Context: an optimization exercise on an open-source flow, tuned for small area. The choices shown serve that exercise and are no tape-out recipe. Function was checked by simulation only, so behaviour that the tests miss may differ from the original. Not every run is shown, and edits may drop behaviour that the tests do not exercise.

Run 1, routed metal, one colour a layer:
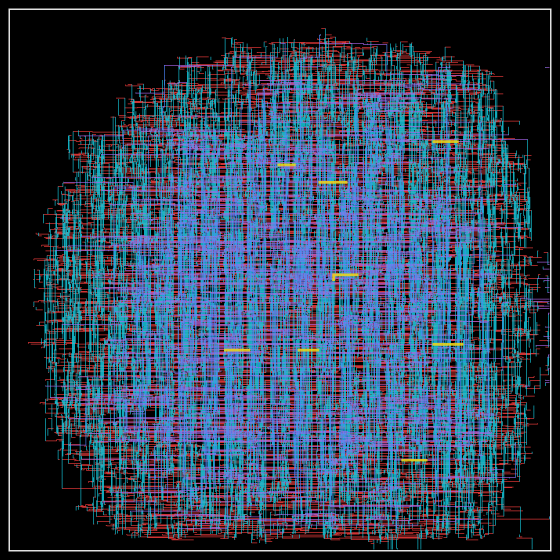
Run 1, clock network drawn from the DEF:
The bar under the picture is 100 µm long.
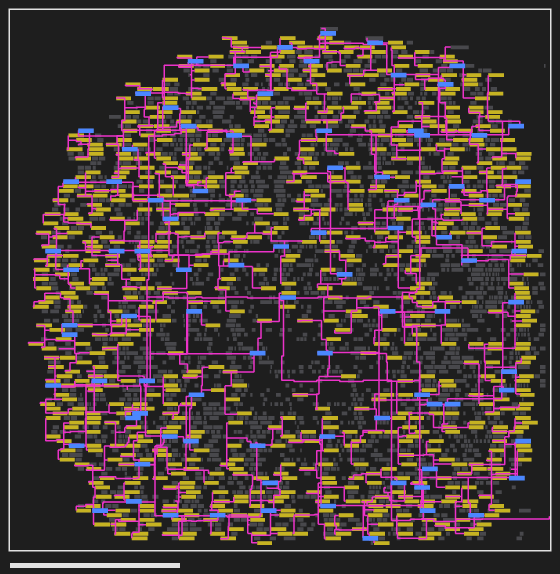
Run 1, cells coloured by class:
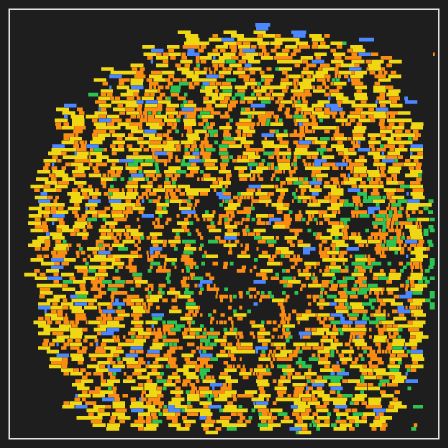
Run 1, congestion heat map:
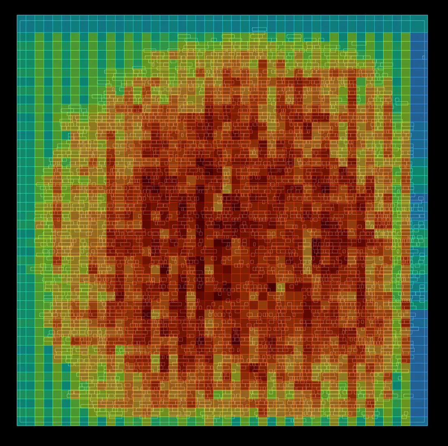
File: design.v
`timescale 1ns/1ps
module ticket_booking_system (
    input clk,
    input rst,
    input book,
    input cancel,
    input check,
    input [3:0] seat_type,
    input [4:0] travel_date,
    output reg [7:0] price,
    output reg [7:0] seats_left,
    output reg booking_success,
    output reg cancel_success,
    output reg availability_status
);
    parameter IDLE = 2'b00,
              BOOKING = 2'b01,
              CANCELLING = 2'b10,
              CHECKING = 2'b11;
    reg [1:0] state, next_state;
    reg [7:0] seat_matrix [0:2][0:31];   
    reg [1:0] pulse_count;
    integer i, j;
    wire type_ok = (seat_type < 4'd3);
    wire [7:0] seats_cur = type_ok ? seat_matrix[seat_type[1:0]][travel_date] : 8'd0;
    always @(*) begin
        case (state)
            IDLE: begin
                if (book)
                    next_state = BOOKING;
                else if (cancel)
                    next_state = CANCELLING;
                else if (check)
                    next_state = CHECKING;
                else
                    next_state = IDLE;
            end
            default: next_state = IDLE;
        endcase
    end
    always @(posedge clk or posedge rst) begin
        if (rst) begin
            state <= IDLE;
            price <= 8'd0;
            booking_success <= 0;
            cancel_success <= 0;
            availability_status <= 0;
            seats_left <= 0;
            pulse_count <= 0;
            for (i = 0; i < 3; i = i + 1)
                for (j = 0; j < 32; j = j + 1)
                    seat_matrix[i][j] <= 8'd10;
        end else begin
            state <= next_state;
            if (pulse_count > 0)
                pulse_count <= pulse_count - 1;
            else begin
                booking_success <= 0;
                cancel_success <= 0;
                availability_status <= 0;
            end
            case (next_state)
                BOOKING: begin
                    if (seats_cur > 0) begin
                        seat_matrix[seat_type[1:0]][travel_date] <= seats_cur - 1;
                        booking_success <= 1;
                        pulse_count <= 2;
                        case (seat_type)
                            0: price <= 8'd100;
                            1: price <= 8'd150;
                            2: price <= 8'd200;
                            default: price <= 8'd0;
                        endcase
                    end
                end
                CANCELLING: begin
                    if (type_ok && seats_cur < 8'd10) begin
                        seat_matrix[seat_type[1:0]][travel_date] <= seats_cur + 1;
                        cancel_success <= 1;
                        price <= 8'd0;
                        pulse_count <= 2;
                    end
                end
                CHECKING: begin
                    seats_left <= seats_cur;
                    availability_status <= 1;
                    pulse_count <= 2;
                end
            endcase
        end
    end
endmodule
File: run.sh
#!/bin/bash
# synth_recipe.tcl (not shown) runs the flow's synth.tcl, then flattens the netlist and writes it again
# the make line also repeats each setting of config.mk as NAME=value (left out here)
make -C /OpenROAD-flow-scripts/flow DESIGN_CONFIG=/design/flow/config.mk WORK_HOME=/design/flow/orfs CLKGATE_MAP_FILE= SYNTH_SCRIPT=/design/flow/synth_recipe.tcl finish
File: config.mk
export PLATFORM = sky130hd
export DESIGN_NAME = ticket_booking_system
export DESIGN_NICKNAME = ticket_booking_system
export VERILOG_FILES = /design/flow/design.v
export SDC_FILE = /design/flow/constraint.sdc
export NUM_CORES = 4
export LEC_CHECK = 0
export CAP_MARGIN = 20
export CORE_MARGIN = 2
export CORE_UTILIZATION = 40
export PLACE_DENSITY = 0.6
export SLEW_MARGIN = 20
File: constraint.sdc
create_clock -name core_clock -period 8.0 [get_ports {clk}]
set_input_delay 1.6000 -clock core_clock [delete_from_list [all_inputs] [get_ports {clk}]]
set_output_delay 1.6000 -clock core_clock [all_outputs]
set_load 0.01 [all_outputs]
==> flow_metrics.tcl, run 1 <==
set metrics [dict create \
    cts_repair_resize_count 0 \
    routed-via-count 31400 \
    synthAdderAreaFrac 0.00243 \
    path_class "primary input to flip-flop" \
    start_util 0.405 \
    reg2reg_depth 14 \
    seq_cells 789 \
    slowest_stage "a2111oi_0" \
    dpl.cell_count 4402 \
    grt_use_met2 0.530 \
    top_layer_used "met5" \
    fin_hold_ws_ns 0.479 \
    critPathBufInv 6 \
    final_core_util 0.485 \
    clkTransAtPathRegs_ns 0.06 \
    hp-class "flip-flop to flip-flop" \
    crit_path_start "travel_date[3]" \
    period_needed_ns 7.24 \
    regMostFlops "seat_matrix" \
    nNonClkBuffers 395 \
    fmaxAchievable_mhz 138 \
    yosys_register_bits 789 \
    cp_num_cells 17 \
    rows 114 \
    drc 0 \
    seq_area_frac 0.426 \
    routed_via_density 6.87 \
    path_delay_family "compound AO/OA/AOI/OAI gates" \
    post_layout_nonfiller_instances 4575 \
    hold_viol_final 0 \
    clkCellAreaFrac 0.0629 \
    insertedDiodeCount 5 \
    hold_end "seats_left[6]$_DFFE_PP0P_" \
    multi_input_cells 1927 \
    first_global_vias 30500 \
    synth-async-reset-ratio 1.00 \
    post_cts_buffers 0 \
    wl_met2_um 77800 \
    met1_length_um 72100 \
    fill_cells 8377 \
    synth.distinct_cells 93 \
    num-clock-buffers 141 \
    synth_edf_count 0 \
    yosys_most_used_dff "dfrtp_1" \
    grt_pass1_wl_um 262000 \
    crit_fanout 45 \
    endpoint "seat_matrix[29][7]$_DFFE_PP0P_" \
    post_drt_wl_per_cell_um 41.7 \
    whs_path_depth 2 \
    synthesis.area_um2 39200 \
    grt-busiest-layer "met2" \
    ff_latch_area_um2 20000 \
    routabilityCongestion 1.09 \
    synth_most_common_cell "mux2_2" \
    dpl_worst_slack_ns 0.510 \
    synth_top_area_cell "dfrtp_1" \
    drt_iter0_drc 4950 \
    cts_tree "built" \
    grt_max_degree 180 \
    multiInputGateArea_um2 18000 \
    dieArea_um2 101000 \
    grt_overflow 0 \
    worstHoldStart "seats_left[6]$_DFFE_PP0P_" \
    largest_cell_class "flip-flops and latches" \
    drt_wl_total_um 191000 \
    inverters 15 \
    die_h_um 317 \
    largest_reg_flops 768 \
    tightest_slew_ns 1.26 \
    crit_path_max_incr_delay_ns 0.81 \
    fin_nets 3239 \
    placed_cell_area_um2 44000 \
    syn_area_per_cell_um2 13.0 \
    synthCells 3010 \
    nonClkBufAreaFrac 0.0915 \
    max_cap_violations 0 \
    cts_max_level 3 \
    final_cell_mix "mux2_2, dfrtp_1, buf_4, dfstp_2, nand3_1" \
    cts_buffer_depth 3 \
    area_delta_synth_final_pct 19.8 \
    core_area_um2 96900 \
    synth_mux_area_frac 0.249 \
    yosysWarnings 2 \
    yosys-top-cells-count "mux2_2, dfrtp_1, dfstp_2" \
    multi_input_area_share 0.384 \
    r2r-start "seat_matrix[5][6]$_DFFE_PP0P_" \
    max_slew_margin 0.158 \
    largestRegisters "seat_matrix (768), seats_left (8), price (6)" \
    synth_compound_area_frac 0.0861 \
    setup_viol_count_final 0 \
    drive_above_1_share 0.501 \
    ctsHoldBuffers 0 \
    numCtsBuffers 90 \
    io_buffer_count 31 \
    synth_xor_area_frac 0.00156 \
    status "timing/DRC/antenna clean" \
    cp_cell_sequence "buf_4 -> buf_4 -> nor2b_1 -> buf_4 -> a22oi_1 -> nor3_1 -> a2111oi_0 -> buf_4 -> o2111ai_1 -> o41ai_2 -> o2111a_2 -> nand3_2 -> and2_4 -> buf_12 -> buf_4 -> nor3_4 -> mux2_2" \
    cp-start-kind "primary input" \
    finalInstanceArea_um2 47000 \
    hpwl_um 134000 \
    cpMostUsedCell "buf_4" \
    synthSimpleGateAreaFrac 0.115 \
    rsz0062_at_grt "false" \
    antenna_found_initial 16 \
    layout_setup_ws_ns 0.756 \
    final_common_cell "mux2_2" \
    boundaryPins 33 \
    rrSetupSlack_ns 2.77 \
    taps 1276 \
    synthTopCellsByArea "dfrtp_1, mux2_2, dfstp_2" \
    cts_root_buf "clkbuf_16" \
    synth_top_family_by_area "multiplexers" \
    chipWidth_um 317 \
    setup_tns_ns 0 \
    postRouteAntennaNets 0 \
    synth_seq_area_share 0.510 \
    clock_sinks 789 \
    critical_path_required_ns 8.57 \
    cp.arrival_ns 7.81 \
    reg2reg_to "seat_matrix[29][7]$_DFFE_PP0P_" \
    critPathCaptureType "flip-flop" \
    grt_usage 0.379 \
    synth_top_area_frac 0.381 \
    drv_slew 0 \
    min_period_over_period 0.905 \
    dr_wl_met3_um 24000 \
    drtPass1Iterations 16 \
]
## Picture notes: 'routed metal, one colour a layer'
- M1: red (wire length 72.1 mm)
- M4: blue (wire length 16600 µm)
- M5: yellow (wire length 110 µm)
- M3: purple (wire length 24.0 mm)
- M2: cyan (wire length 77.8 mm)

## Picture notes: 'clock network drawn from the DEF'
- clock wires: magenta (length 11000 µm)
- flip-flops: yellow (count 789)
- clock-net drivers: blue (count 90)
- routed clock nets: 91
- flops lie: widely spread
Worst Skew: 0.0253 ns
clk latency of the worst-skew pair: 0.69 ns

## Picture notes: 'cells coloured by class'
- clock drivers and dummy loads: blue (cells 168)
- registers: yellow (cells 789)
- remaining logic cells: orange (cells 1942)
- remaining buffers and delay cells: green (cells 395)

## Picture notes: 'congestion heat map'
met1 GRT Util: 0.490
met3 global-route usage: 0.131

==> inputs of run 2 (changes only) <==
==> design.v (replaced) <==
`timescale 1ns/1ps
module ticket_booking_system (
    input clk,
    input rst,
    input book,
    input cancel,
    input check,
    input [3:0] seat_type,
    input [4:0] travel_date,
    output reg [7:0] price,
    output reg [7:0] seats_left,
    output reg booking_success,
    output reg cancel_success,
    output reg availability_status
);
    localparam [6:0] FULL = 7'd120;   
    reg        busy;
    reg [1:0]  pulse_count;
    reg [6:0]  mem [0:47];
    reg [47:0] valid;
    wire       type_ok = ~seat_type[3] & ~seat_type[2] & ~(seat_type[1] & seat_type[0]);
    wire [5:0] waddr   = {seat_type[1:0], travel_date[4:1]};
    wire       hi_sel  = travel_date[0];
    wire [6:0] raw = mem[waddr];
    wire [6:0] v   = valid[waddr] ? raw : FULL;
    reg [6:0] r;
    reg [3:0] q;
    always @(*) begin
        r = v;
        q[3] = (r >= 7'd88); if (q[3]) r = r - 7'd88;
        q[2] = (r >= 7'd44); if (q[2]) r = r - 7'd44;
        q[1] = (r >= 7'd22); if (q[1]) r = r - 7'd22;
        q[0] = (r >= 7'd11); if (q[0]) r = r - 7'd11;
    end
    wire [3:0] cur = hi_sel ? q : r[3:0];
    wire accept = ~busy & (book | cancel | check);
    wire do_book   = accept & book;
    wire do_cancel = accept & ~book & cancel;
    wire do_check  = accept & ~book & ~cancel & check;
    wire book_ok   = do_book & type_ok & (cur != 4'd0);
    wire cancel_ok = do_cancel & type_ok & (cur != 4'd10);
    wire wr = book_ok | cancel_ok;
    wire [6:0] step = hi_sel ? 7'd11 : 7'd1;
    wire [6:0] nv   = book ? v - step : v + step;
    integer i;
    always @(posedge clk) begin
        for (i = 0; i < 48; i = i + 1)
            if (wr && waddr == i) mem[i] <= nv;
    end
    always @(posedge clk or posedge rst) begin
        if (rst) begin
            busy <= 1'b0;
            valid <= 48'd0;
            price <= 8'd0;
            seats_left <= 8'd0;
            booking_success <= 1'b0;
            cancel_success <= 1'b0;
            availability_status <= 1'b0;
            pulse_count <= 2'd0;
        end else begin
            busy <= accept;
            if (wr) valid[waddr] <= 1'b1;
            if (pulse_count != 2'd0)
                pulse_count <= pulse_count - 2'd1;
            else begin
                booking_success <= 1'b0;
                cancel_success <= 1'b0;
                availability_status <= 1'b0;
            end
            if (book_ok) begin
                booking_success <= 1'b1;
                pulse_count <= 2'd2;
                case (seat_type[1:0])
                    2'd0: price <= 8'd100;
                    2'd1: price <= 8'd150;
                    default: price <= 8'd200;
                endcase
            end
            if (cancel_ok) begin
                cancel_success <= 1'b1;
                price <= 8'd0;
                pulse_count <= 2'd2;
            end
            if (do_check) begin
                seats_left <= type_ok ? {4'd0, cur} : 8'd0;
                availability_status <= 1'b1;
                pulse_count <= 2'd2;
            end
        end
    end
endmodule
==> run 2 against run 1 <==
Still clean. First-iteration DRC count is 54% lower. Die area decreased by 54%. Core utilization rose by 5.9 points.
==> flow_metrics.tcl, run 2 <==
set metrics [dict create \
    clkCellAreaFrac 0.0509 \
    synthTopCellsByArea "edfxtp_1, dfrtp_1, nand3_1" \
    final_cell_mix "edfxtp_1, buf_4, nand3_1, dfrtp_1, nand2_1" \
    die_h_um 216 \
    syn_area_per_cell_um2 13.6 \
    synth_mux_area_frac 0.0291 \
    r2r-start "mem[23][5]$_DFFE_PP_" \
    synth_edf_count 336 \
    clkTransAtPathRegs_ns 0.06 \
    cp_num_cells 28 \
    clock_sinks 400 \
    seq_area_frac 0.486 \
    ctsHoldBuffers 0 \
    ff_latch_area_um2 11700 \
    use_met1 0.394 \
    critPathCaptureType "flip-flop" \
    cts_root_buf "clkbuf_16" \
    endpoint "mem[32][4]$_DFFE_PP_" \
    synth_seq_area_share 0.651 \
    fin_hold_ws_ns 0.461 \
    crit_path_max_incr_delay_ns 0.59 \
    setup_tns_ns 0 \
    synth_top_family_by_area "simple AND/OR/NAND/NOR gates" \
    cp.arrival_ns 8.01 \
    layout_setup_ws_ns 0.286 \
    placed_cell_area_um2 21800 \
    finalInstanceArea_um2 24000 \
    drt_wl_total_um 67200 \
    rsz0062_at_grt "true" \
    synthesis.area_um2 18000 \
    multiInputGateArea_um2 6640 \
    yosys_register_bits 400 \
    synth-async-reset-ratio 0.160 \
    drv_slew 0 \
    final_common_cell "edfxtp_1" \
    hold_end "valid[46]$_DFFE_PP0N_" \
    hpwl_um 48400 \
    numCtsBuffers 42 \
    rows 77 \
    drtPass1Iterations 5 \
    synthCells 1318 \
    wl_met2_um 29800 \
    top_layer_used "met5" \
    nonClkBufAreaFrac 0.151 \
    slowest_stage "or4_4" \
    num-clock-buffers 59 \
    whs_path_depth 1 \
    reg2reg_to "mem[32][4]$_DFFE_PP_" \
    regMostFlops "mem" \
    drive_above_1_share 0.360 \
    worstHoldStart "valid[46]$_DFFE_PP0N_" \
    synth_xor_area_frac 0.00732 \
    grt_pass1_wl_um 96600 \
    cts_buffer_depth 3 \
    critical_path_required_ns 8.30 \
    seq_cells 400 \
    hold_viol_final 0 \
    post_cts_buffers 22 \
    io_buffer_count 27 \
    final_core_util 0.543 \
    min_period_over_period 0.964 \
    max_slew_margin 0.245 \
    synthSimpleGateAreaFrac 0.134 \
    first_global_vias 13700 \
    largest_cell_class "flip-flops and latches" \
    area_delta_synth_final_pct 33.9 \
    chipWidth_um 216 \
    grt_usage 0.288 \
    critPathBufInv 10 \
    dr_wl_met3_um 7890 \
    nNonClkBuffers 394 \
    routabilityCongestion 0.998 \
    dieArea_um2 46600 \
    setup_viol_count_final 0 \
    cts_repair_resize_count 61 \
    synth_most_common_cell "edfxtp_1" \
    cts_tree "built" \
    cts_max_level 2 \
    grt_overflow 0 \
    fill_cells 3619 \
    routed_via_density 6.22 \
    period_needed_ns 7.71 \
    antenna_found_initial 2 \
    cp-start-kind "primary input" \
    fin_skew_ns 0.0257 \
    path_class "primary input to flip-flop" \
    use_met3 0.0791 \
    fmaxAchievable_mhz 130 \
    largestRegisters "mem (336), valid (48), price (6)" \
    inverters 27 \
    synthAdderAreaFrac 0.0116 \
    postRouteAntennaNets 0 \
    dpl.cell_count 2169 \
    yosys_most_used_dff "edfxtp_1" \
    core_area_um2 44200 \
    synth_top_area_frac 0.562 \
    reg2reg_depth 24 \
    largest_reg_flops 336 \
    yosysWarnings 2 \
    multi_input_area_share 0.276 \
    cpMostUsedCell "buf_4" \
    max_cap_violations 0 \
    rrSetupSlack_ns 1.42 \
    dpl_worst_slack_ns -1.24 \
    tightest_slew_ns 1.12 \
    multi_input_cells 793 \
    path_delay_family "simple AND/OR/NAND/NOR gates" \
    routed-via-count 14200 \
    taps 592 \
    hp-class "flip-flop to flip-flop" \
    synth_top_area_cell "edfxtp_1" \
    synth_compound_area_frac 0.132 \
    met1_length_um 26700 \
    post_drt_wl_per_cell_um 29.5 \
    insertedDiodeCount 0 \
    drc 0 \
    synth.distinct_cells 100 \
    drt_iter0_drc 2290 \
    start_util 0.406 \
    status "timing/DRC/antenna clean" \
    grt_use_met2 0.436 \
]
Run 2, selected gate families:
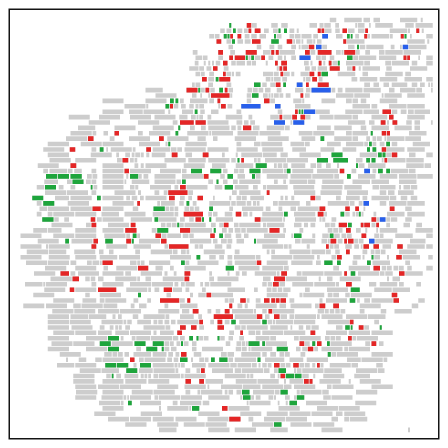
- aoi and oai cells: red (cells 199; most used a22oi_1)
- xor and xnor cells: blue (cells 15; most used xnor2_1)
- nor cells: green (cells 147; most used nor2_1)

Run 2, cells coloured by class:
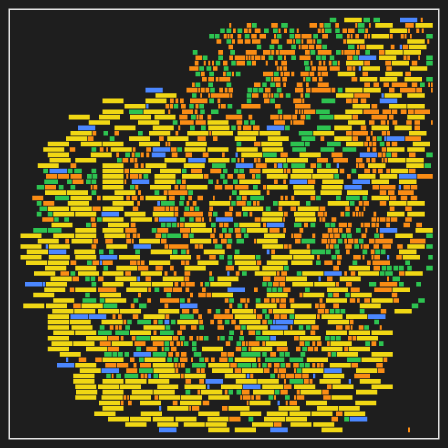
- clock drivers and dummy loads: blue (cells 73)
- registers: yellow (cells 400)
- remaining logic cells: orange (cells 820)
- remaining buffers and delay cells: green (cells 394)

==> run 3: too many edits to list; what changed since run 2 <==
design.v: 91 -> 2139 lines; modules unchanged: 0
  ticket_booking_system: edited, 90 -> 702 lines
  tbk_glue: new, 1364 lines
  tbk_a211o_1: new, 3 lines
  tbk_a222oi_1: new, 3 lines
  tbk_a22o_1: new, 3 lines
  tbk_a31oi_1: new, 3 lines
  tbk_a32o_1: new, 3 lines
  tbk_a32oi_1: new, 3 lines
  tbk_and2_0: new, 3 lines
  tbk_and3_1: new, 3 lines
  tbk_clkinv_1: new, 3 lines
  tbk_nand2_1: new, 3 lines
  tbk_nand2b_1: new, 3 lines
  tbk_nand3_1: new, 3 lines
  tbk_nand4_1: new, 3 lines
  tbk_nor2_1: new, 3 lines
  tbk_o21ai_0: new, 3 lines
  tbk_o21ba_1: new, 3 lines
  tbk_o21bai_1: new, 3 lines
  tbk_o22a_1: new, 3 lines
  tbk_o22ai_1: new, 3 lines
  tbk_o31a_1: new, 3 lines
  tbk_or2_0: new, 3 lines
  tbk_or4_1: new, 3 lines
  tbk_xnor2_1: new, 3 lines
  tbk_xor2_1: new, 3 lines
==> module tbk_a22o_1 as of run 3 <==
module tbk_a22o_1 (input A1, A2, B1, B2, output X);
    assign X = (B1&B2) | (A1&A2);
endmodule
==> module tbk_or4_1 as of run 3 <==
module tbk_or4_1 (input A, B, C, D, output X);
    assign X = (A) | (B) | (C) | (D);
endmodule
==> module tbk_and2_0 as of run 3 <==
module tbk_and2_0 (input A, B, output X);
    assign X = (A&B);
endmodule
==> module tbk_nor2_1 as of run 3 <==
module tbk_nor2_1 (input A, B, output Y);
    assign Y = (~A&~B);
endmodule
==> module tbk_o22a_1 as of run 3 <==
module tbk_o22a_1 (input A1, A2, B1, B2, output X);
    assign X = (A1&B1) | (A2&B1) | (A1&B2) | (A2&B2);
endmodule
==> module tbk_o21ai_0 as of run 3 <==
module tbk_o21ai_0 (input A1, A2, B1, output Y);
    assign Y = (~A1&~A2) | (~B1);
endmodule
==> module tbk_o22ai_1 as of run 3 <==
module tbk_o22ai_1 (input A1, A2, B1, B2, output Y);
    assign Y = (~B1&~B2) | (~A1&~A2);
endmodule
==> module tbk_xor2_1 as of run 3 <==
module tbk_xor2_1 (input A, B, output X);
    assign X = (A&~B) | (~A&B);
endmodule
==> module tbk_and3_1 as of run 3 <==
module tbk_and3_1 (input A, B, C, output X);
    assign X = (A&B&C);
endmodule
==> module tbk_a32oi_1 as of run 3 <==
module tbk_a32oi_1 (input A1, A2, A3, B1, B2, output Y);
    assign Y = (~A1&~B1) | (~A1&~B2) | (~A2&~B1) | (~A3&~B1) | (~A2&~B2) | (~A3&~B2);
endmodule
==> module tbk_xnor2_1 as of run 3 <==
module tbk_xnor2_1 (input A, B, output Y);
    assign Y = (~A&~B) | (A&B);
endmodule
==> module tbk_a222oi_1 as of run 3 <==
module tbk_a222oi_1 (input A1, A2, B1, B2, C1, C2, output Y);
    assign Y = (~A1&~B1&~C1) | (~A1&~B1&~C2) | (~A1&~B2&~C1) | (~A2&~B1&~C1) | (~A1&~B2&~C2) | (~A2&~B1&~C2) | (~A2&~B2&~C1) | (~A2&~B2&~C2);
endmodule
==> module tbk_clkinv_1 as of run 3 <==
module tbk_clkinv_1 (input A, output Y);
    assign Y = (~A);
endmodule
==> module tbk_a32o_1 as of run 3 <==
module tbk_a32o_1 (input A1, A2, A3, B1, B2, output X);
    assign X = (A1&A2&A3) | (B1&B2);
endmodule
==> module tbk_o31a_1 as of run 3 <==
module tbk_o31a_1 (input A1, A2, A3, B1, output X);
    assign X = (A1&B1) | (A2&B1) | (A3&B1);
endmodule
==> module tbk_o21bai_1 as of run 3 <==
module tbk_o21bai_1 (input A1, A2, B1_N, output Y);
    assign Y = (~A1&~A2) | (B1_N);
endmodule
==> module tbk_nand2b_1 as of run 3 <==
module tbk_nand2b_1 (input A_N, B, output Y);
    assign Y = (A_N) | (~B);
endmodule
==> module tbk_nand2_1 as of run 3 <==
module tbk_nand2_1 (input A, B, output Y);
    assign Y = (~A) | (~B);
endmodule
==> module tbk_a31oi_1 as of run 3 <==
module tbk_a31oi_1 (input A1, A2, A3, B1, output Y);
    assign Y = (~A1&~B1) | (~A2&~B1) | (~A3&~B1);
endmodule
==> module tbk_nand3_1 as of run 3 <==
module tbk_nand3_1 (input A, B, C, output Y);
    assign Y = (~A) | (~B) | (~C);
endmodule
==> module tbk_or2_0 as of run 3 <==
module tbk_or2_0 (input A, B, output X);
    assign X = (A) | (B);
endmodule
==> module tbk_a211o_1 as of run 3 <==
module tbk_a211o_1 (input A1, A2, B1, C1, output X);
    assign X = (A1&A2) | (B1) | (C1);
endmodule
==> module tbk_o21ba_1 as of run 3 <==
module tbk_o21ba_1 (input A1, A2, B1_N, output X);
    assign X = (A1&~B1_N) | (A2&~B1_N);
endmodule
==> module tbk_nand4_1 as of run 3 <==
module tbk_nand4_1 (input A, B, C, D, output Y);
    assign Y = (~A) | (~B) | (~C) | (~D);
endmodule
--- a/config.mk
+++ b/config.mk
@@ -8,5 +8,9 @@
 export CAP_MARGIN = 20
 export CORE_MARGIN = 2
-export CORE_UTILIZATION = 40
-export PLACE_DENSITY = 0.6
+export CORE_UTILIZATION = 60
+export CTS_BUF_LIST = sky130_fd_sc_hd__clkbuf_8
+export GPL_TIMING_DRIVEN = 0
+export PLACE_DENSITY = 0.75
 export SLEW_MARGIN = 20
+export SYNTH_HIERARCHICAL = 1
+export SYNTH_MINIMUM_KEEP_SIZE = 0
Run 3, clock network drawn from the DEF:
The bar under the picture is 50 µm long.
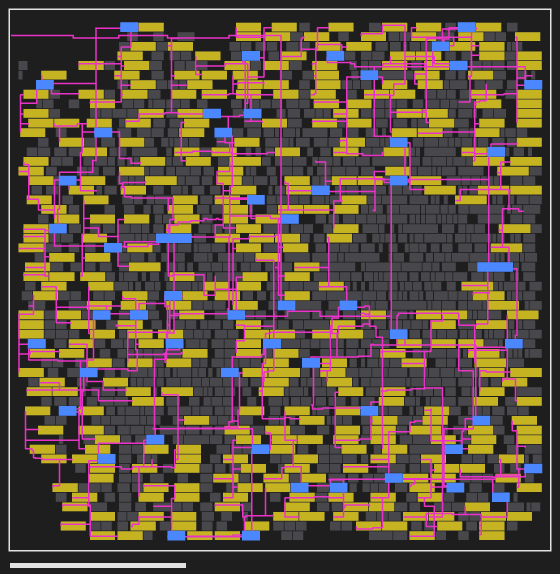
- flip-flops: yellow (count 361)
- clock wires: magenta (length 4420 µm)
- clock-net drivers: blue (count 55)
- flops lie: widely spread
- routed clock nets: 56

Run 3, cells coloured by class:
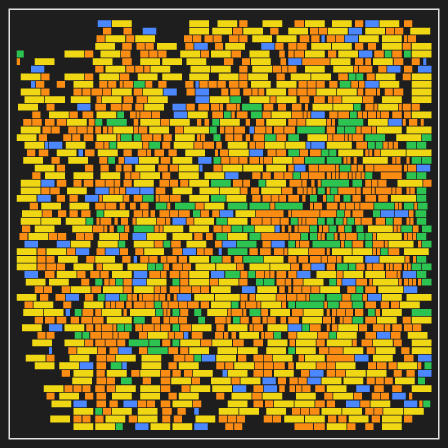
- registers: yellow (cells 361)
- remaining logic cells: orange (cells 857)
- clock drivers and dummy loads: blue (cells 102)
- remaining buffers and delay cells: green (cells 175)

==> run 3 against run 2 <==
The layout now fails its checks (setup timing). Routed wire length is 26% lower. Final cell count shrank 22%. First-iteration DRC count rose by 7.0%. Fmax shrank 12%. Area after synthesis fell by 26%. Critical path depth rose by 21. Synthesized cell count shrank 7.5%. Flip-flop and latch count shrank 39.
==> flow_metrics.tcl, run 3 <==
set metrics [dict create \
    synth_mux_area_frac 0 \
    setup_viol_count_final 352 \
    crit_path_start "travel_date[2]" \
    drc 0 \
    grt-busiest-layer "met2" \
    cp-start-kind "primary input" \
    synth-async-reset-ratio 0.0693 \
    cts_max_level 2 \
    largestRegisters "mem (336), valid (8), price (7)" \
    min_period_over_period 1.10 \
    reg2reg_to "mem[68]$_DFF_P_" \
    grt_overflow 0 \
    use_met3 0.105 \
    nonClkBufAreaFrac 0.103 \
    core_area_um2 21800 \
    drt_iter0_drc 2450 \
    rsz0062_at_grt "true" \
    top_layer_used "met5" \
    post_cts_buffers 61 \
    synthAdderAreaFrac 0 \
    synth_top_family_by_area "compound AO/OA/AOI/OAI gates" \
    cp.arrival_ns 9.32 \
    yosys-top-cells-count "a22o_1, dfxtp_1, nor2_1" \
    worstHoldStart "mem[178]$_DFF_P_" \
    so_faults "setup timing" \
    largest_cell_class "flip-flops and latches" \
    layout_setup_ws_ns -0.799 \
    grt_usage 0.352 \
    synthesis.area_um2 13300 \
    synth_top_area_frac 0.504 \
    routed-via-count 13100 \
    post_layout_nonfiller_instances 1777 \
    fmaxAchievable_mhz 114 \
    drtPass1Iterations 10 \
    placed_cell_area_um2 14300 \
    regMostFlops "mem" \
    post_drt_wl_per_cell_um 28.0 \
    cts_repair_resize_count 209 \
    path_delay_family "simple AND/OR/NAND/NOR gates" \
    ff_latch_area_um2 7350 \
    cpMostUsedCell "nor2_4" \
    inverters 55 \
    antenna_found_initial 2 \
    cts_buffer_depth 3 \
    yosys_register_bits 361 \
    synthTopCellsByArea "dfxtp_1, a22o_1, a222oi_1" \
    dr_wl_met3_um 6830 \
    routed_via_density 7.35 \
    start_util 0.611 \
    fill_cells 1169 \
    synth_xor_area_frac 0.00854 \
    fin_skew_ns 0.0349 \
    routabilityCongestion 0.987 \
    yosysWarnings 7 \
    crit_path_max_incr_delay_ns 0.62 \
    fin_hold_ws_ns 0.475 \
    synth.distinct_cells 28 \
    multi_input_area_share 0.377 \
    taps 280 \
    seq_area_frac 0.413 \
    critical_path_required_ns 8.52 \
    drive_above_1_share 0.284 \
    insertedDiodeCount 2 \
    rrSetupSlack_ns 0.17 \
    synth_seq_area_share 0.551 \
    wl_met2_um 21200 \
    synthSimpleGateAreaFrac 0.0843 \
    area_delta_synth_final_pct 33.4 \
    synthCells 1219 \
    first_global_vias 11600 \
    hold_viol_final 0 \
    clkTransAtPathRegs_ns 0.07 \
    hold_end "mem[178]$_DFF_P_" \
    grt_max_degree 28 \
    num-clock-buffers 83 \
    boundaryPins 33 \
    drv_slew 0 \
    synth_edf_count 0 \
    critPathCaptureType "flip-flop" \
    clock_sinks 361 \
    slowest_stage "or4_4" \
    setup_tns_ns -226.43 \
    cts_tree "built" \
    reg2reg_depth 46 \
    hp-class "flip-flop to flip-flop" \
    rows 54 \
    use_met1 0.482 \
    period_needed_ns 8.80 \
    postRouteAntennaNets 0 \
    whs_path_depth 1 \
    syn_area_per_cell_um2 10.9 \
    clkCellAreaFrac 0.0693 \
    met1_length_um 18300 \
    critPathBufInv 14 \
    chipWidth_um 153 \
    synth_compound_area_frac 0.337 \
    final_core_util 0.816 \
    fin_nets 1464 \
    numCtsBuffers 55 \
    max_slew_margin 0.312 \
    crit_fanout 9 \
    dpl_worst_slack_ns -2.88 \
    cts_root_buf "clkbuf_8" \
    path_class "primary input to flip-flop" \
    nNonClkBuffers 175 \
    die_h_um 153 \
    max_cap_violations 0 \
    cp_num_cells 49 \
    dpl.cell_count 1545 \
    seq_cells 361 \
    tightest_slew_ns 1.03 \
    grt_use_met2 0.507 \
    endpoint "mem[68]$_DFF_P_" \
    clk_latency_ns 0.62 \
    multiInputGateArea_um2 6720 \
    largest_reg_flops 336 \
    multi_input_cells 802 \
    grt_pass1_wl_um 66000 \
    ctsHoldBuffers 0 \
    drt_wl_total_um 49800 \
    yosys_most_used_dff "dfxtp_1" \
    final_cell_mix "a22o_1, dfxtp_1, a222oi_1, buf_4, clkbuf_8" \
    io_buffer_count 27 \
    status "finished with violations" \
    synth_top_area_cell "dfxtp_1" \
    hpwl_um 26200 \
    finalInstanceArea_um2 17800 \
    dieArea_um2 23400 \
    r2r-start "valid[4]$_DFF_PP0_" \
]
==> inputs of run 4 (changes only) <==
--- a/config.mk
+++ b/config.mk
@@ -7,10 +7,8 @@
 export LEC_CHECK = 0
 export CAP_MARGIN = 20
 export CORE_MARGIN = 2
-export CORE_UTILIZATION = 60
-export CTS_BUF_LIST = sky130_fd_sc_hd__clkbuf_8
-export GPL_TIMING_DRIVEN = 0
-export PLACE_DENSITY = 0.75
+export CORE_UTILIZATION = 40
+export PLACE_DENSITY = 0.6
 export SLEW_MARGIN = 20
 export SYNTH_HIERARCHICAL = 1
 export SYNTH_MINIMUM_KEEP_SIZE = 0
Run 4, cells coloured by class:
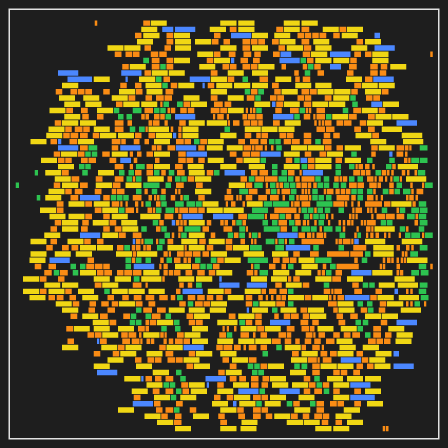
- remaining buffers and delay cells: green (cells 268)
- remaining logic cells: orange (cells 858)
- clock drivers and dummy loads: blue (cells 70)
- registers: yellow (cells 361)

==> run 4 against run 3 <==
Core utilization shrank 26 points. Highest routed layer unchanged. Synthesized cell count is the same. Worst hold slack lost 0.011 ns. Worst setup slack gained 1.0 ns. Now clean on timing, DRC and antenna. Sequential share of layout area shrank 0.79 points. First-iteration DRC count shrank 35%.
==> flow_metrics.tcl, run 4 <==
set metrics [dict create \
    status "timing/DRC/antenna clean" \
    synthSimpleGateAreaFrac 0.0843 \
    chipWidth_um 187 \
    use_met1 0.347 \
    routed_via_density 6.16 \
    max_slew_margin 0.545 \
    cp.arrival_ns 8.25 \
    final_cell_mix "a22o_1, dfxtp_1, buf_4, a222oi_1, nor2_1" \
    grt-busiest-layer "met2" \
    first_global_vias 11600 \
    max_cap_violations 0 \
    nonClkBufAreaFrac 0.124 \
    rows 66 \
    finalInstanceArea_um2 18100 \
    whs_path_depth 2 \
    slowest_stage "or4_4" \
    dr_wl_met3_um 3770 \
    placed_cell_area_um2 15800 \
    grt_pass1_wl_um 68000 \
    synth_mux_area_frac 0 \
    hpwl_um 29800 \
    start_util 0.408 \
    ctsHoldBuffers 0 \
    cts_root_buf "clkbuf_16" \
    synth_edf_count 0 \
    multiInputGateArea_um2 6440 \
    path_class "primary input to flip-flop" \
    taps 442 \
    multi_input_cells 802 \
    r2r-start "valid[3]$_DFF_PP0_" \
    min_period_over_period 0.975 \
    fmaxAchievable_mhz 128 \
    synth_xor_area_frac 0.00854 \
    yosysWarnings 7 \
    synthCells 1219 \
    hold_viol_final 0 \
    cp-start-kind "primary input" \
    reg2reg_depth 43 \
    drc 0 \
    critPathBufInv 15 \
    regMostFlops "mem" \
    clkCellAreaFrac 0.0725 \
    drv_slew 0 \
    yosys-top-cells-count "a22o_1, dfxtp_1, nor2_1" \
    yosys_register_bits 361 \
    yosys_most_used_dff "dfxtp_1" \
    endpoint "mem[177]$_DFF_P_" \
    crit_fanout 7 \
    rrSetupSlack_ns 1.22 \
    crit_path_max_incr_delay_ns 0.58 \
    synth_top_area_frac 0.504 \
    fin_nets 1543 \
    clkTransAtPathRegs_ns 0.06 \
    ff_latch_area_um2 7350 \
    cts_tree "built" \
    cpMostUsedCell "nor2_4" \
    setup_tns_ns 0 \
    largest_cell_class "flip-flops and latches" \
    synth.distinct_cells 28 \
    largestRegisters "mem (336), valid (8), price (7)" \
    routed-via-count 12300 \
    tightest_slew_ns 0.683 \
    dpl_worst_slack_ns -1.12 \
    synthTopCellsByArea "dfxtp_1, a22o_1, a222oi_1" \
    routabilityCongestion 0.917 \
    drtPass1Iterations 9 \
    die_h_um 187 \
    post_drt_wl_per_cell_um 22.4 \
    synth_compound_area_frac 0.337 \
    numCtsBuffers 40 \
    period_needed_ns 7.80 \
    met1_length_um 19900 \
    post_cts_buffers 12 \
    dpl.cell_count 1891 \
    worstHoldStart "seats_left[1]$_DFF_PP0_" \
    reg2reg_to "mem[177]$_DFF_P_" \
    syn_area_per_cell_um2 10.9 \
    critPathCaptureType "flip-flop" \
    synth-async-reset-ratio 0.0693 \
    hold_end "seats_left[1]$_DFF_PP0_" \
    grt_use_met2 0.367 \
    inverters 56 \
    seq_area_frac 0.405 \
    fin_hold_ws_ns 0.464 \
    synth_seq_area_share 0.551 \
    grt_overflow 0 \
    drt_iter0_drc 1602 \
    area_delta_synth_final_pct 36.1 \
    drt_wl_total_um 44900 \
    top_layer_used "met5" \
    core_area_um2 32700 \
    io_buffer_count 27 \
    cts_max_level 2 \
    postRouteAntennaNets 0 \
    final_core_util 0.555 \
    insertedDiodeCount 0 \
    synthesis.area_um2 13300 \
    fill_cells 2843 \
    use_met3 0.0448 \
    path_delay_family "simple AND/OR/NAND/NOR gates" \
    drive_above_1_share 0.290 \
    nNonClkBuffers 268 \
    critical_path_required_ns 8.45 \
    crit_path_start "seat_type[0]" \
    seq_cells 361 \
    wl_met2_um 19600 \
    cts_repair_resize_count 111 \
    clock_sinks 361 \
    cts_buffer_depth 3 \
    synth_top_family_by_area "compound AO/OA/AOI/OAI gates" \
    largest_reg_flops 336 \
    grt_usage 0.245 \
    synth_top_area_cell "dfxtp_1" \
    clk_latency_ns 0.52 \
    layout_setup_ws_ns 0.200 \
    cp_num_cells 49 \
    boundaryPins 33 \
    grt_max_degree 46 \
    num-clock-buffers 54 \
]
Run 4, selected gate families:
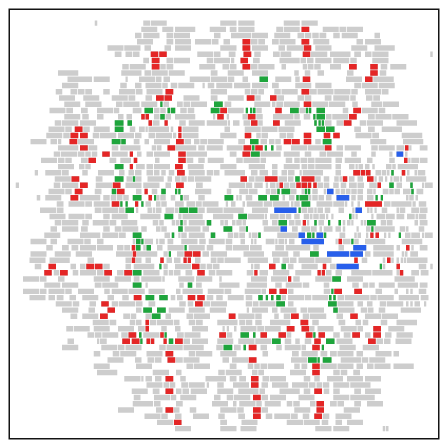
- aoi and oai cells: red (cells 185; most used a222oi_1)
- xor and xnor cells: blue (cells 13; most used xor2_4; where east)
- nor cells: green (cells 134; most used nor2_1)
fraction of area in multi-input gates: 0.355
Final Non-Filler Cells: 1999

Run 4, clock network drawn from the DEF:
The bar under the picture is 50 µm long.
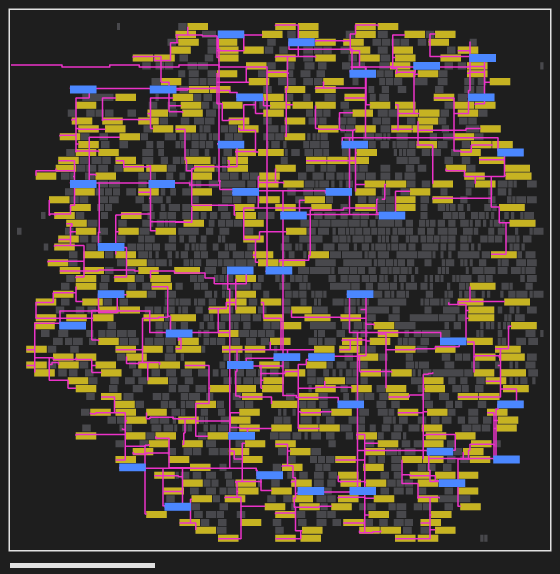

==> run 5: too many edits to list; what changed since run 4 <==
design.v: 2139 -> 1770 lines; modules unchanged: 18
  ticket_booking_system: edited, 702 -> 717 lines
  tbk_glue: edited, 1364 -> 980 lines
  tbk_a2111o_1: new, 3 lines
  tbk_a21o_1: new, 3 lines
  tbk_and3b_1: new, 3 lines
  tbk_o21a_1: new, 3 lines
  tbk_o32a_1: new, 3 lines
  tbk_or3_1: new, 3 lines
  removed: tbk_a211o_1, tbk_and3_1, tbk_o21ba_1, tbk_o31a_1, tbk_or4_1, tbk_xnor2_1
==> module tbk_o32a_1 as of run 5 <==
module tbk_o32a_1 (input A1, A2, A3, B1, B2, output X);
    assign X = (A1&B1) | (A1&B2) | (A2&B1) | (A3&B1) | (A2&B2) | (A3&B2);
endmodule
==> module tbk_a2111o_1 as of run 5 <==
module tbk_a2111o_1 (input A1, A2, B1, C1, D1, output X);
    assign X = (A1&A2) | (B1) | (C1) | (D1);
endmodule
==> module tbk_and3b_1 as of run 5 <==
module tbk_and3b_1 (input A_N, B, C, output X);
    assign X = (~A_N&B&C);
endmodule
==> module tbk_a21o_1 as of run 5 <==
module tbk_a21o_1 (input A1, A2, B1, output X);
    assign X = (A1&A2) | (B1);
endmodule
==> module tbk_o21a_1 as of run 5 <==
module tbk_o21a_1 (input A1, A2, B1, output X);
    assign X = (A1&B1) | (A2&B1);
endmodule
==> module tbk_or3_1 as of run 5 <==
module tbk_or3_1 (input A, B, C, output X);
    assign X = (A) | (B) | (C);
endmodule
--- a/config.mk
+++ b/config.mk
@@ -8,6 +8,9 @@
 export CAP_MARGIN = 20
 export CORE_MARGIN = 2
-export CORE_UTILIZATION = 40
-export PLACE_DENSITY = 0.6
+export CORE_UTILIZATION = 55
+export CTS_BUF_LIST = sky130_fd_sc_hd__clkbuf_16
+export CTS_CLUSTER_DIAMETER = 80
+export CTS_CLUSTER_SIZE = 24
+export PLACE_DENSITY = 0.7
 export SLEW_MARGIN = 20
 export SYNTH_HIERARCHICAL = 1
Run 5, clock network drawn from the DEF:
The bar under the picture is 50 µm long.
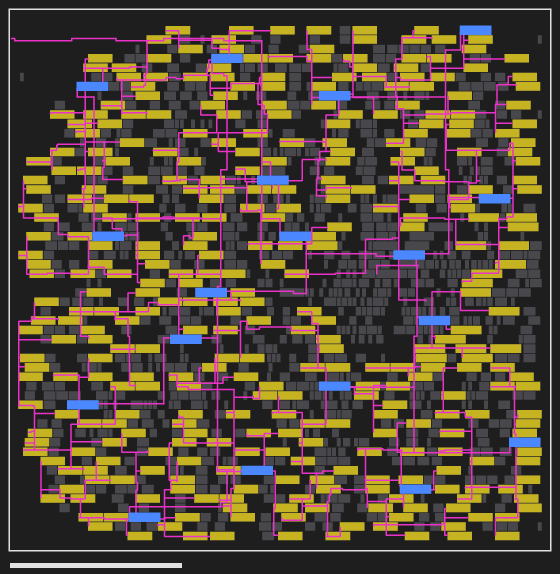
- flip-flops: yellow (count 354)
- clock wires: magenta (length 3590 µm)
- clock-net drivers: blue (count 18)
- routed clock nets: 19

==> run 5 against run 4 <==
Still clean. Critical path depth down 21. Count of clock-buffer cells in the layout down 35. Cell area is 21% lower. Synthesized cell count fell by 5.7%. Critical path type unchanged.
==> flow_metrics.tcl, run 5 <==
set metrics [dict create \
    status "timing/DRC/antenna clean" \
    critical_path_required_ns 8.42 \
    synth_top_area_frac 0.524 \
    tightest_slew_ns 1.03 \
    io_buffer_count 27 \
    cpMostUsedCell "nor2_1" \
    crit_fanout 16 \
    cp.arrival_ns 7.71 \
    use_met1 0.437 \
    synth_top_area_cell "dfxtp_1" \
    critPathCaptureType "flip-flop" \
    fin_hold_ws_ns 0.424 \
    dr_wl_met3_um 3670 \
    syn_area_per_cell_um2 11.2 \
    top_layer_used "met4" \
    path_delay_family "simple AND/OR/NAND/NOR gates" \
    reg2reg_to "mem[64]$_DFF_P_" \
    synthTopCellsByArea "dfxtp_1, a22o_1, a222oi_1" \
    worstHoldStart "busy$_DFF_PP0_" \
    cts_max_level 1 \
    hpwl_um 24600 \
    grt-busiest-layer "met2" \
    start_util 0.564 \
    crit_path_start "seat_type[1]" \
    post_cts_buffers 0 \
    clk_latency_ns 0.53 \
    seq_cells 354 \
    regMostFlops "mem" \
    synthesis.area_um2 12800 \
    slowest_stage "clkdlybuf4s50_1" \
    cts_root_buf "clkbuf_16" \
    final_common_cell "a22o_1" \
    critPathBufInv 6 \
    wl_met2_um 15800 \
    die_h_um 157 \
    final_core_util 0.628 \
    synth_seq_area_share 0.559 \
    rrSetupSlack_ns 1.91 \
    fin_nets 1235 \
    layout_setup_ws_ns 0.717 \
    drive_above_1_share 0.0433 \
    cts_buffer_depth 3 \
    synth_most_common_cell "a22o_1" \
    endpoint "mem[64]$_DFF_P_" \
    drv_slew 0 \
    fmaxAchievable_mhz 137 \
    period_needed_ns 7.28 \
    ctsHoldBuffers 0 \
    setup_viol_count_final 0 \
    synth.distinct_cells 28 \
    synthAdderAreaFrac 0 \
    largest_reg_flops 336 \
    synth_edf_count 0 \
    synth-async-reset-ratio 0.0508 \
    dpl.cell_count 1514 \
    placed_cell_area_um2 13800 \
    met1_length_um 16500 \
    clock_sinks 354 \
    synth_mux_area_frac 0 \
    inverters 31 \
    min_period_over_period 0.910 \
    largest_cell_class "flip-flops and latches" \
    reg2reg_depth 26 \
    grt_pass1_wl_um 57200 \
    cts_repair_resize_count 0 \
    chipWidth_um 157 \
    whs_path_depth 1 \
    yosysWarnings 7 \
    grt_overflow 0 \
    synth_compound_area_frac 0.339 \
    boundaryPins 33 \
    cp_num_cells 28 \
    yosys-top-cells-count "a22o_1, dfxtp_1, nor2_1" \
    antenna_found_initial 1 \
    synthSimpleGateAreaFrac 0.0895 \
    clkCellAreaFrac 0.0344 \
    hold_end "busy$_DFF_PP0_" \
    num-clock-buffers 19 \
]
Run 5, routed metal, one colour a layer:
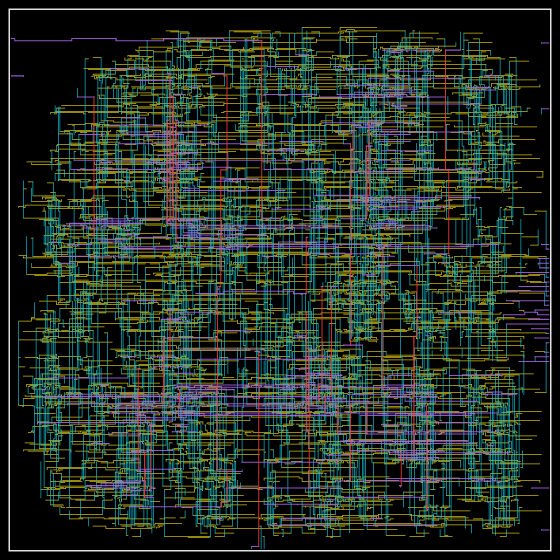
- M3: purple (wire length 3670 µm)
- M2: cyan (wire length 15800 µm)
- M1: yellow (wire length 16500 µm)
- M4: red (wire length 1030 µm)
GRT Total Usage: 0.296
wire length per cell: 24.1 µm
routed wire length: 37000 µm

==> inputs of run 6 (changes only) <==
--- a/config.mk
+++ b/config.mk
@@ -11,6 +11,7 @@
 export CTS_BUF_LIST = sky130_fd_sc_hd__clkbuf_16
 export CTS_CLUSTER_DIAMETER = 80
 export CTS_CLUSTER_SIZE = 24
+export GPL_TIMING_DRIVEN = 0
 export PLACE_DENSITY = 0.7
 export SLEW_MARGIN = 20
 export SYNTH_HIERARCHICAL = 1
Run 6, critical path on the layout:
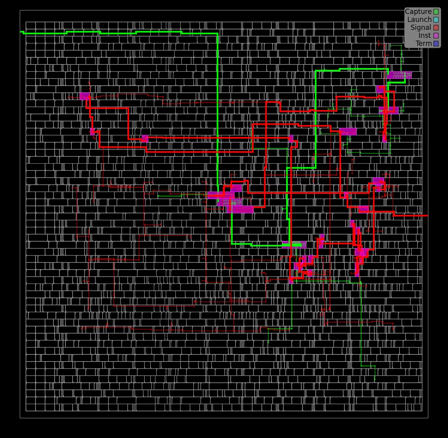
Post-Route Utilization: 0.632
Final Non-Filler Cells: 1527
Total Neg Setup Slack: 0 ns
worst setup margin: 0.467 ns
post-layout min period: 7.53 ns

==> run 6 against run 5 <==
Worst setup slack worse by 0.25 ns. Register-to-register slack worse by 0.10 ns. Area after synthesis stayed put. Global-route usage is 2.3 points lower. Cell area is 0.70% higher. Critical endpoint is now mem[277]$_DFF_P_. Fmax is 3.3% lower. Core utilization is 0.44 points higher. Die area stayed put. Final cell count is 0.65% lower. Synthesized cell count stayed put. Largest cell class unchanged. Still clean on timing, DRC and antenna.
==> flow_metrics.tcl, run 6 <==
set metrics [dict create \
    syn_area_per_cell_um2 11.2 \
    largestRegisters "mem (336), price (7), seats_left (4)" \
    nNonClkBuffers 40 \
    cts_tree "built" \
    crit_fanout 19 \
    drt_wl_total_um 34300 \
    first_global_vias 9290 \
    clock_sinks 354 \
    drv_slew 0 \
    grt_max_degree 49 \
    critPathCaptureType "flip-flop" \
    reg2reg_to "mem[277]$_DFF_P_" \
    tightest_slew_ns 0.778 \
    clkTransAtPathRegs_ns 0.09 \
    yosys-top-cells-count "a22o_1, dfxtp_1, nor2_1" \
    wl_met2_um 14300 \
    chipWidth_um 157 \
    multi_input_cells 764 \
    slowest_stage "clkdlybuf4s50_1" \
    min_period_over_period 0.942 \
    boundaryPins 33 \
    routed_via_density 6.71 \
    grt_pass1_wl_um 52900 \
    cp.arrival_ns 7.99 \
    ctsHoldBuffers 0 \
    synth_mux_area_frac 0 \
    synthSimpleGateAreaFrac 0.0895 \
    largest_cell_class "flip-flops and latches" \
    crit_path_max_incr_delay_ns 0.67 \
    grt_usage 0.273 \
    numCtsBuffers 18 \
    final_common_cell "a22o_1" \
    whs_path_depth 1 \
    regMostFlops "mem" \
    dr_wl_met3_um 2670 \
    hold_viol_final 0 \
    inverters 31 \
    max_cap_violations 0 \
    area_delta_synth_final_pct 12.1 \
    worstHoldStart "busy$_DFF_PP0_" \
    max_slew_margin 0.481 \
    fin_hold_ws_ns 0.406 \
    drtPass1Iterations 11 \
    critPathBufInv 7 \
    placed_cell_area_um2 13800 \
    multiInputGateArea_um2 5690 \
    synthesis.area_um2 12800 \
    cts_repair_resize_count 6 \
    yosys_register_bits 354 \
    cpMostUsedCell "nor2_1" \
    final_cell_mix "a22o_1, dfxtp_1, nor2_1, a222oi_1, inv_1" \
    largest_reg_flops 336 \
    path_class "primary input to flip-flop" \
    grt_overflow 0 \
    cts_root_buf "clkbuf_16" \
    start_util 0.564 \
    yosys_most_used_dff "dfxtp_1" \
    multi_input_area_share 0.395 \
    nonClkBufAreaFrac 0.0348 \
    top_layer_used "met4" \
    fin_skew_ns 0.0134 \
    critical_path_required_ns 8.46 \
    seq_area_frac 0.498 \
    fmaxAchievable_mhz 133 \
    synthAdderAreaFrac 0 \
    seq_cells 354 \
    synth_top_family_by_area "compound AO/OA/AOI/OAI gates" \
    clkCellAreaFrac 0.0361 \
    dieArea_um2 24600 \
    drive_above_1_share 0.0428 \
    hp-class "flip-flop to flip-flop" \
    synth_xor_area_frac 0.000682 \
    cp-start-kind "primary input" \
    dpl.cell_count 1501 \
    insertedDiodeCount 0 \
    taps 313 \
    path_delay_family "simple AND/OR/NAND/NOR gates" \
    hold_end "busy$_DFF_PP0_" \
    routabilityCongestion 0.870 \
    reg2reg_depth 28 \
    crit_path_start "travel_date[1]" \
    cts_max_level 1 \
    yosysWarnings 7 \
    num-clock-buffers 20 \
    synth.distinct_cells 28 \
    synthTopCellsByArea "dfxtp_1, a22o_1, a222oi_1" \
    fill_cells 1846 \
    setup_viol_count_final 0 \
    drc 0 \
    synth_seq_area_share 0.559 \
    met1_length_um 16200 \
    clk_latency_ns 0.52 \
    status "timing/DRC/antenna clean" \
]
Run 6, congestion heat map:
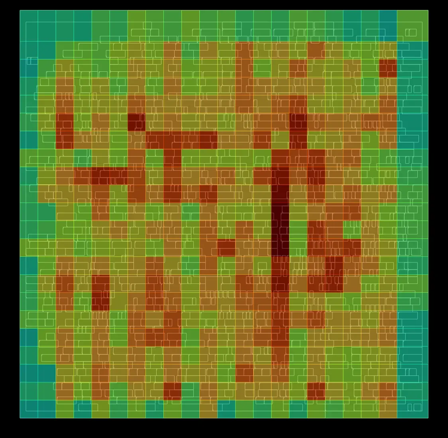
Most Crowded Layer GR: met1
GR Layer Usage met2: 0.406
met3 global-route usage: 0.0421
wire length per cell: 22.4 µm

==> inputs of run 7 (changes only) <==
==> flow/run.sh (new file) <==
#!/bin/bash
# The standard layout (standard.sh: ORFS synthesis to final layout),
# with one change: the port buffers that global placement inserts are the
# platform's smallest buffer instead of the one buffer_ports picks by itself.
set -euo pipefail
export BUFFER_PORTS_ARGS="-buffer_cell sky130_fd_sc_hd__buf_1"
bash standard.sh > standard.log 2>&1
==> standard.sh (new file) <==
#!/bin/bash
# synth_recipe.tcl (not shown) runs the flow's synth.tcl, then flattens the netlist and writes it again
# the make line also repeats each setting of config.mk as NAME=value (left out here)
make -C /OpenROAD-flow-scripts/flow DESIGN_CONFIG=/design/flow/config.mk WORK_HOME=/design/flow/orfs CLKGATE_MAP_FILE= SYNTH_SCRIPT=/design/flow/synth_recipe.tcl "${@:-finish}"
--- a/config.mk
+++ b/config.mk
@@ -8,10 +8,9 @@
 export CAP_MARGIN = 20
 export CORE_MARGIN = 2
 export CORE_UTILIZATION = 55
-export CTS_BUF_LIST = sky130_fd_sc_hd__clkbuf_16
-export CTS_CLUSTER_DIAMETER = 80
-export CTS_CLUSTER_SIZE = 24
-export GPL_TIMING_DRIVEN = 0
+export CTS_BUF_LIST = sky130_fd_sc_hd__clkbuf_4
+export CTS_CLUSTER_DIAMETER = 50
+export CTS_CLUSTER_SIZE = 10
 export PLACE_DENSITY = 0.7
 export SLEW_MARGIN = 20
 export SYNTH_HIERARCHICAL = 1
removed: run.sh
==> run 7 against run 6 <==
Clock skew up 0.0087 ns. Routed wire length up 9.6%. Count of clock-buffer cells in the layout up 29. Sequential share of layout area up 0.24 points. Via count up 7.8%. Still clean. Non-clock buffer count up 56. Fmax up 6.6%. Worst setup slack better by 0.47 ns. Worst hold slack better by 0.0074 ns. Cell area down 0.48%. Critical path depth up 1.
==> flow_metrics.tcl, run 7 <==
set metrics [dict create \
    clkCellAreaFrac 0.0273 \
    worstHoldStart "busy$_DFF_PP0_" \
    path_class "primary input to flip-flop" \
    num-clock-buffers 49 \
    synthCells 1150 \
    synth_top_family_by_area "compound AO/OA/AOI/OAI gates" \
    min_period_over_period 0.883 \
    reg2reg_to "mem[64]$_DFF_P_" \
    die_h_um 157 \
    drt_wl_total_um 37600 \
    final_cell_mix "a22o_1, dfxtp_1, nor2_1, a222oi_1, buf_4" \
    crit_path_max_incr_delay_ns 0.54 \
    hp-class "flip-flop to flip-flop" \
    seq_area_frac 0.501 \
    multiInputGateArea_um2 5570 \
    clock_sinks 354 \
    yosys-top-cells-count "a22o_1, dfxtp_1, nor2_1" \
    regMostFlops "mem" \
    numCtsBuffers 42 \
    slowest_stage "a222oi_1" \
    cpMostUsedCell "nor2_1" \
    yosys_register_bits 354 \
    critical_path_required_ns 8.63 \
    synth_top_area_cell "dfxtp_1" \
    crit_path_start "seat_type[1]" \
    grt_overflow 0 \
    chipWidth_um 157 \
    synth_top_area_frac 0.524 \
    fin_hold_ws_ns 0.414 \
    cts_tree "built" \
    synth_compound_area_frac 0.339 \
    multi_input_cells 764 \
    critPathCaptureType "flip-flop" \
    syn_area_per_cell_um2 11.2 \
    taps 313 \
    rsz0062_at_grt "false" \
    synth-async-reset-ratio 0.0508 \
    cp-start-kind "primary input" \
    seq_cells 354 \
    cts_repair_resize_count 0 \
    synthesis.area_um2 12800 \
    fill_cells 1894 \
    ff_latch_area_um2 7180 \
    critPathBufInv 7 \
    io_buffer_count 27 \
    cp.arrival_ns 7.70 \
    nonClkBufAreaFrac 0.0476 \
    fmaxAchievable_mhz 142 \
    synth_seq_area_share 0.559 \
    boundaryPins 33 \
    dpl.cell_count 1558 \
    drive_above_1_share 0.0994 \
    largest_reg_flops 336 \
    largestRegisters "mem (336), price (7), seats_left (4)" \
    routed_via_density 6.85 \
    crit_fanout 10 \
    dr_wl_met3_um 3770 \
    rows 55 \
    dpl_worst_slack_ns 0.467 \
    reg2reg_depth 29 \
    largest_cell_class "flip-flops and latches" \
    cts_buffer_depth 3 \
    fin_nets 1303 \
    fin_skew_ns 0.0222 \
    cp_num_cells 30 \
    drtPass1Iterations 10 \
    inverters 31 \
    cts_max_level 2 \
    placed_cell_area_um2 13900 \
    start_util 0.564 \
    synth_most_common_cell "a22o_1" \
    hpwl_um 24600 \
    hold_viol_final 0 \
    postRouteAntennaNets 0 \
    multi_input_area_share 0.388 \
    grt-busiest-layer "met2" \
    yosysWarnings 7 \
    synth_edf_count 0 \
    tightest_slew_ns 0.971 \
    synth_mux_area_frac 0 \
    synthAdderAreaFrac 0 \
    antenna_found_initial 2 \
    drc 0 \
    whs_path_depth 1 \
    synth.distinct_cells 28 \
    r2r-start "valid$_DFF_PP0_" \
    finalInstanceArea_um2 14300 \
    synthTopCellsByArea "dfxtp_1, a22o_1, a222oi_1" \
    drv_slew 0 \
    insertedDiodeCount 2 \
    max_slew_margin 0.351 \
    post_cts_buffers 0 \
    synth_xor_area_frac 0.000682 \
    first_global_vias 10200 \
    dieArea_um2 24600 \
    met1_length_um 16500 \
    core_area_um2 22800 \
    use_met1 0.428 \
    post_drt_wl_per_cell_um 23.3 \
    wl_met2_um 16200 \
    cts_root_buf "clkbuf_4" \
    grt_max_degree 49 \
    grt_usage 0.299 \
    use_met3 0.0606 \
    status "timing/DRC/antenna clean" \
    routabilityCongestion 0.981 \
    area_delta_synth_final_pct 11.5 \
    clk_latency_ns 0.69 \
]
Run 7, critical path on the layout:
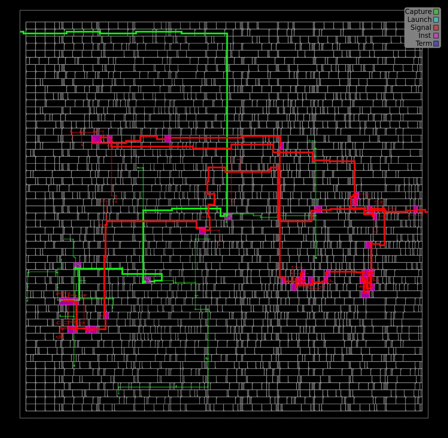
worst setup margin: 0.934 ns
Final Non-Filler Cells: 1613
Post-Route Utilization: 0.629
post-layout min period: 7.07 ns

Run 7, routed metal, one colour a layer:
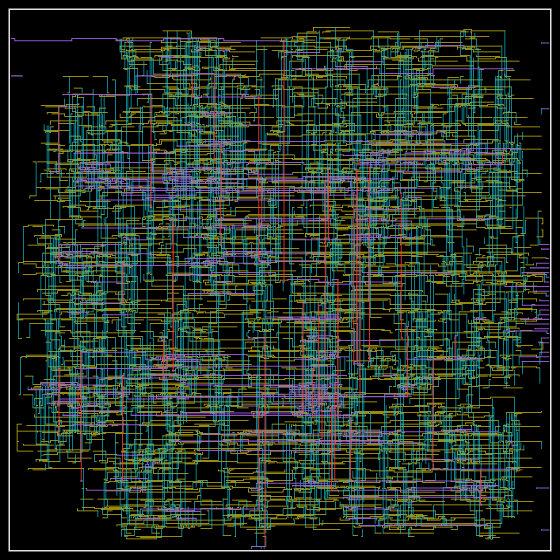
- M3: purple (wire length 3770 µm)
- M2: cyan (wire length 16200 µm)
- M1: yellow (wire length 16500 µm)
- M4: red (wire length 1100 µm)

==> run 8: too many edits to list; what changed since run 7 <==
design.v: 1770 -> 1863 lines; modules unchanged: 19
  ticket_booking_system: edited, 717 -> 729 lines
  tbk_glue: edited, 980 -> 1070 lines
  tbk_a311oi_1: new, 3 lines
  tbk_o221a_1: new, 3 lines
  removed: tbk_a31oi_1, tbk_and3b_1, tbk_nand2b_1, tbk_o32a_1, tbk_xor2_1
==> module tbk_o221a_1 as of run 8 <==
module tbk_o221a_1 (input A1, A2, B1, B2, C1, output X);
    assign X = (A1&B1&C1) | (A2&B1&C1) | (A1&B2&C1) | (A2&B2&C1);
endmodule
==> module tbk_a311oi_1 as of run 8 <==
module tbk_a311oi_1 (input A1, A2, A3, B1, C1, output Y);
    assign Y = (~A1&~B1&~C1) | (~A2&~B1&~C1) | (~A3&~B1&~C1);
endmodule
==> run.sh (new file) <==
#!/bin/bash
# synth_recipe.tcl (not shown) runs the flow's synth.tcl, then flattens the netlist and writes it again
# the make line also repeats each setting of config.mk as NAME=value (left out here)
make -C /OpenROAD-flow-scripts/flow DESIGN_CONFIG=/design/flow/config.mk WORK_HOME=/design/flow/orfs CLKGATE_MAP_FILE= SYNTH_SCRIPT=/design/flow/synth_recipe.tcl finish
--- a/config.mk
+++ b/config.mk
@@ -9,7 +9,4 @@
 export CORE_MARGIN = 2
 export CORE_UTILIZATION = 55
-export CTS_BUF_LIST = sky130_fd_sc_hd__clkbuf_4
-export CTS_CLUSTER_DIAMETER = 50
-export CTS_CLUSTER_SIZE = 10
 export PLACE_DENSITY = 0.7
 export SLEW_MARGIN = 20
removed: flow/run.sh
removed: standard.sh
Run 8, cells coloured by class:
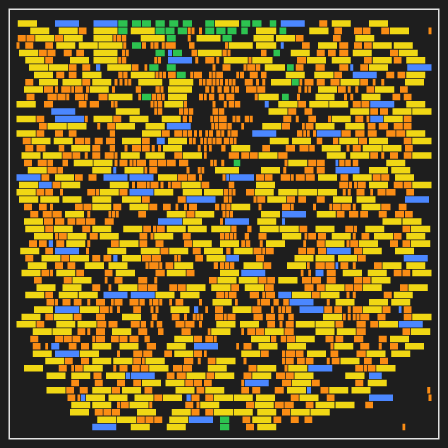
- registers: yellow (cells 368)
- remaining buffers and delay cells: green (cells 35)
- remaining logic cells: orange (cells 810)
- clock drivers and dummy loads: blue (cells 67)
Post-Route Utilization: 0.643
Seq/total area: 0.495
area of the core: 23500 µm²
Final Instance Area: 15100 µm²
Rows: 56

Run 8, selected gate families:
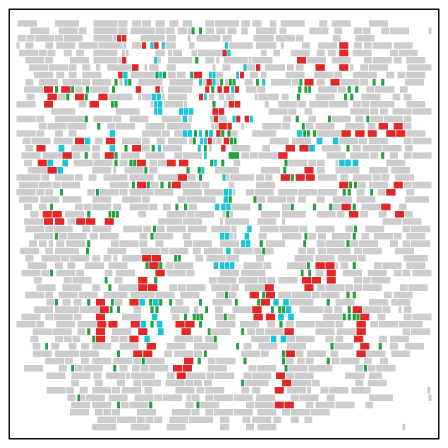
- nand cells: cyan (cells 86; most used nand2_1)
- nor cells: green (cells 180; most used nor2_1)
- aoi and oai cells: red (cells 144; most used a222oi_1; where widely spread)
Final Non-Filler Cells: 1599
fraction of area in multi-input gates: 0.367
most common cell after layout, fill and taps aside: dfxtp_1

==> run 8 against run 7 <==
Still clean. Via count grew 0.45%. Clock skew down 0.0058 ns. Worst hold slack better by 0.011 ns. Core utilization increased by 1.4 points. Routed wire length is 6.7% higher. Final cell count fell by 0.87%. Count of clock-buffer cells in the layout up 3. Critical path depth fell by 8. Critical path type unchanged. Highest routed layer unchanged.
==> flow_metrics.tcl, run 8 <==
set metrics [dict create \
    status "timing/DRC/antenna clean" \
    reg2reg_depth 21 \
    multi_input_cells 773 \
    numCtsBuffers 38 \
    ctsHoldBuffers 0 \
    grt_overflow 0 \
    antenna_found_initial 0 \
    nonClkBufAreaFrac 0.0219 \
    fmaxAchievable_mhz 152 \
    routabilityCongestion 0.926 \
    setup_viol_count_final 0 \
    yosys_most_used_dff "dfxtp_1" \
    routed-via-count 11100 \
    tightest_slew_ns 0.892 \
    boundaryPins 33 \
    path_class "primary input to flip-flop" \
    worstHoldStart "busy$_DFF_PP0_" \
    clkTransAtPathRegs_ns 0.06 \
    cp.arrival_ns 7.00 \
    drt_iter0_drc 2011 \
    grt_pass1_wl_um 60600 \
    setup_tns_ns 0 \
    cp_num_cells 22 \
    start_util 0.561 \
    syn_area_per_cell_um2 11.2 \
    synth_top_family_by_area "compound AO/OA/AOI/OAI gates" \
    synth_edf_count 0 \
    cpMostUsedCell "nor2_1" \
    synth_top_area_cell "dfxtp_1" \
    grt_usage 0.305 \
    io_buffer_count 27 \
    dpl_worst_slack_ns 1.15 \
    max_cap_violations 0 \
    placed_cell_area_um2 13900 \
    synth_compound_area_frac 0.331 \
    die_h_um 159 \
    final_cell_mix "dfxtp_1, a22o_1, nor2_1, a222oi_1, clkbuf_16" \
    synthAdderAreaFrac 0 \
    rrSetupSlack_ns 2.96 \
    dpl.cell_count 1532 \
    fin_nets 1267 \
    area_delta_synth_final_pct 14.7 \
    synthSimpleGateAreaFrac 0.0881 \
    critical_path_required_ns 8.40 \
    use_met1 0.428 \
    use_met3 0.0509 \
    largest_cell_class "flip-flops and latches" \
    top_layer_used "met4" \
    first_global_vias 10400 \
    slowest_stage "clkdlybuf4s50_1" \
    fin_hold_ws_ns 0.425 \
    cts_tree "built" \
    crit_fanout 9 \
    cts_root_buf "clkbuf_16" \
    grt-busiest-layer "met2" \
    path_delay_family "simple AND/OR/NAND/NOR gates" \
    met1_length_um 17300 \
    regMostFlops "mem" \
    grt_max_degree 49 \
    reg2reg_to "nvr[2]$_DFF_P_" \
    dieArea_um2 25200 \
    period_needed_ns 6.59 \
    synth-async-reset-ratio 0.0516 \
    synth_seq_area_share 0.567 \
    ff_latch_area_um2 7470 \
    drc 0 \
    cts_buffer_depth 3 \
    post_drt_wl_per_cell_um 25.1 \
    cts_max_level 2 \
    multiInputGateArea_um2 5550 \
    taps 319 \
    hold_end "busy$_DFF_PP0_" \
    yosys-top-cells-count "dfxtp_1, a22o_1, nor2_1" \
    synth_most_common_cell "dfxtp_1" \
    postRouteAntennaNets 0 \
    insertedDiodeCount 0 \
    cp-start-kind "primary input" \
    endpoint "nvr[2]$_DFF_P_" \
    hp-class "flip-flop to flip-flop" \
    hold_viol_final 0 \
    synth.distinct_cells 25 \
    r2r-start "valid$_DFF_PP0_" \
    drtPass1Iterations 9 \
    inverters 37 \
    chipWidth_um 159 \
    crit_path_max_incr_delay_ns 0.62 \
    critPathCaptureType "flip-flop" \
    fill_cells 1864 \
    routed_via_density 6.94 \
    wl_met2_um 17600 \
    seq_cells 368 \
    yosys_register_bits 368 \
    layout_setup_ws_ns 1.41 \
    post_cts_buffers 0 \
    fin_skew_ns 0.0164 \
    clock_sinks 368 \
    clk_latency_ns 0.53 \
    drt_wl_total_um 40100 \
    max_slew_margin 0.404 \
    num-clock-buffers 52 \
    largestRegisters "mem (336), nvr (7), price (7)" \
    whs_path_depth 1 \
    grt_use_met2 0.476 \
    crit_path_start "seat_type[0]" \
]
==> inputs of run 9 (changes only) <==
--- a/config.mk
+++ b/config.mk
@@ -8,6 +8,7 @@
 export CAP_MARGIN = 20
 export CORE_MARGIN = 2
 export CORE_UTILIZATION = 55
+export CTS_BUF_LIST = sky130_fd_sc_hd__clkbuf_4
 export PLACE_DENSITY = 0.7
 export SLEW_MARGIN = 20
 export SYNTH_HIERARCHICAL = 1
==> run 9 against run 8 <==
Still clean on timing, DRC and antenna. Core utilization down 0.28 points. Flip-flop and latch count unchanged. Sequential share of layout area up 0.22 points. Critical path type unchanged.
==> flow_metrics.tcl, run 9 <==
set metrics [dict create \
    r2r-start "valid$_DFF_PP0_" \
    yosys-top-cells-count "dfxtp_1, a22o_1, nor2_1" \
    fill_cells 1936 \
    num-clock-buffers 136 \
    clkCellAreaFrac 0.0760 \
    cp_cell_sequence "clkdlybuf4s50_1 -> inv_1 -> nand3_1 -> nor2_1 -> a222oi_1 -> nand4_1 -> nor2_1 -> nand2_1 -> nand2_1 -> inv_1 -> nor2_1 -> o22a_1 -> o22ai_1 -> nor2_1 -> inv_1 -> nand2_1 -> o21a_1 -> nor2_1 -> o21ai_1 -> inv_1 -> or2_1 -> o221a_1" \
    fin_skew_ns 0.0492 \
    drc 0 \
    regMostFlops "mem" \
    synth_top_area_cell "dfxtp_1" \
    max_slew_margin 0.398 \
    clk_latency_ns 0.74 \
    start_util 0.561 \
    met1_length_um 17500 \
    routabilityCongestion 0.926 \
    largest_reg_flops 336 \
    final_common_cell "dfxtp_1" \
    drive_above_1_share 0.115 \
    grt_pass1_wl_um 61300 \
    routed_via_density 6.72 \
    cp-start-kind "primary input" \
    endpoint "nvr[2]$_DFF_P_" \
    slowest_stage "clkdlybuf4s50_1" \
    nonClkBufAreaFrac 0.0220 \
    path_delay_family "simple AND/OR/NAND/NOR gates" \
    cts_tree "built" \
    chipWidth_um 159 \
    grt-busiest-layer "met2" \
    synth_xor_area_frac 0 \
    io_buffer_count 27 \
    synth_edf_count 0 \
    synth_top_area_frac 0.531 \
    synth.distinct_cells 25 \
    placed_cell_area_um2 13900 \
    dieArea_um2 25200 \
    multi_input_cells 773 \
    area_delta_synth_final_pct 14.2 \
    grt_max_degree 49 \
    clkTransAtPathRegs_ns 0.07 \
    postRouteAntennaNets 0 \
    whs_path_depth 1 \
    drtPass1Iterations 7 \
    antenna_found_initial 1 \
    top_layer_used "met4" \
    dr_wl_met3_um 3920 \
    cts_buffer_depth 3 \
    ff_latch_area_um2 7470 \
    min_period_over_period 0.807 \
    crit_fanout 9 \
    clock_sinks 368 \
    taps 319 \
    path_class "primary input to flip-flop" \
    rrSetupSlack_ns 2.96 \
    status "timing/DRC/antenna clean" \
    rsz0062_at_grt "false" \
    critPathCaptureType "flip-flop" \
    largestRegisters "mem (336), nvr (7), price (7)" \
    post_cts_buffers 0 \
    yosysWarnings 7 \
    hold_viol_final 0 \
    synthCells 1179 \
    inverters 37 \
    cp.arrival_ns 7.06 \
    max_cap_violations 0 \
    critPathBufInv 5 \
    synth_compound_area_frac 0.331 \
    cts_root_buf "clkbuf_4" \
    insertedDiodeCount 1 \
    fin_hold_ws_ns 0.416 \
    critical_path_required_ns 8.60 \
    tightest_slew_ns 0.901 \
    synth_seq_area_share 0.567 \
    post_drt_wl_per_cell_um 24.0 \
    rows 56 \
    drt_iter0_drc 2043 \
    routed-via-count 11400 \
    yosys_most_used_dff "dfxtp_1" \
    core_area_um2 23500 \
    grt_usage 0.310 \
    use_met3 0.0695 \
    nNonClkBuffers 35 \
    dpl.cell_count 1532 \
    final_cell_mix "dfxtp_1, a22o_1, nor2_1, clkbuf_4, a222oi_1" \
    multiInputGateArea_um2 5550 \
    synth_top_family_by_area "compound AO/OA/AOI/OAI gates" \
    fin_nets 1320 \
    cp_num_cells 22 \
    ctsHoldBuffers 0 \
    first_global_vias 10800 \
    setup_viol_count_final 0 \
    hp-class "flip-flop to flip-flop" \
    layout_setup_ws_ns 1.55 \
    boundaryPins 33 \
    numCtsBuffers 91 \
    post_layout_nonfiller_instances 1697 \
    synth_mux_area_frac 0 \
    multi_input_area_share 0.369 \
    crit_path_start "seat_type[0]" \
    fmaxAchievable_mhz 155 \
    drv_slew 0 \
    synthSimpleGateAreaFrac 0.0881 \
    reg2reg_to "nvr[2]$_DFF_P_" \
    cts_max_level 3 \
    dpl_worst_slack_ns 1.15 \
    cpMostUsedCell "nor2_1" \
    use_met1 0.421 \
    synthTopCellsByArea "dfxtp_1, a22o_1, a222oi_1" \
    die_h_um 159 \
    setup_tns_ns 0 \
    grt_overflow 0 \
    cts_repair_resize_count 0 \
    yosys_register_bits 368 \
    synthAdderAreaFrac 0 \
    hold_end "busy$_DFF_PP0_" \
    syn_area_per_cell_um2 11.2 \
    period_needed_ns 6.45 \
    drt_wl_total_um 40700 \
    seq_cells 368 \
    synth_most_common_cell "dfxtp_1" \
    wl_met2_um 17700 \
    hpwl_um 25300 \
    grt_use_met2 0.471 \
    reg2reg_depth 21 \
    worstHoldStart "busy$_DFF_PP0_" \
    synthesis.area_um2 13200 \
    crit_path_max_incr_delay_ns 0.63 \
    synth-async-reset-ratio 0.0516 \
    largest_cell_class "flip-flops and latches" \
]
Run 9, cells coloured by class:
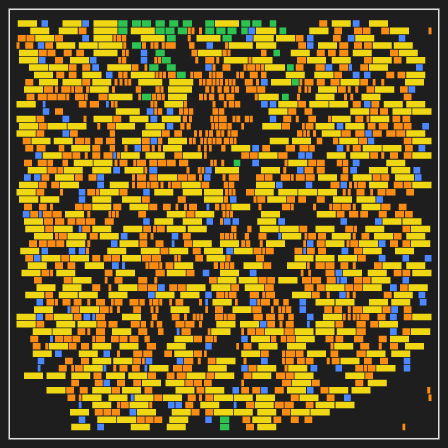
- registers: yellow (cells 368)
- clock drivers and dummy loads: blue (cells 164)
- remaining buffers and delay cells: green (cells 35)
- remaining logic cells: orange (cells 810)
Seq/total area: 0.497
Post-Route Utilization: 0.640
Final Instance Area: 15000 µm²

Run 9, clock network drawn from the DEF:
The bar under the picture is 50 µm long.
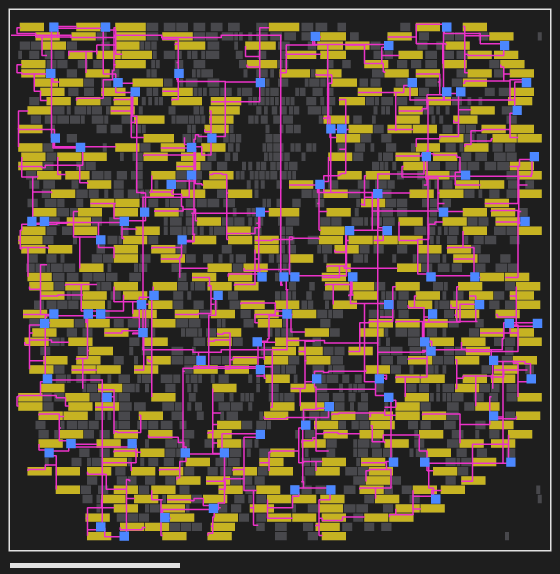
- clock-net drivers: blue (count 91)
- clock wires: magenta (length 4670 µm)
- flip-flops: yellow (count 368)
- flops lie: widely spread

==> inputs of run 10 (changes only) <==
--- a/config.mk
+++ b/config.mk
@@ -8,7 +8,9 @@
 export CAP_MARGIN = 20
 export CORE_MARGIN = 2
 export CORE_UTILIZATION = 55
-export CTS_BUF_LIST = sky130_fd_sc_hd__clkbuf_4
+export CTS_BUF_LIST = sky130_fd_sc_hd__clkbuf_16
+export CTS_CLUSTER_DIAMETER = 80
+export CTS_CLUSTER_SIZE = 24
 export PLACE_DENSITY = 0.7
 export SLEW_MARGIN = 20
 export SYNTH_HIERARCHICAL = 1
Run 10, routed metal, one colour a layer:
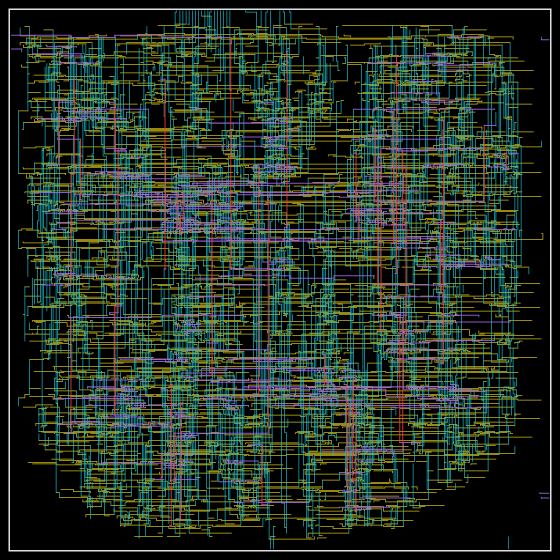
- M1: yellow (wire length 17600 µm)
- M2: cyan (wire length 17300 µm)
- M4: red (wire length 1380 µm)
- M3: purple (wire length 3180 µm)
GRT Total Usage: 0.298
via count: 10800

Run 10, selected gate families:
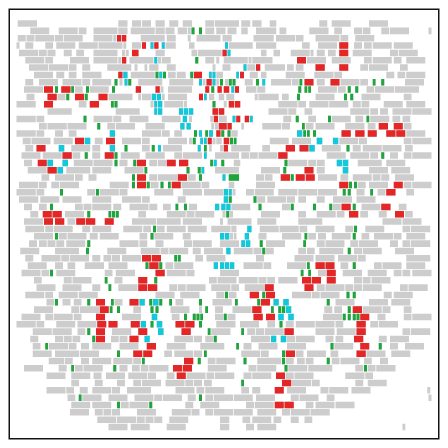
- aoi and oai cells: red (cells 144; most used a222oi_1; where widely spread)
- nand cells: cyan (cells 86; most used nand2_1)
- nor cells: green (cells 180; most used nor2_1)
Final Non-Filler Cells: 1557
fraction of area in multi-input gates: 0.385

==> run 10 against run 9 <==
Clock skew shrank 0.025 ns. Worst hold slack gained 0.0080 ns. Largest cell class unchanged. Sequential share of layout area grew 2.2 points. Register-to-register slack is essentially flat. Synthesized cell count is the same. Non-clock buffer count is the same. Count of clock-buffer cells in the layout shrank 117.
==> flow_metrics.tcl, run 10 <==
set metrics [dict create \
    synthCells 1179 \
    fmaxAchievable_mhz 152 \
    synth-async-reset-ratio 0.0516 \
    seq_cells 368 \
    wl_met2_um 17300 \
    routabilityCongestion 0.926 \
    synth_compound_area_frac 0.331 \
    slowest_stage "clkdlybuf4s50_1" \
    drt_iter0_drc 1943 \
    max_slew_margin 0.401 \
    cts_repair_resize_count 0 \
    max_cap_violations 0 \
    path_delay_family "simple AND/OR/NAND/NOR gates" \
    antenna_found_initial 0 \
    cts_buffer_depth 3 \
    use_met3 0.0455 \
    period_needed_ns 6.58 \
    dieArea_um2 25200 \
    synthesis.area_um2 13200 \
    crit_fanout 9 \
    largest_cell_class "flip-flops and latches" \
    grt_pass1_wl_um 59500 \
    yosys-top-cells-count "dfxtp_1, a22o_1, nor2_1" \
    fin_nets 1248 \
    path_class "primary input to flip-flop" \
    clkCellAreaFrac 0.0358 \
    dr_wl_met3_um 3180 \
    synthAdderAreaFrac 0 \
    area_delta_synth_final_pct 9.41 \
    drc 0 \
    dpl.cell_count 1532 \
    setup_viol_count_final 0 \
    start_util 0.561 \
    synth_seq_area_share 0.567 \
    clk_latency_ns 0.53 \
    nonClkBufAreaFrac 0.0229 \
    clock_sinks 368 \
    drive_above_1_share 0.0299 \
    drtPass1Iterations 10 \
    hold_end "busy$_DFF_PP0_" \
    grt_max_degree 49 \
    largest_reg_flops 336 \
    yosysWarnings 7 \
    rrSetupSlack_ns 2.96 \
    final_common_cell "dfxtp_1" \
    regMostFlops "mem" \
    insertedDiodeCount 0 \
    cts_root_buf "clkbuf_16" \
    num-clock-buffers 19 \
    grt-busiest-layer "met2" \
    cp_num_cells 23 \
    reg2reg_depth 22 \
    synth_top_family_by_area "compound AO/OA/AOI/OAI gates" \
    io_buffer_count 27 \
    fin_skew_ns 0.0237 \
    endpoint "nvr[2]$_DFF_P_" \
    synth_top_area_frac 0.531 \
    routed_via_density 6.96 \
    tightest_slew_ns 0.896 \
    inverters 37 \
    multi_input_cells 773 \
    reg2reg_to "nvr[2]$_DFF_P_" \
    cts_tree "built" \
    rsz0062_at_grt "false" \
    hp-class "flip-flop to flip-flop" \
    rows 56 \
    die_h_um 159 \
    use_met1 0.421 \
    placed_cell_area_um2 13900 \
    min_period_over_period 0.822 \
    synthSimpleGateAreaFrac 0.0881 \
    multiInputGateArea_um2 5550 \
    final_cell_mix "dfxtp_1, a22o_1, nor2_1, a222oi_1, inv_1" \
    dpl_worst_slack_ns 1.15 \
    critical_path_required_ns 8.43 \
    syn_area_per_cell_um2 11.2 \
    synth_most_common_cell "dfxtp_1" \
    first_global_vias 10100 \
    fin_hold_ws_ns 0.424 \
    grt_overflow 0 \
    largestRegisters "mem (336), nvr (7), price (7)" \
    whs_path_depth 1 \
    seq_area_frac 0.519 \
    drv_slew 0 \
    finalInstanceArea_um2 14400 \
    status "timing/DRC/antenna clean" \
    drt_wl_total_um 39500 \
    layout_setup_ws_ns 1.42 \
    taps 319 \
    r2r-start "valid$_DFF_PP0_" \
    synth_mux_area_frac 0 \
    yosys_most_used_dff "dfxtp_1" \
    critPathBufInv 6 \
    met1_length_um 17600 \
    post_drt_wl_per_cell_um 25.3 \
    boundaryPins 33 \
    clkTransAtPathRegs_ns 0.09 \
    synth_xor_area_frac 0 \
    final_core_util 0.614 \
    crit_path_max_incr_delay_ns 0.62 \
    hold_viol_final 0 \
    synthTopCellsByArea "dfxtp_1, a22o_1, a222oi_1" \
    ff_latch_area_um2 7470 \
    top_layer_used "met4" \
    synth_top_area_cell "dfxtp_1" \
    crit_path_start "seat_type[0]" \
    postRouteAntennaNets 0 \
    yosys_register_bits 368 \
    numCtsBuffers 19 \
    critPathCaptureType "flip-flop" \
    post_cts_buffers 0 \
    grt_use_met2 0.467 \
    cp_cell_sequence "clkdlybuf4s50_1 -> inv_1 -> nand3_1 -> nor2_1 -> a222oi_1 -> nand4_1 -> nor2_1 -> nand2_1 -> nand2_1 -> inv_1 -> nor2_1 -> o22ai_1 -> inv_1 -> o21ai_1 -> and2_1 -> o22ai_1 -> nor2_1 -> inv_1 -> nor2_1 -> o21ai_1 -> inv_1 -> or2_1 -> o221a_1" \
    worstHoldStart "busy$_DFF_PP0_" \
    cts_max_level 1 \
    ctsHoldBuffers 0 \
    hpwl_um 25300 \
    nNonClkBuffers 35 \
    synth.distinct_cells 25 \
    setup_tns_ns 0 \
    chipWidth_um 159 \
    cp-start-kind "primary input" \
    cp.arrival_ns 7.00 \
    core_area_um2 23500 \
]
Run 10, congestion heat map:
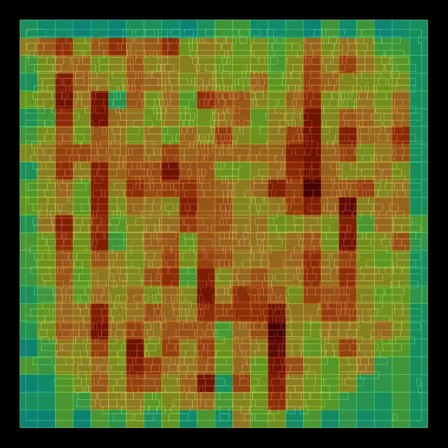

==> inputs of run 11 (changes only) <==
--- a/config.mk
+++ b/config.mk
@@ -8,9 +8,9 @@
 export CAP_MARGIN = 20
 export CORE_MARGIN = 2
 export CORE_UTILIZATION = 55
-export CTS_BUF_LIST = sky130_fd_sc_hd__clkbuf_16
-export CTS_CLUSTER_DIAMETER = 80
-export CTS_CLUSTER_SIZE = 24
+export CTS_BUF_LIST = sky130_fd_sc_hd__clkbuf_8
+export CTS_CLUSTER_DIAMETER = 60
+export CTS_CLUSTER_SIZE = 16
 export PLACE_DENSITY = 0.7
 export SLEW_MARGIN = 20
 export SYNTH_HIERARCHICAL = 1
Run 11, congestion heat map:
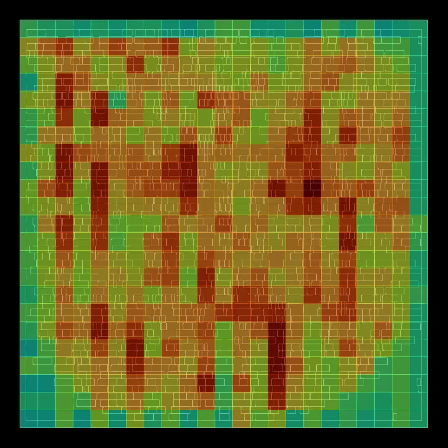
Post-Route Utilization: 0.614
Most Crowded Layer GR: met2
met3 global-route usage: 0.0525
wire length per cell: 25.1 µm
GR Layer Usage met2: 0.470

==> run 11 against run 10 <==
Die area is the same. Worst hold slack lost 0.0041 ns. Highest routed layer unchanged. Cell area hardly changed. Global-route usage up 0.16 points. Critical path depth fell by 1. Non-clock buffer count unchanged. Core utilization barely moved. Register-to-register slack better by 0.02 ns. Routed wire length grew 0.33%. Final cell count up 1.2%.
==> flow_metrics.tcl, run 11 <==
set metrics [dict create \
    synthSimpleGateAreaFrac 0.0881 \
    path_delay_family "simple AND/OR/NAND/NOR gates" \
    taps 319 \
    die_h_um 159 \
    synthesis.area_um2 13200 \
    dr_wl_met3_um 3710 \
    drv_slew 0 \
    yosys_register_bits 368 \
    cts_root_buf "clkbuf_8" \
    endpoint "nvr[2]$_DFF_P_" \
    wl_met2_um 17400 \
    syn_area_per_cell_um2 11.2 \
    synth_xor_area_frac 0 \
    crit_path_start "seat_type[0]" \
    ctsHoldBuffers 0 \
    antenna_found_initial 0 \
    post_layout_nonfiller_instances 1575 \
    max_cap_violations 0 \
    final_common_cell "dfxtp_1" \
    multi_input_area_share 0.385 \
    drive_above_1_share 0.0430 \
    core_area_um2 23500 \
    synth_edf_count 0 \
    grt_max_degree 49 \
    fin_nets 1258 \
    reg2reg_to "nvr[2]$_DFF_P_" \
    first_global_vias 10200 \
    worstHoldStart "busy$_DFF_PP0_" \
    synth_top_family_by_area "compound AO/OA/AOI/OAI gates" \
    crit_fanout 9 \
    final_cell_mix "dfxtp_1, a22o_1, nor2_1, a222oi_1, inv_1" \
    multi_input_cells 773 \
    start_util 0.561 \
    critical_path_required_ns 8.49 \
    yosys_most_used_dff "dfxtp_1" \
    cp_cell_sequence "clkdlybuf4s50_1 -> inv_1 -> nand3_1 -> nor2_1 -> a222oi_1 -> nand4_1 -> nor2_1 -> nand2_1 -> nand2_1 -> inv_1 -> nor2_1 -> o22a_1 -> o22ai_1 -> nor2_1 -> inv_1 -> nand2_1 -> o21a_1 -> nor2_1 -> o21ai_1 -> inv_1 -> or2_1 -> o221a_1" \
    synthCells 1179 \
    multiInputGateArea_um2 5550 \
    layout_setup_ws_ns 1.50 \
    hpwl_um 25300 \
    path_class "primary input to flip-flop" \
    num-clock-buffers 30 \
    cp.arrival_ns 6.99 \
    largest_reg_flops 336 \
    synthTopCellsByArea "dfxtp_1, a22o_1, a222oi_1" \
    hp-class "flip-flop to flip-flop" \
    cp-start-kind "primary input" \
    clk_latency_ns 0.62 \
    yosysWarnings 7 \
    synthAdderAreaFrac 0 \
    tightest_slew_ns 0.881 \
    whs_path_depth 1 \
    rows 56 \
    critPathBufInv 5 \
    numCtsBuffers 29 \
    routed-via-count 10900 \
    cp_num_cells 22 \
    synth_top_area_cell "dfxtp_1" \
    rsz0062_at_grt "false" \
    io_buffer_count 27 \
    clock_sinks 368 \
    synth_seq_area_share 0.567 \
    drc 0 \
    cts_max_level 1 \
    rrSetupSlack_ns 2.98 \
    inverters 37 \
    setup_viol_count_final 0 \
    clkCellAreaFrac 0.0361 \
    synth.distinct_cells 25 \
    synth_mux_area_frac 0 \
    yosys-top-cells-count "dfxtp_1, a22o_1, nor2_1" \
    top_layer_used "met4" \
    dpl_worst_slack_ns 1.15 \
    use_met1 0.419 \
    largest_cell_class "flip-flops and latches" \
    placed_cell_area_um2 13900 \
    cts_repair_resize_count 0 \
    fmaxAchievable_mhz 154 \
    drtPass1Iterations 9 \
    hold_end "busy$_DFF_PP0_" \
    fin_skew_ns 0.0328 \
    dpl.cell_count 1532 \
    nonClkBufAreaFrac 0.0229 \
    insertedDiodeCount 0 \
    postRouteAntennaNets 0 \
    ff_latch_area_um2 7470 \
    grt_usage 0.299 \
    setup_tns_ns 0 \
    clkTransAtPathRegs_ns 0.10 \
    dieArea_um2 25200 \
    crit_path_max_incr_delay_ns 0.62 \
    cts_buffer_depth 3 \
    drt_iter0_drc 1881 \
    reg2reg_depth 21 \
    post_cts_buffers 0 \
    grt_overflow 0 \
    seq_cells 368 \
    fill_cells 1939 \
    largestRegisters "mem (336), nvr (7), price (7)" \
    routabilityCongestion 0.926 \
    boundaryPins 33 \
    hold_viol_final 0 \
    max_slew_margin 0.411 \
    status "timing/DRC/antenna clean" \
    grt_pass1_wl_um 59700 \
    chipWidth_um 159 \
]
Run 11, cells coloured by class:
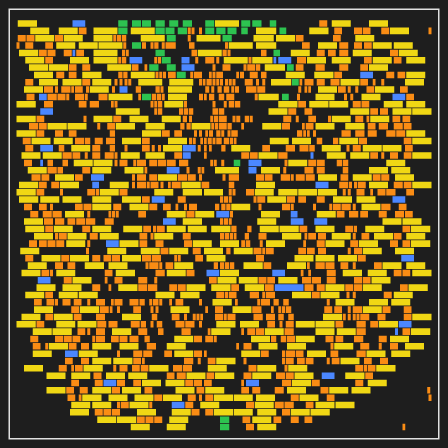
- clock drivers and dummy loads: blue (cells 43)
- remaining buffers and delay cells: green (cells 35)
- remaining logic cells: orange (cells 810)
- registers: yellow (cells 368)
Seq/total area: 0.519
Final Instance Area: 14400 µm²

==> inputs of run 12 (changes only) <==
--- a/config.mk
+++ b/config.mk
@@ -7,11 +7,8 @@
 export LEC_CHECK = 0
 export CAP_MARGIN = 20
 export CORE_MARGIN = 2
-export CORE_UTILIZATION = 55
-export CTS_BUF_LIST = sky130_fd_sc_hd__clkbuf_8
-export CTS_CLUSTER_DIAMETER = 60
-export CTS_CLUSTER_SIZE = 16
-export PLACE_DENSITY = 0.7
+export CORE_UTILIZATION = 40
+export PLACE_DENSITY = 0.6
 export SLEW_MARGIN = 20
 export SYNTH_HIERARCHICAL = 1
 export SYNTH_MINIMUM_KEEP_SIZE = 0
==> run 12 against run 11 <==
Flip-flop and latch count did not move. Count of clock-buffer cells in the layout rose by 25. Die area up 36%. Critical path depth up 1. Highest routed layer unchanged.
==> flow_metrics.tcl, run 12 <==
set metrics [dict create \
    status "timing/DRC/antenna clean" \
    hold_end "busy$_DFF_PP0_" \
    fin_nets 1269 \
    drtPass1Iterations 12 \
    fill_cells 2935 \
    yosys_register_bits 368 \
    drv_slew 0 \
    rows 66 \
    period_needed_ns 6.58 \
    start_util 0.406 \
    wl_met2_um 18400 \
    ff_latch_area_um2 7470 \
    reg2reg_to "nvr[2]$_DFF_P_" \
    postRouteAntennaNets 0 \
    numCtsBuffers 39 \
    r2r-start "valid$_DFF_PP0_" \
    multi_input_cells 773 \
    dieArea_um2 34400 \
    inverters 37 \
    reg2reg_depth 22 \
    slowest_stage "clkdlybuf4s50_1" \
    grt_pass1_wl_um 64000 \
    layout_setup_ws_ns 1.42 \
    critical_path_required_ns 8.40 \
    cts_root_buf "clkbuf_16" \
    final_common_cell "dfxtp_1" \
    use_met3 0.0379 \
    multiInputGateArea_um2 5550 \
    tightest_slew_ns 0.922 \
    max_cap_violations 0 \
    routed_via_density 6.42 \
    cts_max_level 2 \
    clkCellAreaFrac 0.0820 \
    min_period_over_period 0.823 \
    cts_buffer_depth 3 \
    path_delay_family "simple AND/OR/NAND/NOR gates" \
    routed-via-count 11100 \
    fin_hold_ws_ns 0.404 \
    worstHoldStart "busy$_DFF_PP0_" \
    core_area_um2 32500 \
    clkTransAtPathRegs_ns 0.06 \
    placed_cell_area_um2 14000 \
    endpoint "nvr[2]$_DFF_P_" \
    synthAdderAreaFrac 0 \
    largestRegisters "mem (336), nvr (7), price (7)" \
    crit_path_max_incr_delay_ns 0.64 \
    drc 0 \
    yosys_most_used_dff "dfxtp_1" \
    insertedDiodeCount 0 \
    clk_latency_ns 0.53 \
    synthTopCellsByArea "dfxtp_1, a22o_1, a222oi_1" \
    grt_overflow 0 \
    rsz0062_at_grt "false" \
    final_cell_mix "dfxtp_1, a22o_1, nor2_1, a222oi_1, clkbuf_16" \
    largest_cell_class "flip-flops and latches" \
    area_delta_synth_final_pct 16.3 \
    drt_wl_total_um 42200 \
    regMostFlops "mem" \
    syn_area_per_cell_um2 11.2 \
    first_global_vias 10300 \
    synth_compound_area_frac 0.331 \
    drive_above_1_share 0.0600 \
    synth_top_family_by_area "compound AO/OA/AOI/OAI gates" \
    drt_iter0_drc 2147 \
    synthCells 1179 \
    cts_tree "built" \
    cp.arrival_ns 6.99 \
    fmaxAchievable_mhz 152 \
    synth_top_area_frac 0.531 \
    io_buffer_count 27 \
    critPathBufInv 6 \
    yosysWarnings 7 \
    path_class "primary input to flip-flop" \
    taps 442 \
]
Run 12, selected gate families:
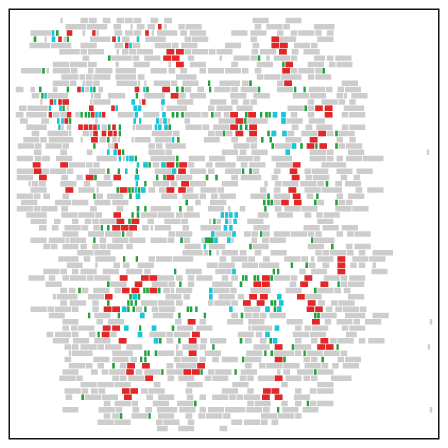
- nor cells: green (cells 180; most used nor2_1)
- aoi and oai cells: red (cells 144; most used a222oi_1)
- nand cells: cyan (cells 86; most used nand2_1)
fraction of area in multi-input gates: 0.363
Final Non-Filler Cells: 1725

Run 12, congestion heat map:
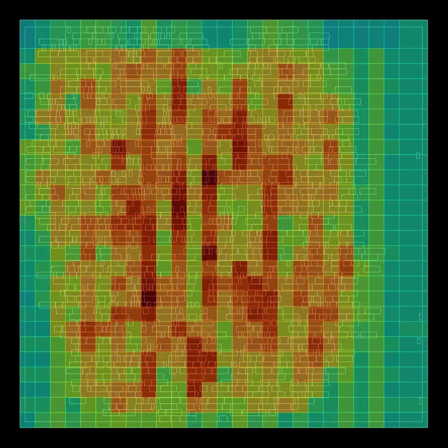
Post-Route Utilization: 0.472
met1 GRT Util: 0.343
wire length per cell: 24.5 µm
GRT Total Usage: 0.243

==> run 13: too many edits to list; what changed since run 12 <==
design.v: 1863 -> 1809 lines; modules unchanged: 17
  ticket_booking_system: edited, 729 -> 715 lines
  tbk_glue: edited, 1070 -> 1027 lines
  tbk_and3b_1: new, 3 lines
  tbk_o2111a_1: new, 3 lines
  tbk_o32a_1: new, 3 lines
  tbk_or4_1: new, 3 lines
  tbk_xor2_1: new, 3 lines
  removed: tbk_a21o_1, tbk_a311oi_1, tbk_a32oi_1, tbk_o221a_1
==> module tbk_o2111a_1 as of run 13 <==
module tbk_o2111a_1 (input A1, A2, B1, C1, D1, output X);
    assign X = (A1&B1&C1&D1) | (A2&B1&C1&D1);
endmodule
==> module tbk_and3b_1 as of run 13 <==
module tbk_and3b_1 (input A_N, B, C, output X);
    assign X = (~A_N&B&C);
endmodule
==> module tbk_o32a_1 as of run 13 <==
module tbk_o32a_1 (input A1, A2, A3, B1, B2, output X);
    assign X = (A1&B1) | (A1&B2) | (A2&B1) | (A3&B1) | (A2&B2) | (A3&B2);
endmodule
==> module tbk_xor2_1 as of run 13 <==
module tbk_xor2_1 (input A, B, output X);
    assign X = (A&~B) | (~A&B);
endmodule
==> module tbk_or4_1 as of run 13 <==
module tbk_or4_1 (input A, B, C, D, output X);
    assign X = (A) | (B) | (C) | (D);
endmodule
--- a/config.mk
+++ b/config.mk
@@ -8,6 +8,9 @@
 export CAP_MARGIN = 20
 export CORE_MARGIN = 2
-export CORE_UTILIZATION = 40
-export PLACE_DENSITY = 0.6
+export CORE_UTILIZATION = 55
+export CTS_BUF_LIST = sky130_fd_sc_hd__clkbuf_16
+export CTS_CLUSTER_DIAMETER = 70
+export CTS_CLUSTER_SIZE = 30
+export PLACE_DENSITY = 0.7
 export SLEW_MARGIN = 20
 export SYNTH_HIERARCHICAL = 1
==> run 13 against run 12 <==
Still clean on timing, DRC and antenna. Fmax down 5.4%. Synthesized cell count down 1.9%. Global-route usage rose by 7.1 points. Non-clock buffer count shrank 1. Highest routed layer is now met5.
==> flow_metrics.tcl, run 13 <==
set metrics [dict create \
    largestRegisters "mem (336), nvr (7), price (7)" \
    grt-busiest-layer "met2" \
    inverters 42 \
    path_delay_family "simple AND/OR/NAND/NOR gates" \
    first_global_vias 10100 \
    top_layer_used "met5" \
    hold_end "busy$_DFF_PP0_" \
    drv_slew 0 \
    placed_cell_area_um2 13800 \
    nNonClkBuffers 35 \
    grt_overflow 0 \
    ff_latch_area_um2 7470 \
    yosys_most_used_dff "dfxtp_1" \
    dpl_worst_slack_ns 0.787 \
    yosys-top-cells-count "dfxtp_1, a22o_1, nor2_1" \
    synth_edf_count 0 \
    critPathCaptureType "flip-flop" \
    reg2reg_depth 21 \
    regMostFlops "mem" \
    min_period_over_period 0.870 \
    ctsHoldBuffers 0 \
    routed_via_density 7.04 \
    insertedDiodeCount 4 \
    met1_length_um 16600 \
    fill_cells 1902 \
    endpoint "nvr[2]$_DFF_P_" \
    largest_reg_flops 336 \
    drt_iter0_drc 2050 \
    worstHoldStart "busy$_DFF_PP0_" \
    rsz0062_at_grt "false" \
    synth.distinct_cells 26 \
    hold_viol_final 0 \
    postRouteAntennaNets 0 \
    crit_path_start "seat_type[1]" \
    cts_repair_resize_count 0 \
    grt_max_degree 49 \
    hpwl_um 25500 \
    drt_wl_total_um 39900 \
    yosysWarnings 7 \
    syn_area_per_cell_um2 11.3 \
    synth-async-reset-ratio 0.0516 \
    cp_num_cells 21 \
    routabilityCongestion 0.952 \
    io_buffer_count 27 \
    dieArea_um2 25100 \
    synth_compound_area_frac 0.332 \
    grt_pass1_wl_um 60400 \
    core_area_um2 23500 \
    cpMostUsedCell "inv_1" \
    chipWidth_um 158 \
    cts_buffer_depth 3 \
    final_common_cell "dfxtp_1" \
    critical_path_required_ns 8.43 \
    post_cts_buffers 0 \
    cp.arrival_ns 7.39 \
    synth_most_common_cell "dfxtp_1" \
    multi_input_cells 746 \
    cts_root_buf "clkbuf_16" \
    cp-start-kind "primary input" \
    dr_wl_met3_um 4320 \
    crit_fanout 10 \
    taps 319 \
    layout_setup_ws_ns 1.04 \
    multiInputGateArea_um2 5480 \
    routed-via-count 10900 \
    crit_path_max_incr_delay_ns 0.62 \
    seq_cells 368 \
    synth_top_area_cell "dfxtp_1" \
    numCtsBuffers 18 \
    cts_tree "built" \
    dpl.cell_count 1510 \
    r2r-start "valid$_DFF_PP0_" \
    cts_max_level 1 \
    rrSetupSlack_ns 2.65 \
    synth_top_area_frac 0.533 \
    setup_tns_ns 0 \
    synthAdderAreaFrac 0 \
    max_cap_violations 0 \
    wl_met2_um 17500 \
    whs_path_depth 1 \
    synthesis.area_um2 13100 \
    period_needed_ns 6.96 \
    status "timing/DRC/antenna clean" \
    rows 56 \
    post_drt_wl_per_cell_um 25.8 \
    largest_cell_class "flip-flops and latches" \
    synth_top_family_by_area "compound AO/OA/AOI/OAI gates" \
    reg2reg_to "nvr[2]$_DFF_P_" \
    setup_viol_count_final 0 \
    synthCells 1157 \
    nonClkBufAreaFrac 0.0227 \
    fmaxAchievable_mhz 144 \
    clock_sinks 368 \
    synthTopCellsByArea "dfxtp_1, a22o_1, a222oi_1" \
    finalInstanceArea_um2 14500 \
    max_slew_margin 0.422 \
    multi_input_area_share 0.377 \
    post_layout_nonfiller_instances 1544 \
]
Run 13, congestion heat map:
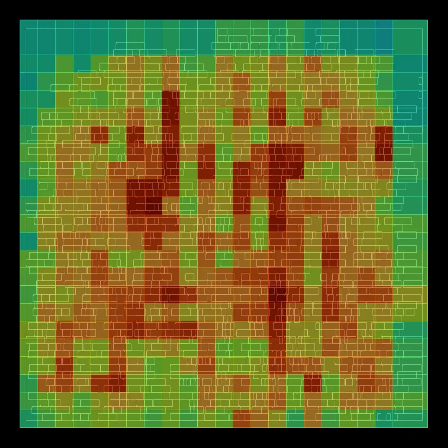
GRT Total Usage: 0.315
met3 global-route usage: 0.0680
met1 GRT Util: 0.441
Post-Route Utilization: 0.619
GR Layer Usage met2: 0.480

Run 13, cells coloured by class:
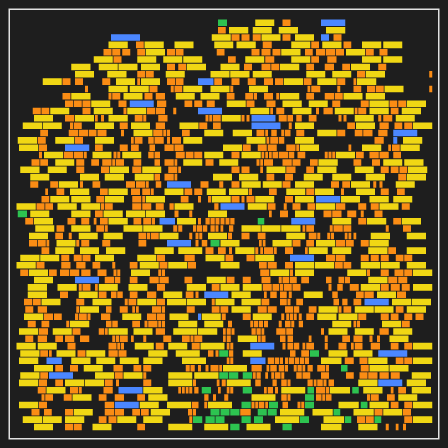
- clock drivers and dummy loads: blue (cells 30)
- registers: yellow (cells 368)
- remaining logic cells: orange (cells 788)
- remaining buffers and delay cells: green (cells 35)

Run 13, selected gate families:
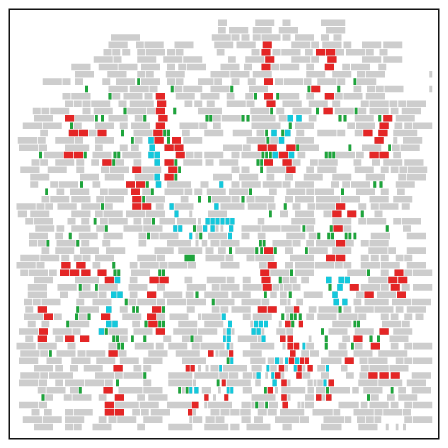

==> inputs of run 14 (changes only) <==
--- a/config.mk
+++ b/config.mk
@@ -9,8 +9,8 @@
 export CORE_MARGIN = 2
 export CORE_UTILIZATION = 55
 export CTS_BUF_LIST = sky130_fd_sc_hd__clkbuf_16
-export CTS_CLUSTER_DIAMETER = 70
-export CTS_CLUSTER_SIZE = 30
+export CTS_CLUSTER_DIAMETER = 80
+export CTS_CLUSTER_SIZE = 24
 export PLACE_DENSITY = 0.7
 export SLEW_MARGIN = 20
 export SYNTH_HIERARCHICAL = 1
Run 14, selected gate families:
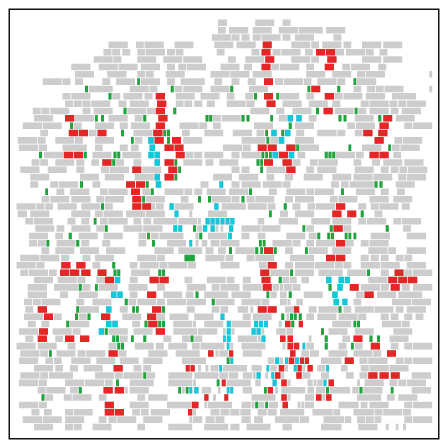
- aoi and oai cells: red (cells 144; most used a222oi_1; where widely spread)
- nor cells: green (cells 160; most used nor2_1)
- nand cells: cyan (cells 74; most used nand3_1)
fraction of area in multi-input gates: 0.382
Final Non-Filler Cells: 1538

==> run 14 against run 13 <==
Die area unchanged. Via count down 0.68%. Flip-flop and latch count unchanged. Non-clock buffer count unchanged. Sequential share of layout area up 0.59 points. Fmax up 0.78%. Cell area down 1.1%.
==> flow_metrics.tcl, run 14 <==
set metrics [dict create \
    status "timing/DRC/antenna clean" \
    synthAdderAreaFrac 0 \
    start_util 0.559 \
    cts_buffer_depth 3 \
    hpwl_um 25500 \
    synth_top_family_by_area "compound AO/OA/AOI/OAI gates" \
    use_met1 0.444 \
    yosysWarnings 7 \
    tightest_slew_ns 0.843 \
    ctsHoldBuffers 0 \
    largest_cell_class "flip-flops and latches" \
    drtPass1Iterations 8 \
    r2r-start "valid$_DFF_PP0_" \
    synth_mux_area_frac 0 \
    nonClkBufAreaFrac 0.0230 \
    grt_pass1_wl_um 60300 \
    reg2reg_to "nvr[2]$_DFF_P_" \
    setup_tns_ns 0 \
    endpoint "nvr[2]$_DFF_P_" \
    cp_num_cells 21 \
    postRouteAntennaNets 0 \
    seq_area_frac 0.520 \
    seq_cells 368 \
    syn_area_per_cell_um2 11.3 \
    wl_met2_um 17200 \
    boundaryPins 33 \
    final_cell_mix "dfxtp_1, a22o_1, nor2_1, a222oi_1, inv_1" \
    path_class "primary input to flip-flop" \
    top_layer_used "met5" \
    synthesis.area_um2 13100 \
    synth_top_area_cell "dfxtp_1" \
    synthTopCellsByArea "dfxtp_1, a22o_1, a222oi_1" \
    crit_fanout 10 \
    nNonClkBuffers 35 \
    multiInputGateArea_um2 5480 \
    max_slew_margin 0.436 \
    insertedDiodeCount 3 \
    fin_skew_ns 0.0159 \
    setup_viol_count_final 0 \
    dpl_worst_slack_ns 0.787 \
    synth_edf_count 0 \
    synthSimpleGateAreaFrac 0.0828 \
    dpl.cell_count 1510 \
    numCtsBuffers 19 \
    chipWidth_um 158 \
    dr_wl_met3_um 4340 \
    rsz0062_at_grt "false" \
    clock_sinks 368 \
    routed_via_density 7.02 \
    whs_path_depth 1 \
    synthCells 1157 \
    cts_tree "built" \
    critical_path_required_ns 8.43 \
    drt_iter0_drc 2046 \
    synth_xor_area_frac 0.00134 \
    fin_hold_ws_ns 0.438 \
    max_cap_violations 0 \
    clkCellAreaFrac 0.0356 \
    dieArea_um2 25100 \
    regMostFlops "mem" \
    hold_viol_final 0 \
    final_common_cell "dfxtp_1" \
    slowest_stage "clkdlybuf4s50_1" \
    num-clock-buffers 19 \
    clkTransAtPathRegs_ns 0.09 \
    synth_seq_area_share 0.569 \
    first_global_vias 10100 \
    period_needed_ns 6.91 \
    multi_input_cells 746 \
    clk_latency_ns 0.53 \
    cp_cell_sequence "clkdlybuf4s50_1 -> inv_1 -> nand3_1 -> nor2_1 -> a222oi_1 -> nand4_1 -> or4_1 -> inv_1 -> nor2_1 -> nor2_1 -> inv_1 -> o22ai_1 -> o22ai_1 -> inv_1 -> nand3_1 -> o22ai_1 -> nand2_1 -> o21a_1 -> o22ai_1 -> inv_1 -> a32o_1" \
    synth_most_common_cell "dfxtp_1" \
    use_met3 0.0651 \
    largestRegisters "mem (336), nvr (7), price (7)" \
    fill_cells 1909 \
    crit_path_start "seat_type[1]" \
    synth-async-reset-ratio 0.0516 \
    cp-start-kind "primary input" \
    grt-busiest-layer "met2" \
    grt_max_degree 49 \
    crit_path_max_incr_delay_ns 0.62 \
    die_h_um 158 \
    taps 319 \
    min_period_over_period 0.864 \
    layout_setup_ws_ns 1.09 \
    synth_top_area_frac 0.533 \
    placed_cell_area_um2 13800 \
    cts_repair_resize_count 0 \
    reg2reg_depth 21 \
    hold_end "busy$_DFF_PP0_" \
    path_delay_family "simple AND/OR/NAND/NOR gates" \
    yosys_most_used_dff "dfxtp_1" \
    fmaxAchievable_mhz 145 \
    met1_length_um 16500 \
    synth.distinct_cells 26 \
    hp-class "flip-flop to flip-flop" \
    fin_nets 1226 \
    drive_above_1_share 0.0304 \
    cts_max_level 1 \
    grt_overflow 0 \
    largest_reg_flops 336 \
    post_cts_buffers 0 \
    antenna_found_initial 5 \
    yosys-top-cells-count "dfxtp_1, a22o_1, nor2_1" \
    inverters 42 \
    synth_compound_area_frac 0.332 \
    cp.arrival_ns 7.33 \
    finalInstanceArea_um2 14400 \
    grt_use_met2 0.478 \
    rrSetupSlack_ns 2.70 \
    drv_slew 0 \
    rows 56 \
    io_buffer_count 27 \
    drc 0 \
    core_area_um2 23500 \
    area_delta_synth_final_pct 9.46 \
    ff_latch_area_um2 7470 \
    critPathBufInv 6 \
    critPathCaptureType "flip-flop" \
    cts_root_buf "clkbuf_16" \
    final_core_util 0.612 \
    yosys_register_bits 368 \
    routabilityCongestion 0.952 \
    cpMostUsedCell "inv_1" \
    worstHoldStart "busy$_DFF_PP0_" \
]
Run 14, routed metal, one colour a layer:
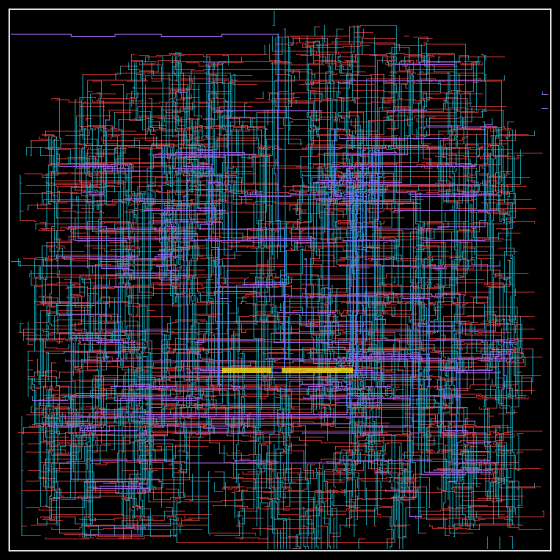
- M5: yellow (wire length 32.2 µm)
- M1: red (wire length 16500 µm)
- M2: cyan (wire length 17200 µm)
- M3: purple (wire length 4340 µm)
- M4: blue (wire length 1560 µm)
GRT Total Usage: 0.314
via count: 10800
routed wire length: 39700 µm
wire length per cell: 25.8 µm

Run 14, cells coloured by class:
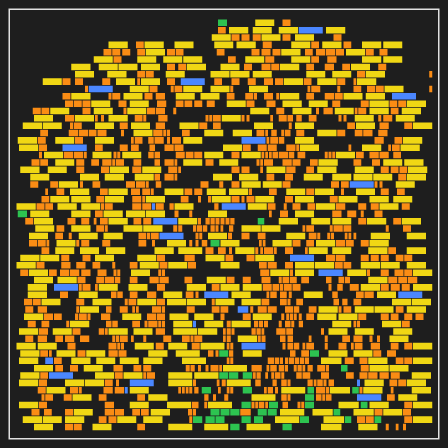

==> inputs of run 15 (changes only) <==
==> flow/run.sh (new file) <==
#!/bin/bash
# The standard layout (standard.sh: ORFS synthesis to final layout),
# with one change: the port buffers that global placement inserts are the
# platform's smallest buffer instead of the one buffer_ports picks by itself.
set -euo pipefail
export BUFFER_PORTS_ARGS="-buffer_cell sky130_fd_sc_hd__buf_1"
bash standard.sh > standard.log 2>&1
==> standard.sh (new file) <==
#!/bin/bash
# synth_recipe.tcl (not shown) runs the flow's synth.tcl, then flattens the netlist and writes it again
# the make line also repeats each setting of config.mk as NAME=value (left out here)
make -C /OpenROAD-flow-scripts/flow DESIGN_CONFIG=/design/flow/config.mk WORK_HOME=/design/flow/orfs CLKGATE_MAP_FILE= SYNTH_SCRIPT=/design/flow/synth_recipe.tcl "${@:-finish}"
removed: run.sh
Run 15, cells coloured by class:
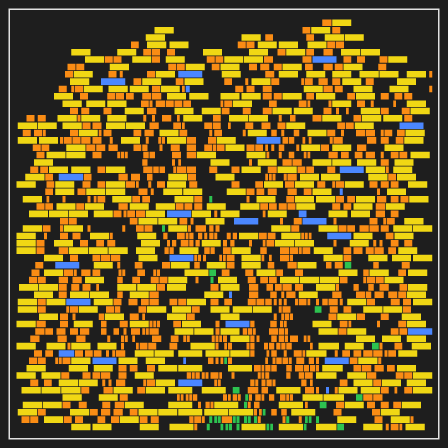
- clock drivers and dummy loads: blue (cells 26)
- remaining buffers and delay cells: green (cells 35)
- registers: yellow (cells 368)
- remaining logic cells: orange (cells 788)

==> run 15 against run 14 <==
Cell area down 1.1%. Sequential share of layout area up 0.60 points. Critical endpoint unchanged. Largest cell class unchanged. Worst hold slack worse by 0.020 ns. Critical path depth unchanged. Register-to-register slack about the same. Clock skew up 0.0089 ns. Still clean.
==> flow_metrics.tcl, run 15 <==
set metrics [dict create \
    status "timing/DRC/antenna clean" \
    critPathCaptureType "flip-flop" \
    regMostFlops "mem" \
    taps 319 \
    final_core_util 0.605 \
    synth_xor_area_frac 0.00134 \
    hpwl_um 25300 \
    cp.arrival_ns 6.90 \
    reg2reg_to "nvr[2]$_DFF_P_" \
    nonClkBufAreaFrac 0.0114 \
    synthAdderAreaFrac 0 \
    drt_iter0_drc 2228 \
    antenna_found_initial 2 \
    postRouteAntennaNets 0 \
    synth_seq_area_share 0.569 \
    max_slew_margin 0.393 \
    boundaryPins 33 \
    num-clock-buffers 19 \
    yosys_most_used_dff "dfxtp_1" \
    hold_viol_final 0 \
    slowest_stage "a222oi_1" \
    grt_pass1_wl_um 59500 \
    inverters 42 \
    cp-start-kind "primary input" \
    synth.distinct_cells 26 \
    post_drt_wl_per_cell_um 25.7 \
    endpoint "nvr[2]$_DFF_P_" \
    path_delay_family "simple AND/OR/NAND/NOR gates" \
    layout_setup_ws_ns 1.51 \
    synth-async-reset-ratio 0.0516 \
    met1_length_um 16800 \
    synthCells 1157 \
    final_common_cell "dfxtp_1" \
    seq_cells 368 \
    cts_max_level 1 \
    drive_above_1_share 0.0312 \
    wl_met2_um 17000 \
    cts_repair_resize_count 0 \
    r2r-start "valid$_DFF_PP0_" \
    crit_fanout 10 \
    dpl.cell_count 1510 \
    fin_nets 1226 \
    die_h_um 158 \
    fmaxAchievable_mhz 154 \
    routed_via_density 7.07 \
    hp-class "flip-flop to flip-flop" \
    hold_end "busy$_DFF_PP0_" \
    area_delta_synth_final_pct 8.21 \
    grt_use_met2 0.477 \
    use_met3 0.0621 \
    ff_latch_area_um2 7470 \
    synth_top_area_frac 0.533 \
    use_met1 0.434 \
    whs_path_depth 1 \
    final_cell_mix "dfxtp_1, a22o_1, nor2_1, a222oi_1, inv_1" \
    multiInputGateArea_um2 5480 \
    synth_top_family_by_area "compound AO/OA/AOI/OAI gates" \
    dieArea_um2 25100 \
    max_cap_violations 0 \
    yosysWarnings 7 \
    dpl_worst_slack_ns 1.15 \
    synth_edf_count 0 \
    multi_input_cells 746 \
    clkCellAreaFrac 0.0367 \
    post_cts_buffers 0 \
    synth_most_common_cell "dfxtp_1" \
    top_layer_used "met5" \
    post_layout_nonfiller_instances 1537 \
    clock_sinks 368 \
    drc 0 \
    cts_buffer_depth 3 \
    grt_max_degree 49 \
    dr_wl_met3_um 4130 \
    syn_area_per_cell_um2 11.3 \
    crit_path_start "seat_type[1]" \
    fin_hold_ws_ns 0.418 \
    multi_input_area_share 0.386 \
]
Run 15, clock network drawn from the DEF:
The bar under the picture is 50 µm long.
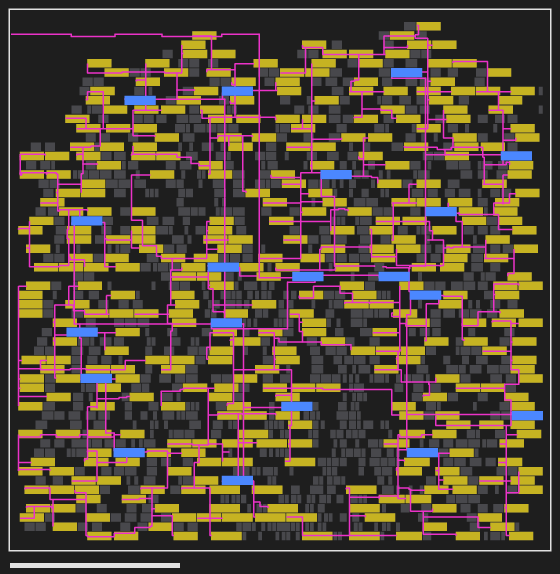
- clock wires: magenta (length 3560 µm)
- flip-flops: yellow (count 368)
- clock-net drivers: blue (count 19)
- routed clock nets: 20
- flops lie: widely spread
clk latency of the worst-skew pair: 0.53 ns
Worst Skew: 0.0248 ns

==> inputs of run 16 (changes only) <==
--- a/config.mk
+++ b/config.mk
@@ -5,13 +5,13 @@
 export SDC_FILE = /design/flow/constraint.sdc
 export NUM_CORES = 4
 export LEC_CHECK = 0
-export CAP_MARGIN = 20
+export CAP_MARGIN = 5
 export CORE_MARGIN = 2
 export CORE_UTILIZATION = 55
 export CTS_BUF_LIST = sky130_fd_sc_hd__clkbuf_16
 export CTS_CLUSTER_DIAMETER = 80
 export CTS_CLUSTER_SIZE = 24
 export PLACE_DENSITY = 0.7
-export SLEW_MARGIN = 20
+export SLEW_MARGIN = 5
 export SYNTH_HIERARCHICAL = 1
 export SYNTH_MINIMUM_KEEP_SIZE = 0
Run 16, critical path on the layout:
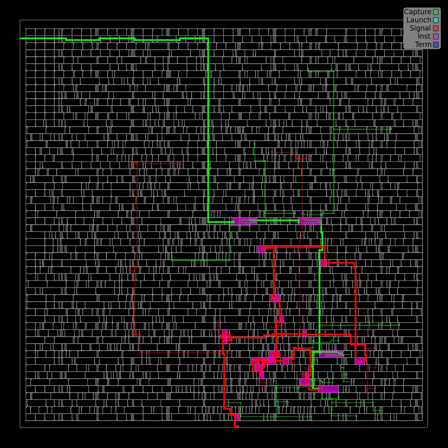
worst setup margin: 1.51 ns
Final Non-Filler Cells: 1537

==> run 16 against run 15 <==
Area after synthesis is the same. Cell area did not move. Global-route usage is the same. Critical endpoint unchanged. First-iteration DRC count is the same. Clock skew unchanged. Count of clock-buffer cells in the layout did not move. Via count unchanged. Still clean on timing, DRC and antenna. Routed wire length unchanged. Synthesized cell count did not move. Largest cell class unchanged. Fmax is the same.
==> flow_metrics.tcl, run 16 <==
set metrics [dict create \
    synthTopCellsByArea "dfxtp_1, a22o_1, a222oi_1" \
    wl_met2_um 17000 \
    cp_cell_sequence "buf_1 -> inv_1 -> nand3_1 -> nor2_1 -> a222oi_1 -> nand4_1 -> or4_1 -> inv_1 -> nor2_1 -> nor2_1 -> inv_1 -> o22ai_1 -> o22ai_1 -> inv_1 -> nand3_1 -> o22ai_1 -> nand2_1 -> o21a_1 -> o22ai_1 -> inv_1 -> a32o_1" \
    core_area_um2 23500 \
    die_h_um 158 \
    rows 56 \
    final_cell_mix "dfxtp_1, a22o_1, nor2_1, a222oi_1, inv_1" \
    whs_path_depth 1 \
    drv_slew 0 \
    reg2reg_depth 21 \
    chipWidth_um 158 \
    io_buffer_count 27 \
    synthCells 1157 \
    synthAdderAreaFrac 0 \
    start_util 0.559 \
    finalInstanceArea_um2 14200 \
    seq_area_frac 0.526 \
    synth_top_family_by_area "compound AO/OA/AOI/OAI gates" \
    yosys_most_used_dff "dfxtp_1" \
    boundaryPins 33 \
    status "timing/DRC/antenna clean" \
    setup_viol_count_final 0 \
    hpwl_um 25300 \
    met1_length_um 16800 \
    final_core_util 0.605 \
    seq_cells 368 \
    taps 319 \
    dpl.cell_count 1510 \
    cp-start-kind "primary input" \
    synth_xor_area_frac 0.00134 \
    hold_viol_final 0 \
    cts_tree "built" \
    r2r-start "valid$_DFF_PP0_" \
    syn_area_per_cell_um2 11.3 \
    path_class "primary input to flip-flop" \
    cpMostUsedCell "inv_1" \
    hold_end "busy$_DFF_PP0_" \
    regMostFlops "mem" \
    largest_cell_class "flip-flops and latches" \
    routed_via_density 7.07 \
    hp-class "flip-flop to flip-flop" \
    clkCellAreaFrac 0.0367 \
    nonClkBufAreaFrac 0.0114 \
    grt_use_met2 0.477 \
    critPathCaptureType "flip-flop" \
    setup_tns_ns 0 \
    synth_seq_area_share 0.569 \
    path_delay_family "simple AND/OR/NAND/NOR gates" \
    clkTransAtPathRegs_ns 0.10 \
    first_global_vias 10000 \
    critPathBufInv 6 \
    synth_most_common_cell "dfxtp_1" \
    postRouteAntennaNets 0 \
    cts_root_buf "clkbuf_16" \
    crit_path_start "seat_type[1]" \
    drc 0 \
    critical_path_required_ns 8.41 \
    clock_sinks 368 \
    crit_path_max_incr_delay_ns 0.58 \
    ctsHoldBuffers 0 \
    fill_cells 1957 \
    final_common_cell "dfxtp_1" \
    grt_max_degree 49 \
    antenna_found_initial 2 \
    fmaxAchievable_mhz 154 \
    largestRegisters "mem (336), nvr (7), price (7)" \
    grt-busiest-layer "met2" \
    synth-async-reset-ratio 0.0516 \
    cp.arrival_ns 6.90 \
    multi_input_area_share 0.386 \
    worstHoldStart "busy$_DFF_PP0_" \
    inverters 42 \
    ff_latch_area_um2 7470 \
    endpoint "nvr[2]$_DFF_P_" \
    grt_overflow 0 \
    use_met3 0.0621 \
    synth_mux_area_frac 0 \
    largest_reg_flops 336 \
    multi_input_cells 746 \
    area_delta_synth_final_pct 8.21 \
    slowest_stage "a222oi_1" \
    period_needed_ns 6.49 \
    clk_latency_ns 0.53 \
    drt_wl_total_um 39500 \
    multiInputGateArea_um2 5480 \
    post_cts_buffers 0 \
    yosysWarnings 7 \
    cp_num_cells 21 \
    synth_top_area_frac 0.533 \
    cts_max_level 1 \
    synthesis.area_um2 13100 \
    grt_pass1_wl_um 59500 \
    insertedDiodeCount 1 \
    dpl_worst_slack_ns 1.15 \
    nNonClkBuffers 35 \
]
Run 16, routed metal, one colour a layer:
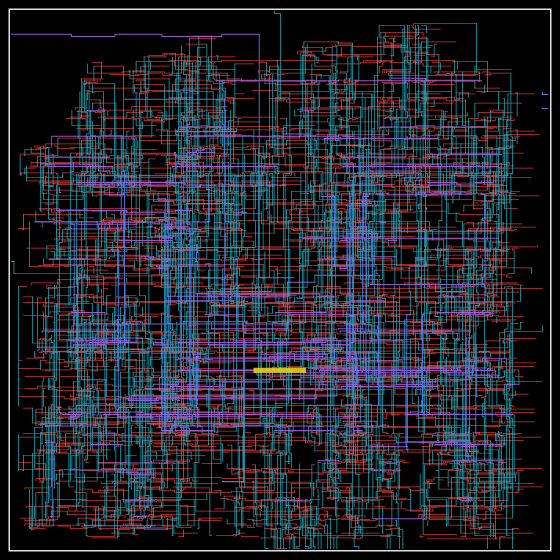
- M1: red (wire length 16800 µm)
- M5: yellow (wire length 13.8 µm)
- M2: cyan (wire length 17000 µm)
- M3: purple (wire length 4130 µm)
- M4: blue (wire length 1500 µm)
wire length per cell: 25.7 µm
via count: 10900
GRT Total Usage: 0.310

## what the ideal ports hide
No port has a modelled driver above. Below, the same layouts with a new extraction and two added sets of constraints.
Step 1, drivers: a clkbuf_16 drives clk and a buf_2 each remaining input, both assumed.
Step 2 times the ports against the registers' clock, not the clock port: input delays grow and output delays shrink by t, the midpoint of the rising clock arrivals with the driver on.
a / b / c = ideal ports / drivers / drivers and shift; a / b = the first two.
run | t (ns) | setup WS [ns] | clock arrival spread, ns | worst slew at a driven data input, ns | cell pins on the clock port's net
run 1 | 0.752 | 0.756 / 0.805 / 0.053 | 0.025 / 0.026 | 0.05 | 1
run 2 | 0.623 | 0.286 / 0.312 / -0.311 | 0.026 / 0.026 | 0.04 | 1
run 3 | 0.643 | -0.799 / -0.838 / -1.482 | 0.035 / 0.035 | 0.09 | 1
run 4 | 0.563 | 0.200 / 0.213 / -0.350 | 0.017 / 0.018 | 0.05 | 1
run 5 | 0.567 | 0.717 / 0.725 / 0.159 | 0.022 / 0.021 | 0.07 | 1
run 6 | 0.561 | 0.467 / 0.468 / -0.093 | 0.014 / 0.014 | 0.05 | 1
run 7 | 0.719 | 0.934 / 0.952 / 0.233 | 0.022 / 0.022 | 0.08 | 1
run 8 | 0.569 | 1.408 / 1.429 / 0.861 | 0.017 / 0.017 | 0.04 | 1
run 9 | 0.762 | 1.546 / 1.563 / 0.800 | 0.049 / 0.049 | 0.04 | 1
run 10 | 0.572 | 1.423 / 1.444 / 0.872 | 0.025 / 0.025 | 0.04 | 1
run 11 | 0.644 | 1.501 / 1.517 / 0.873 | 0.033 / 0.034 | 0.04 | 1
run 12 | 0.566 | 1.416 / 1.434 / 0.868 | 0.018 / 0.018 | 0.03 | 1
run 13 | 0.568 | 1.037 / 1.057 / 0.489 | 0.021 / 0.021 | 0.07 | 1
run 14 | 0.564 | 1.091 / 1.110 / 0.546 | 0.018 / 0.018 | 0.08 | 1
run 15 | 0.566 | 1.512 / 1.536 / 0.970 | 0.025 / 0.025 | 0.08 | 1
run 16 | 0.566 | 1.512 / 1.536 / 0.970 | 0.025 / 0.025 | 0.08 | 1
With both steps, setup timing fails in run 2, run 4 and run 6, where it was met with ideal ports. The setup slack of run 9, which loses most, moves by +0.017 ns with the drivers and by -0.746 ns with both steps.
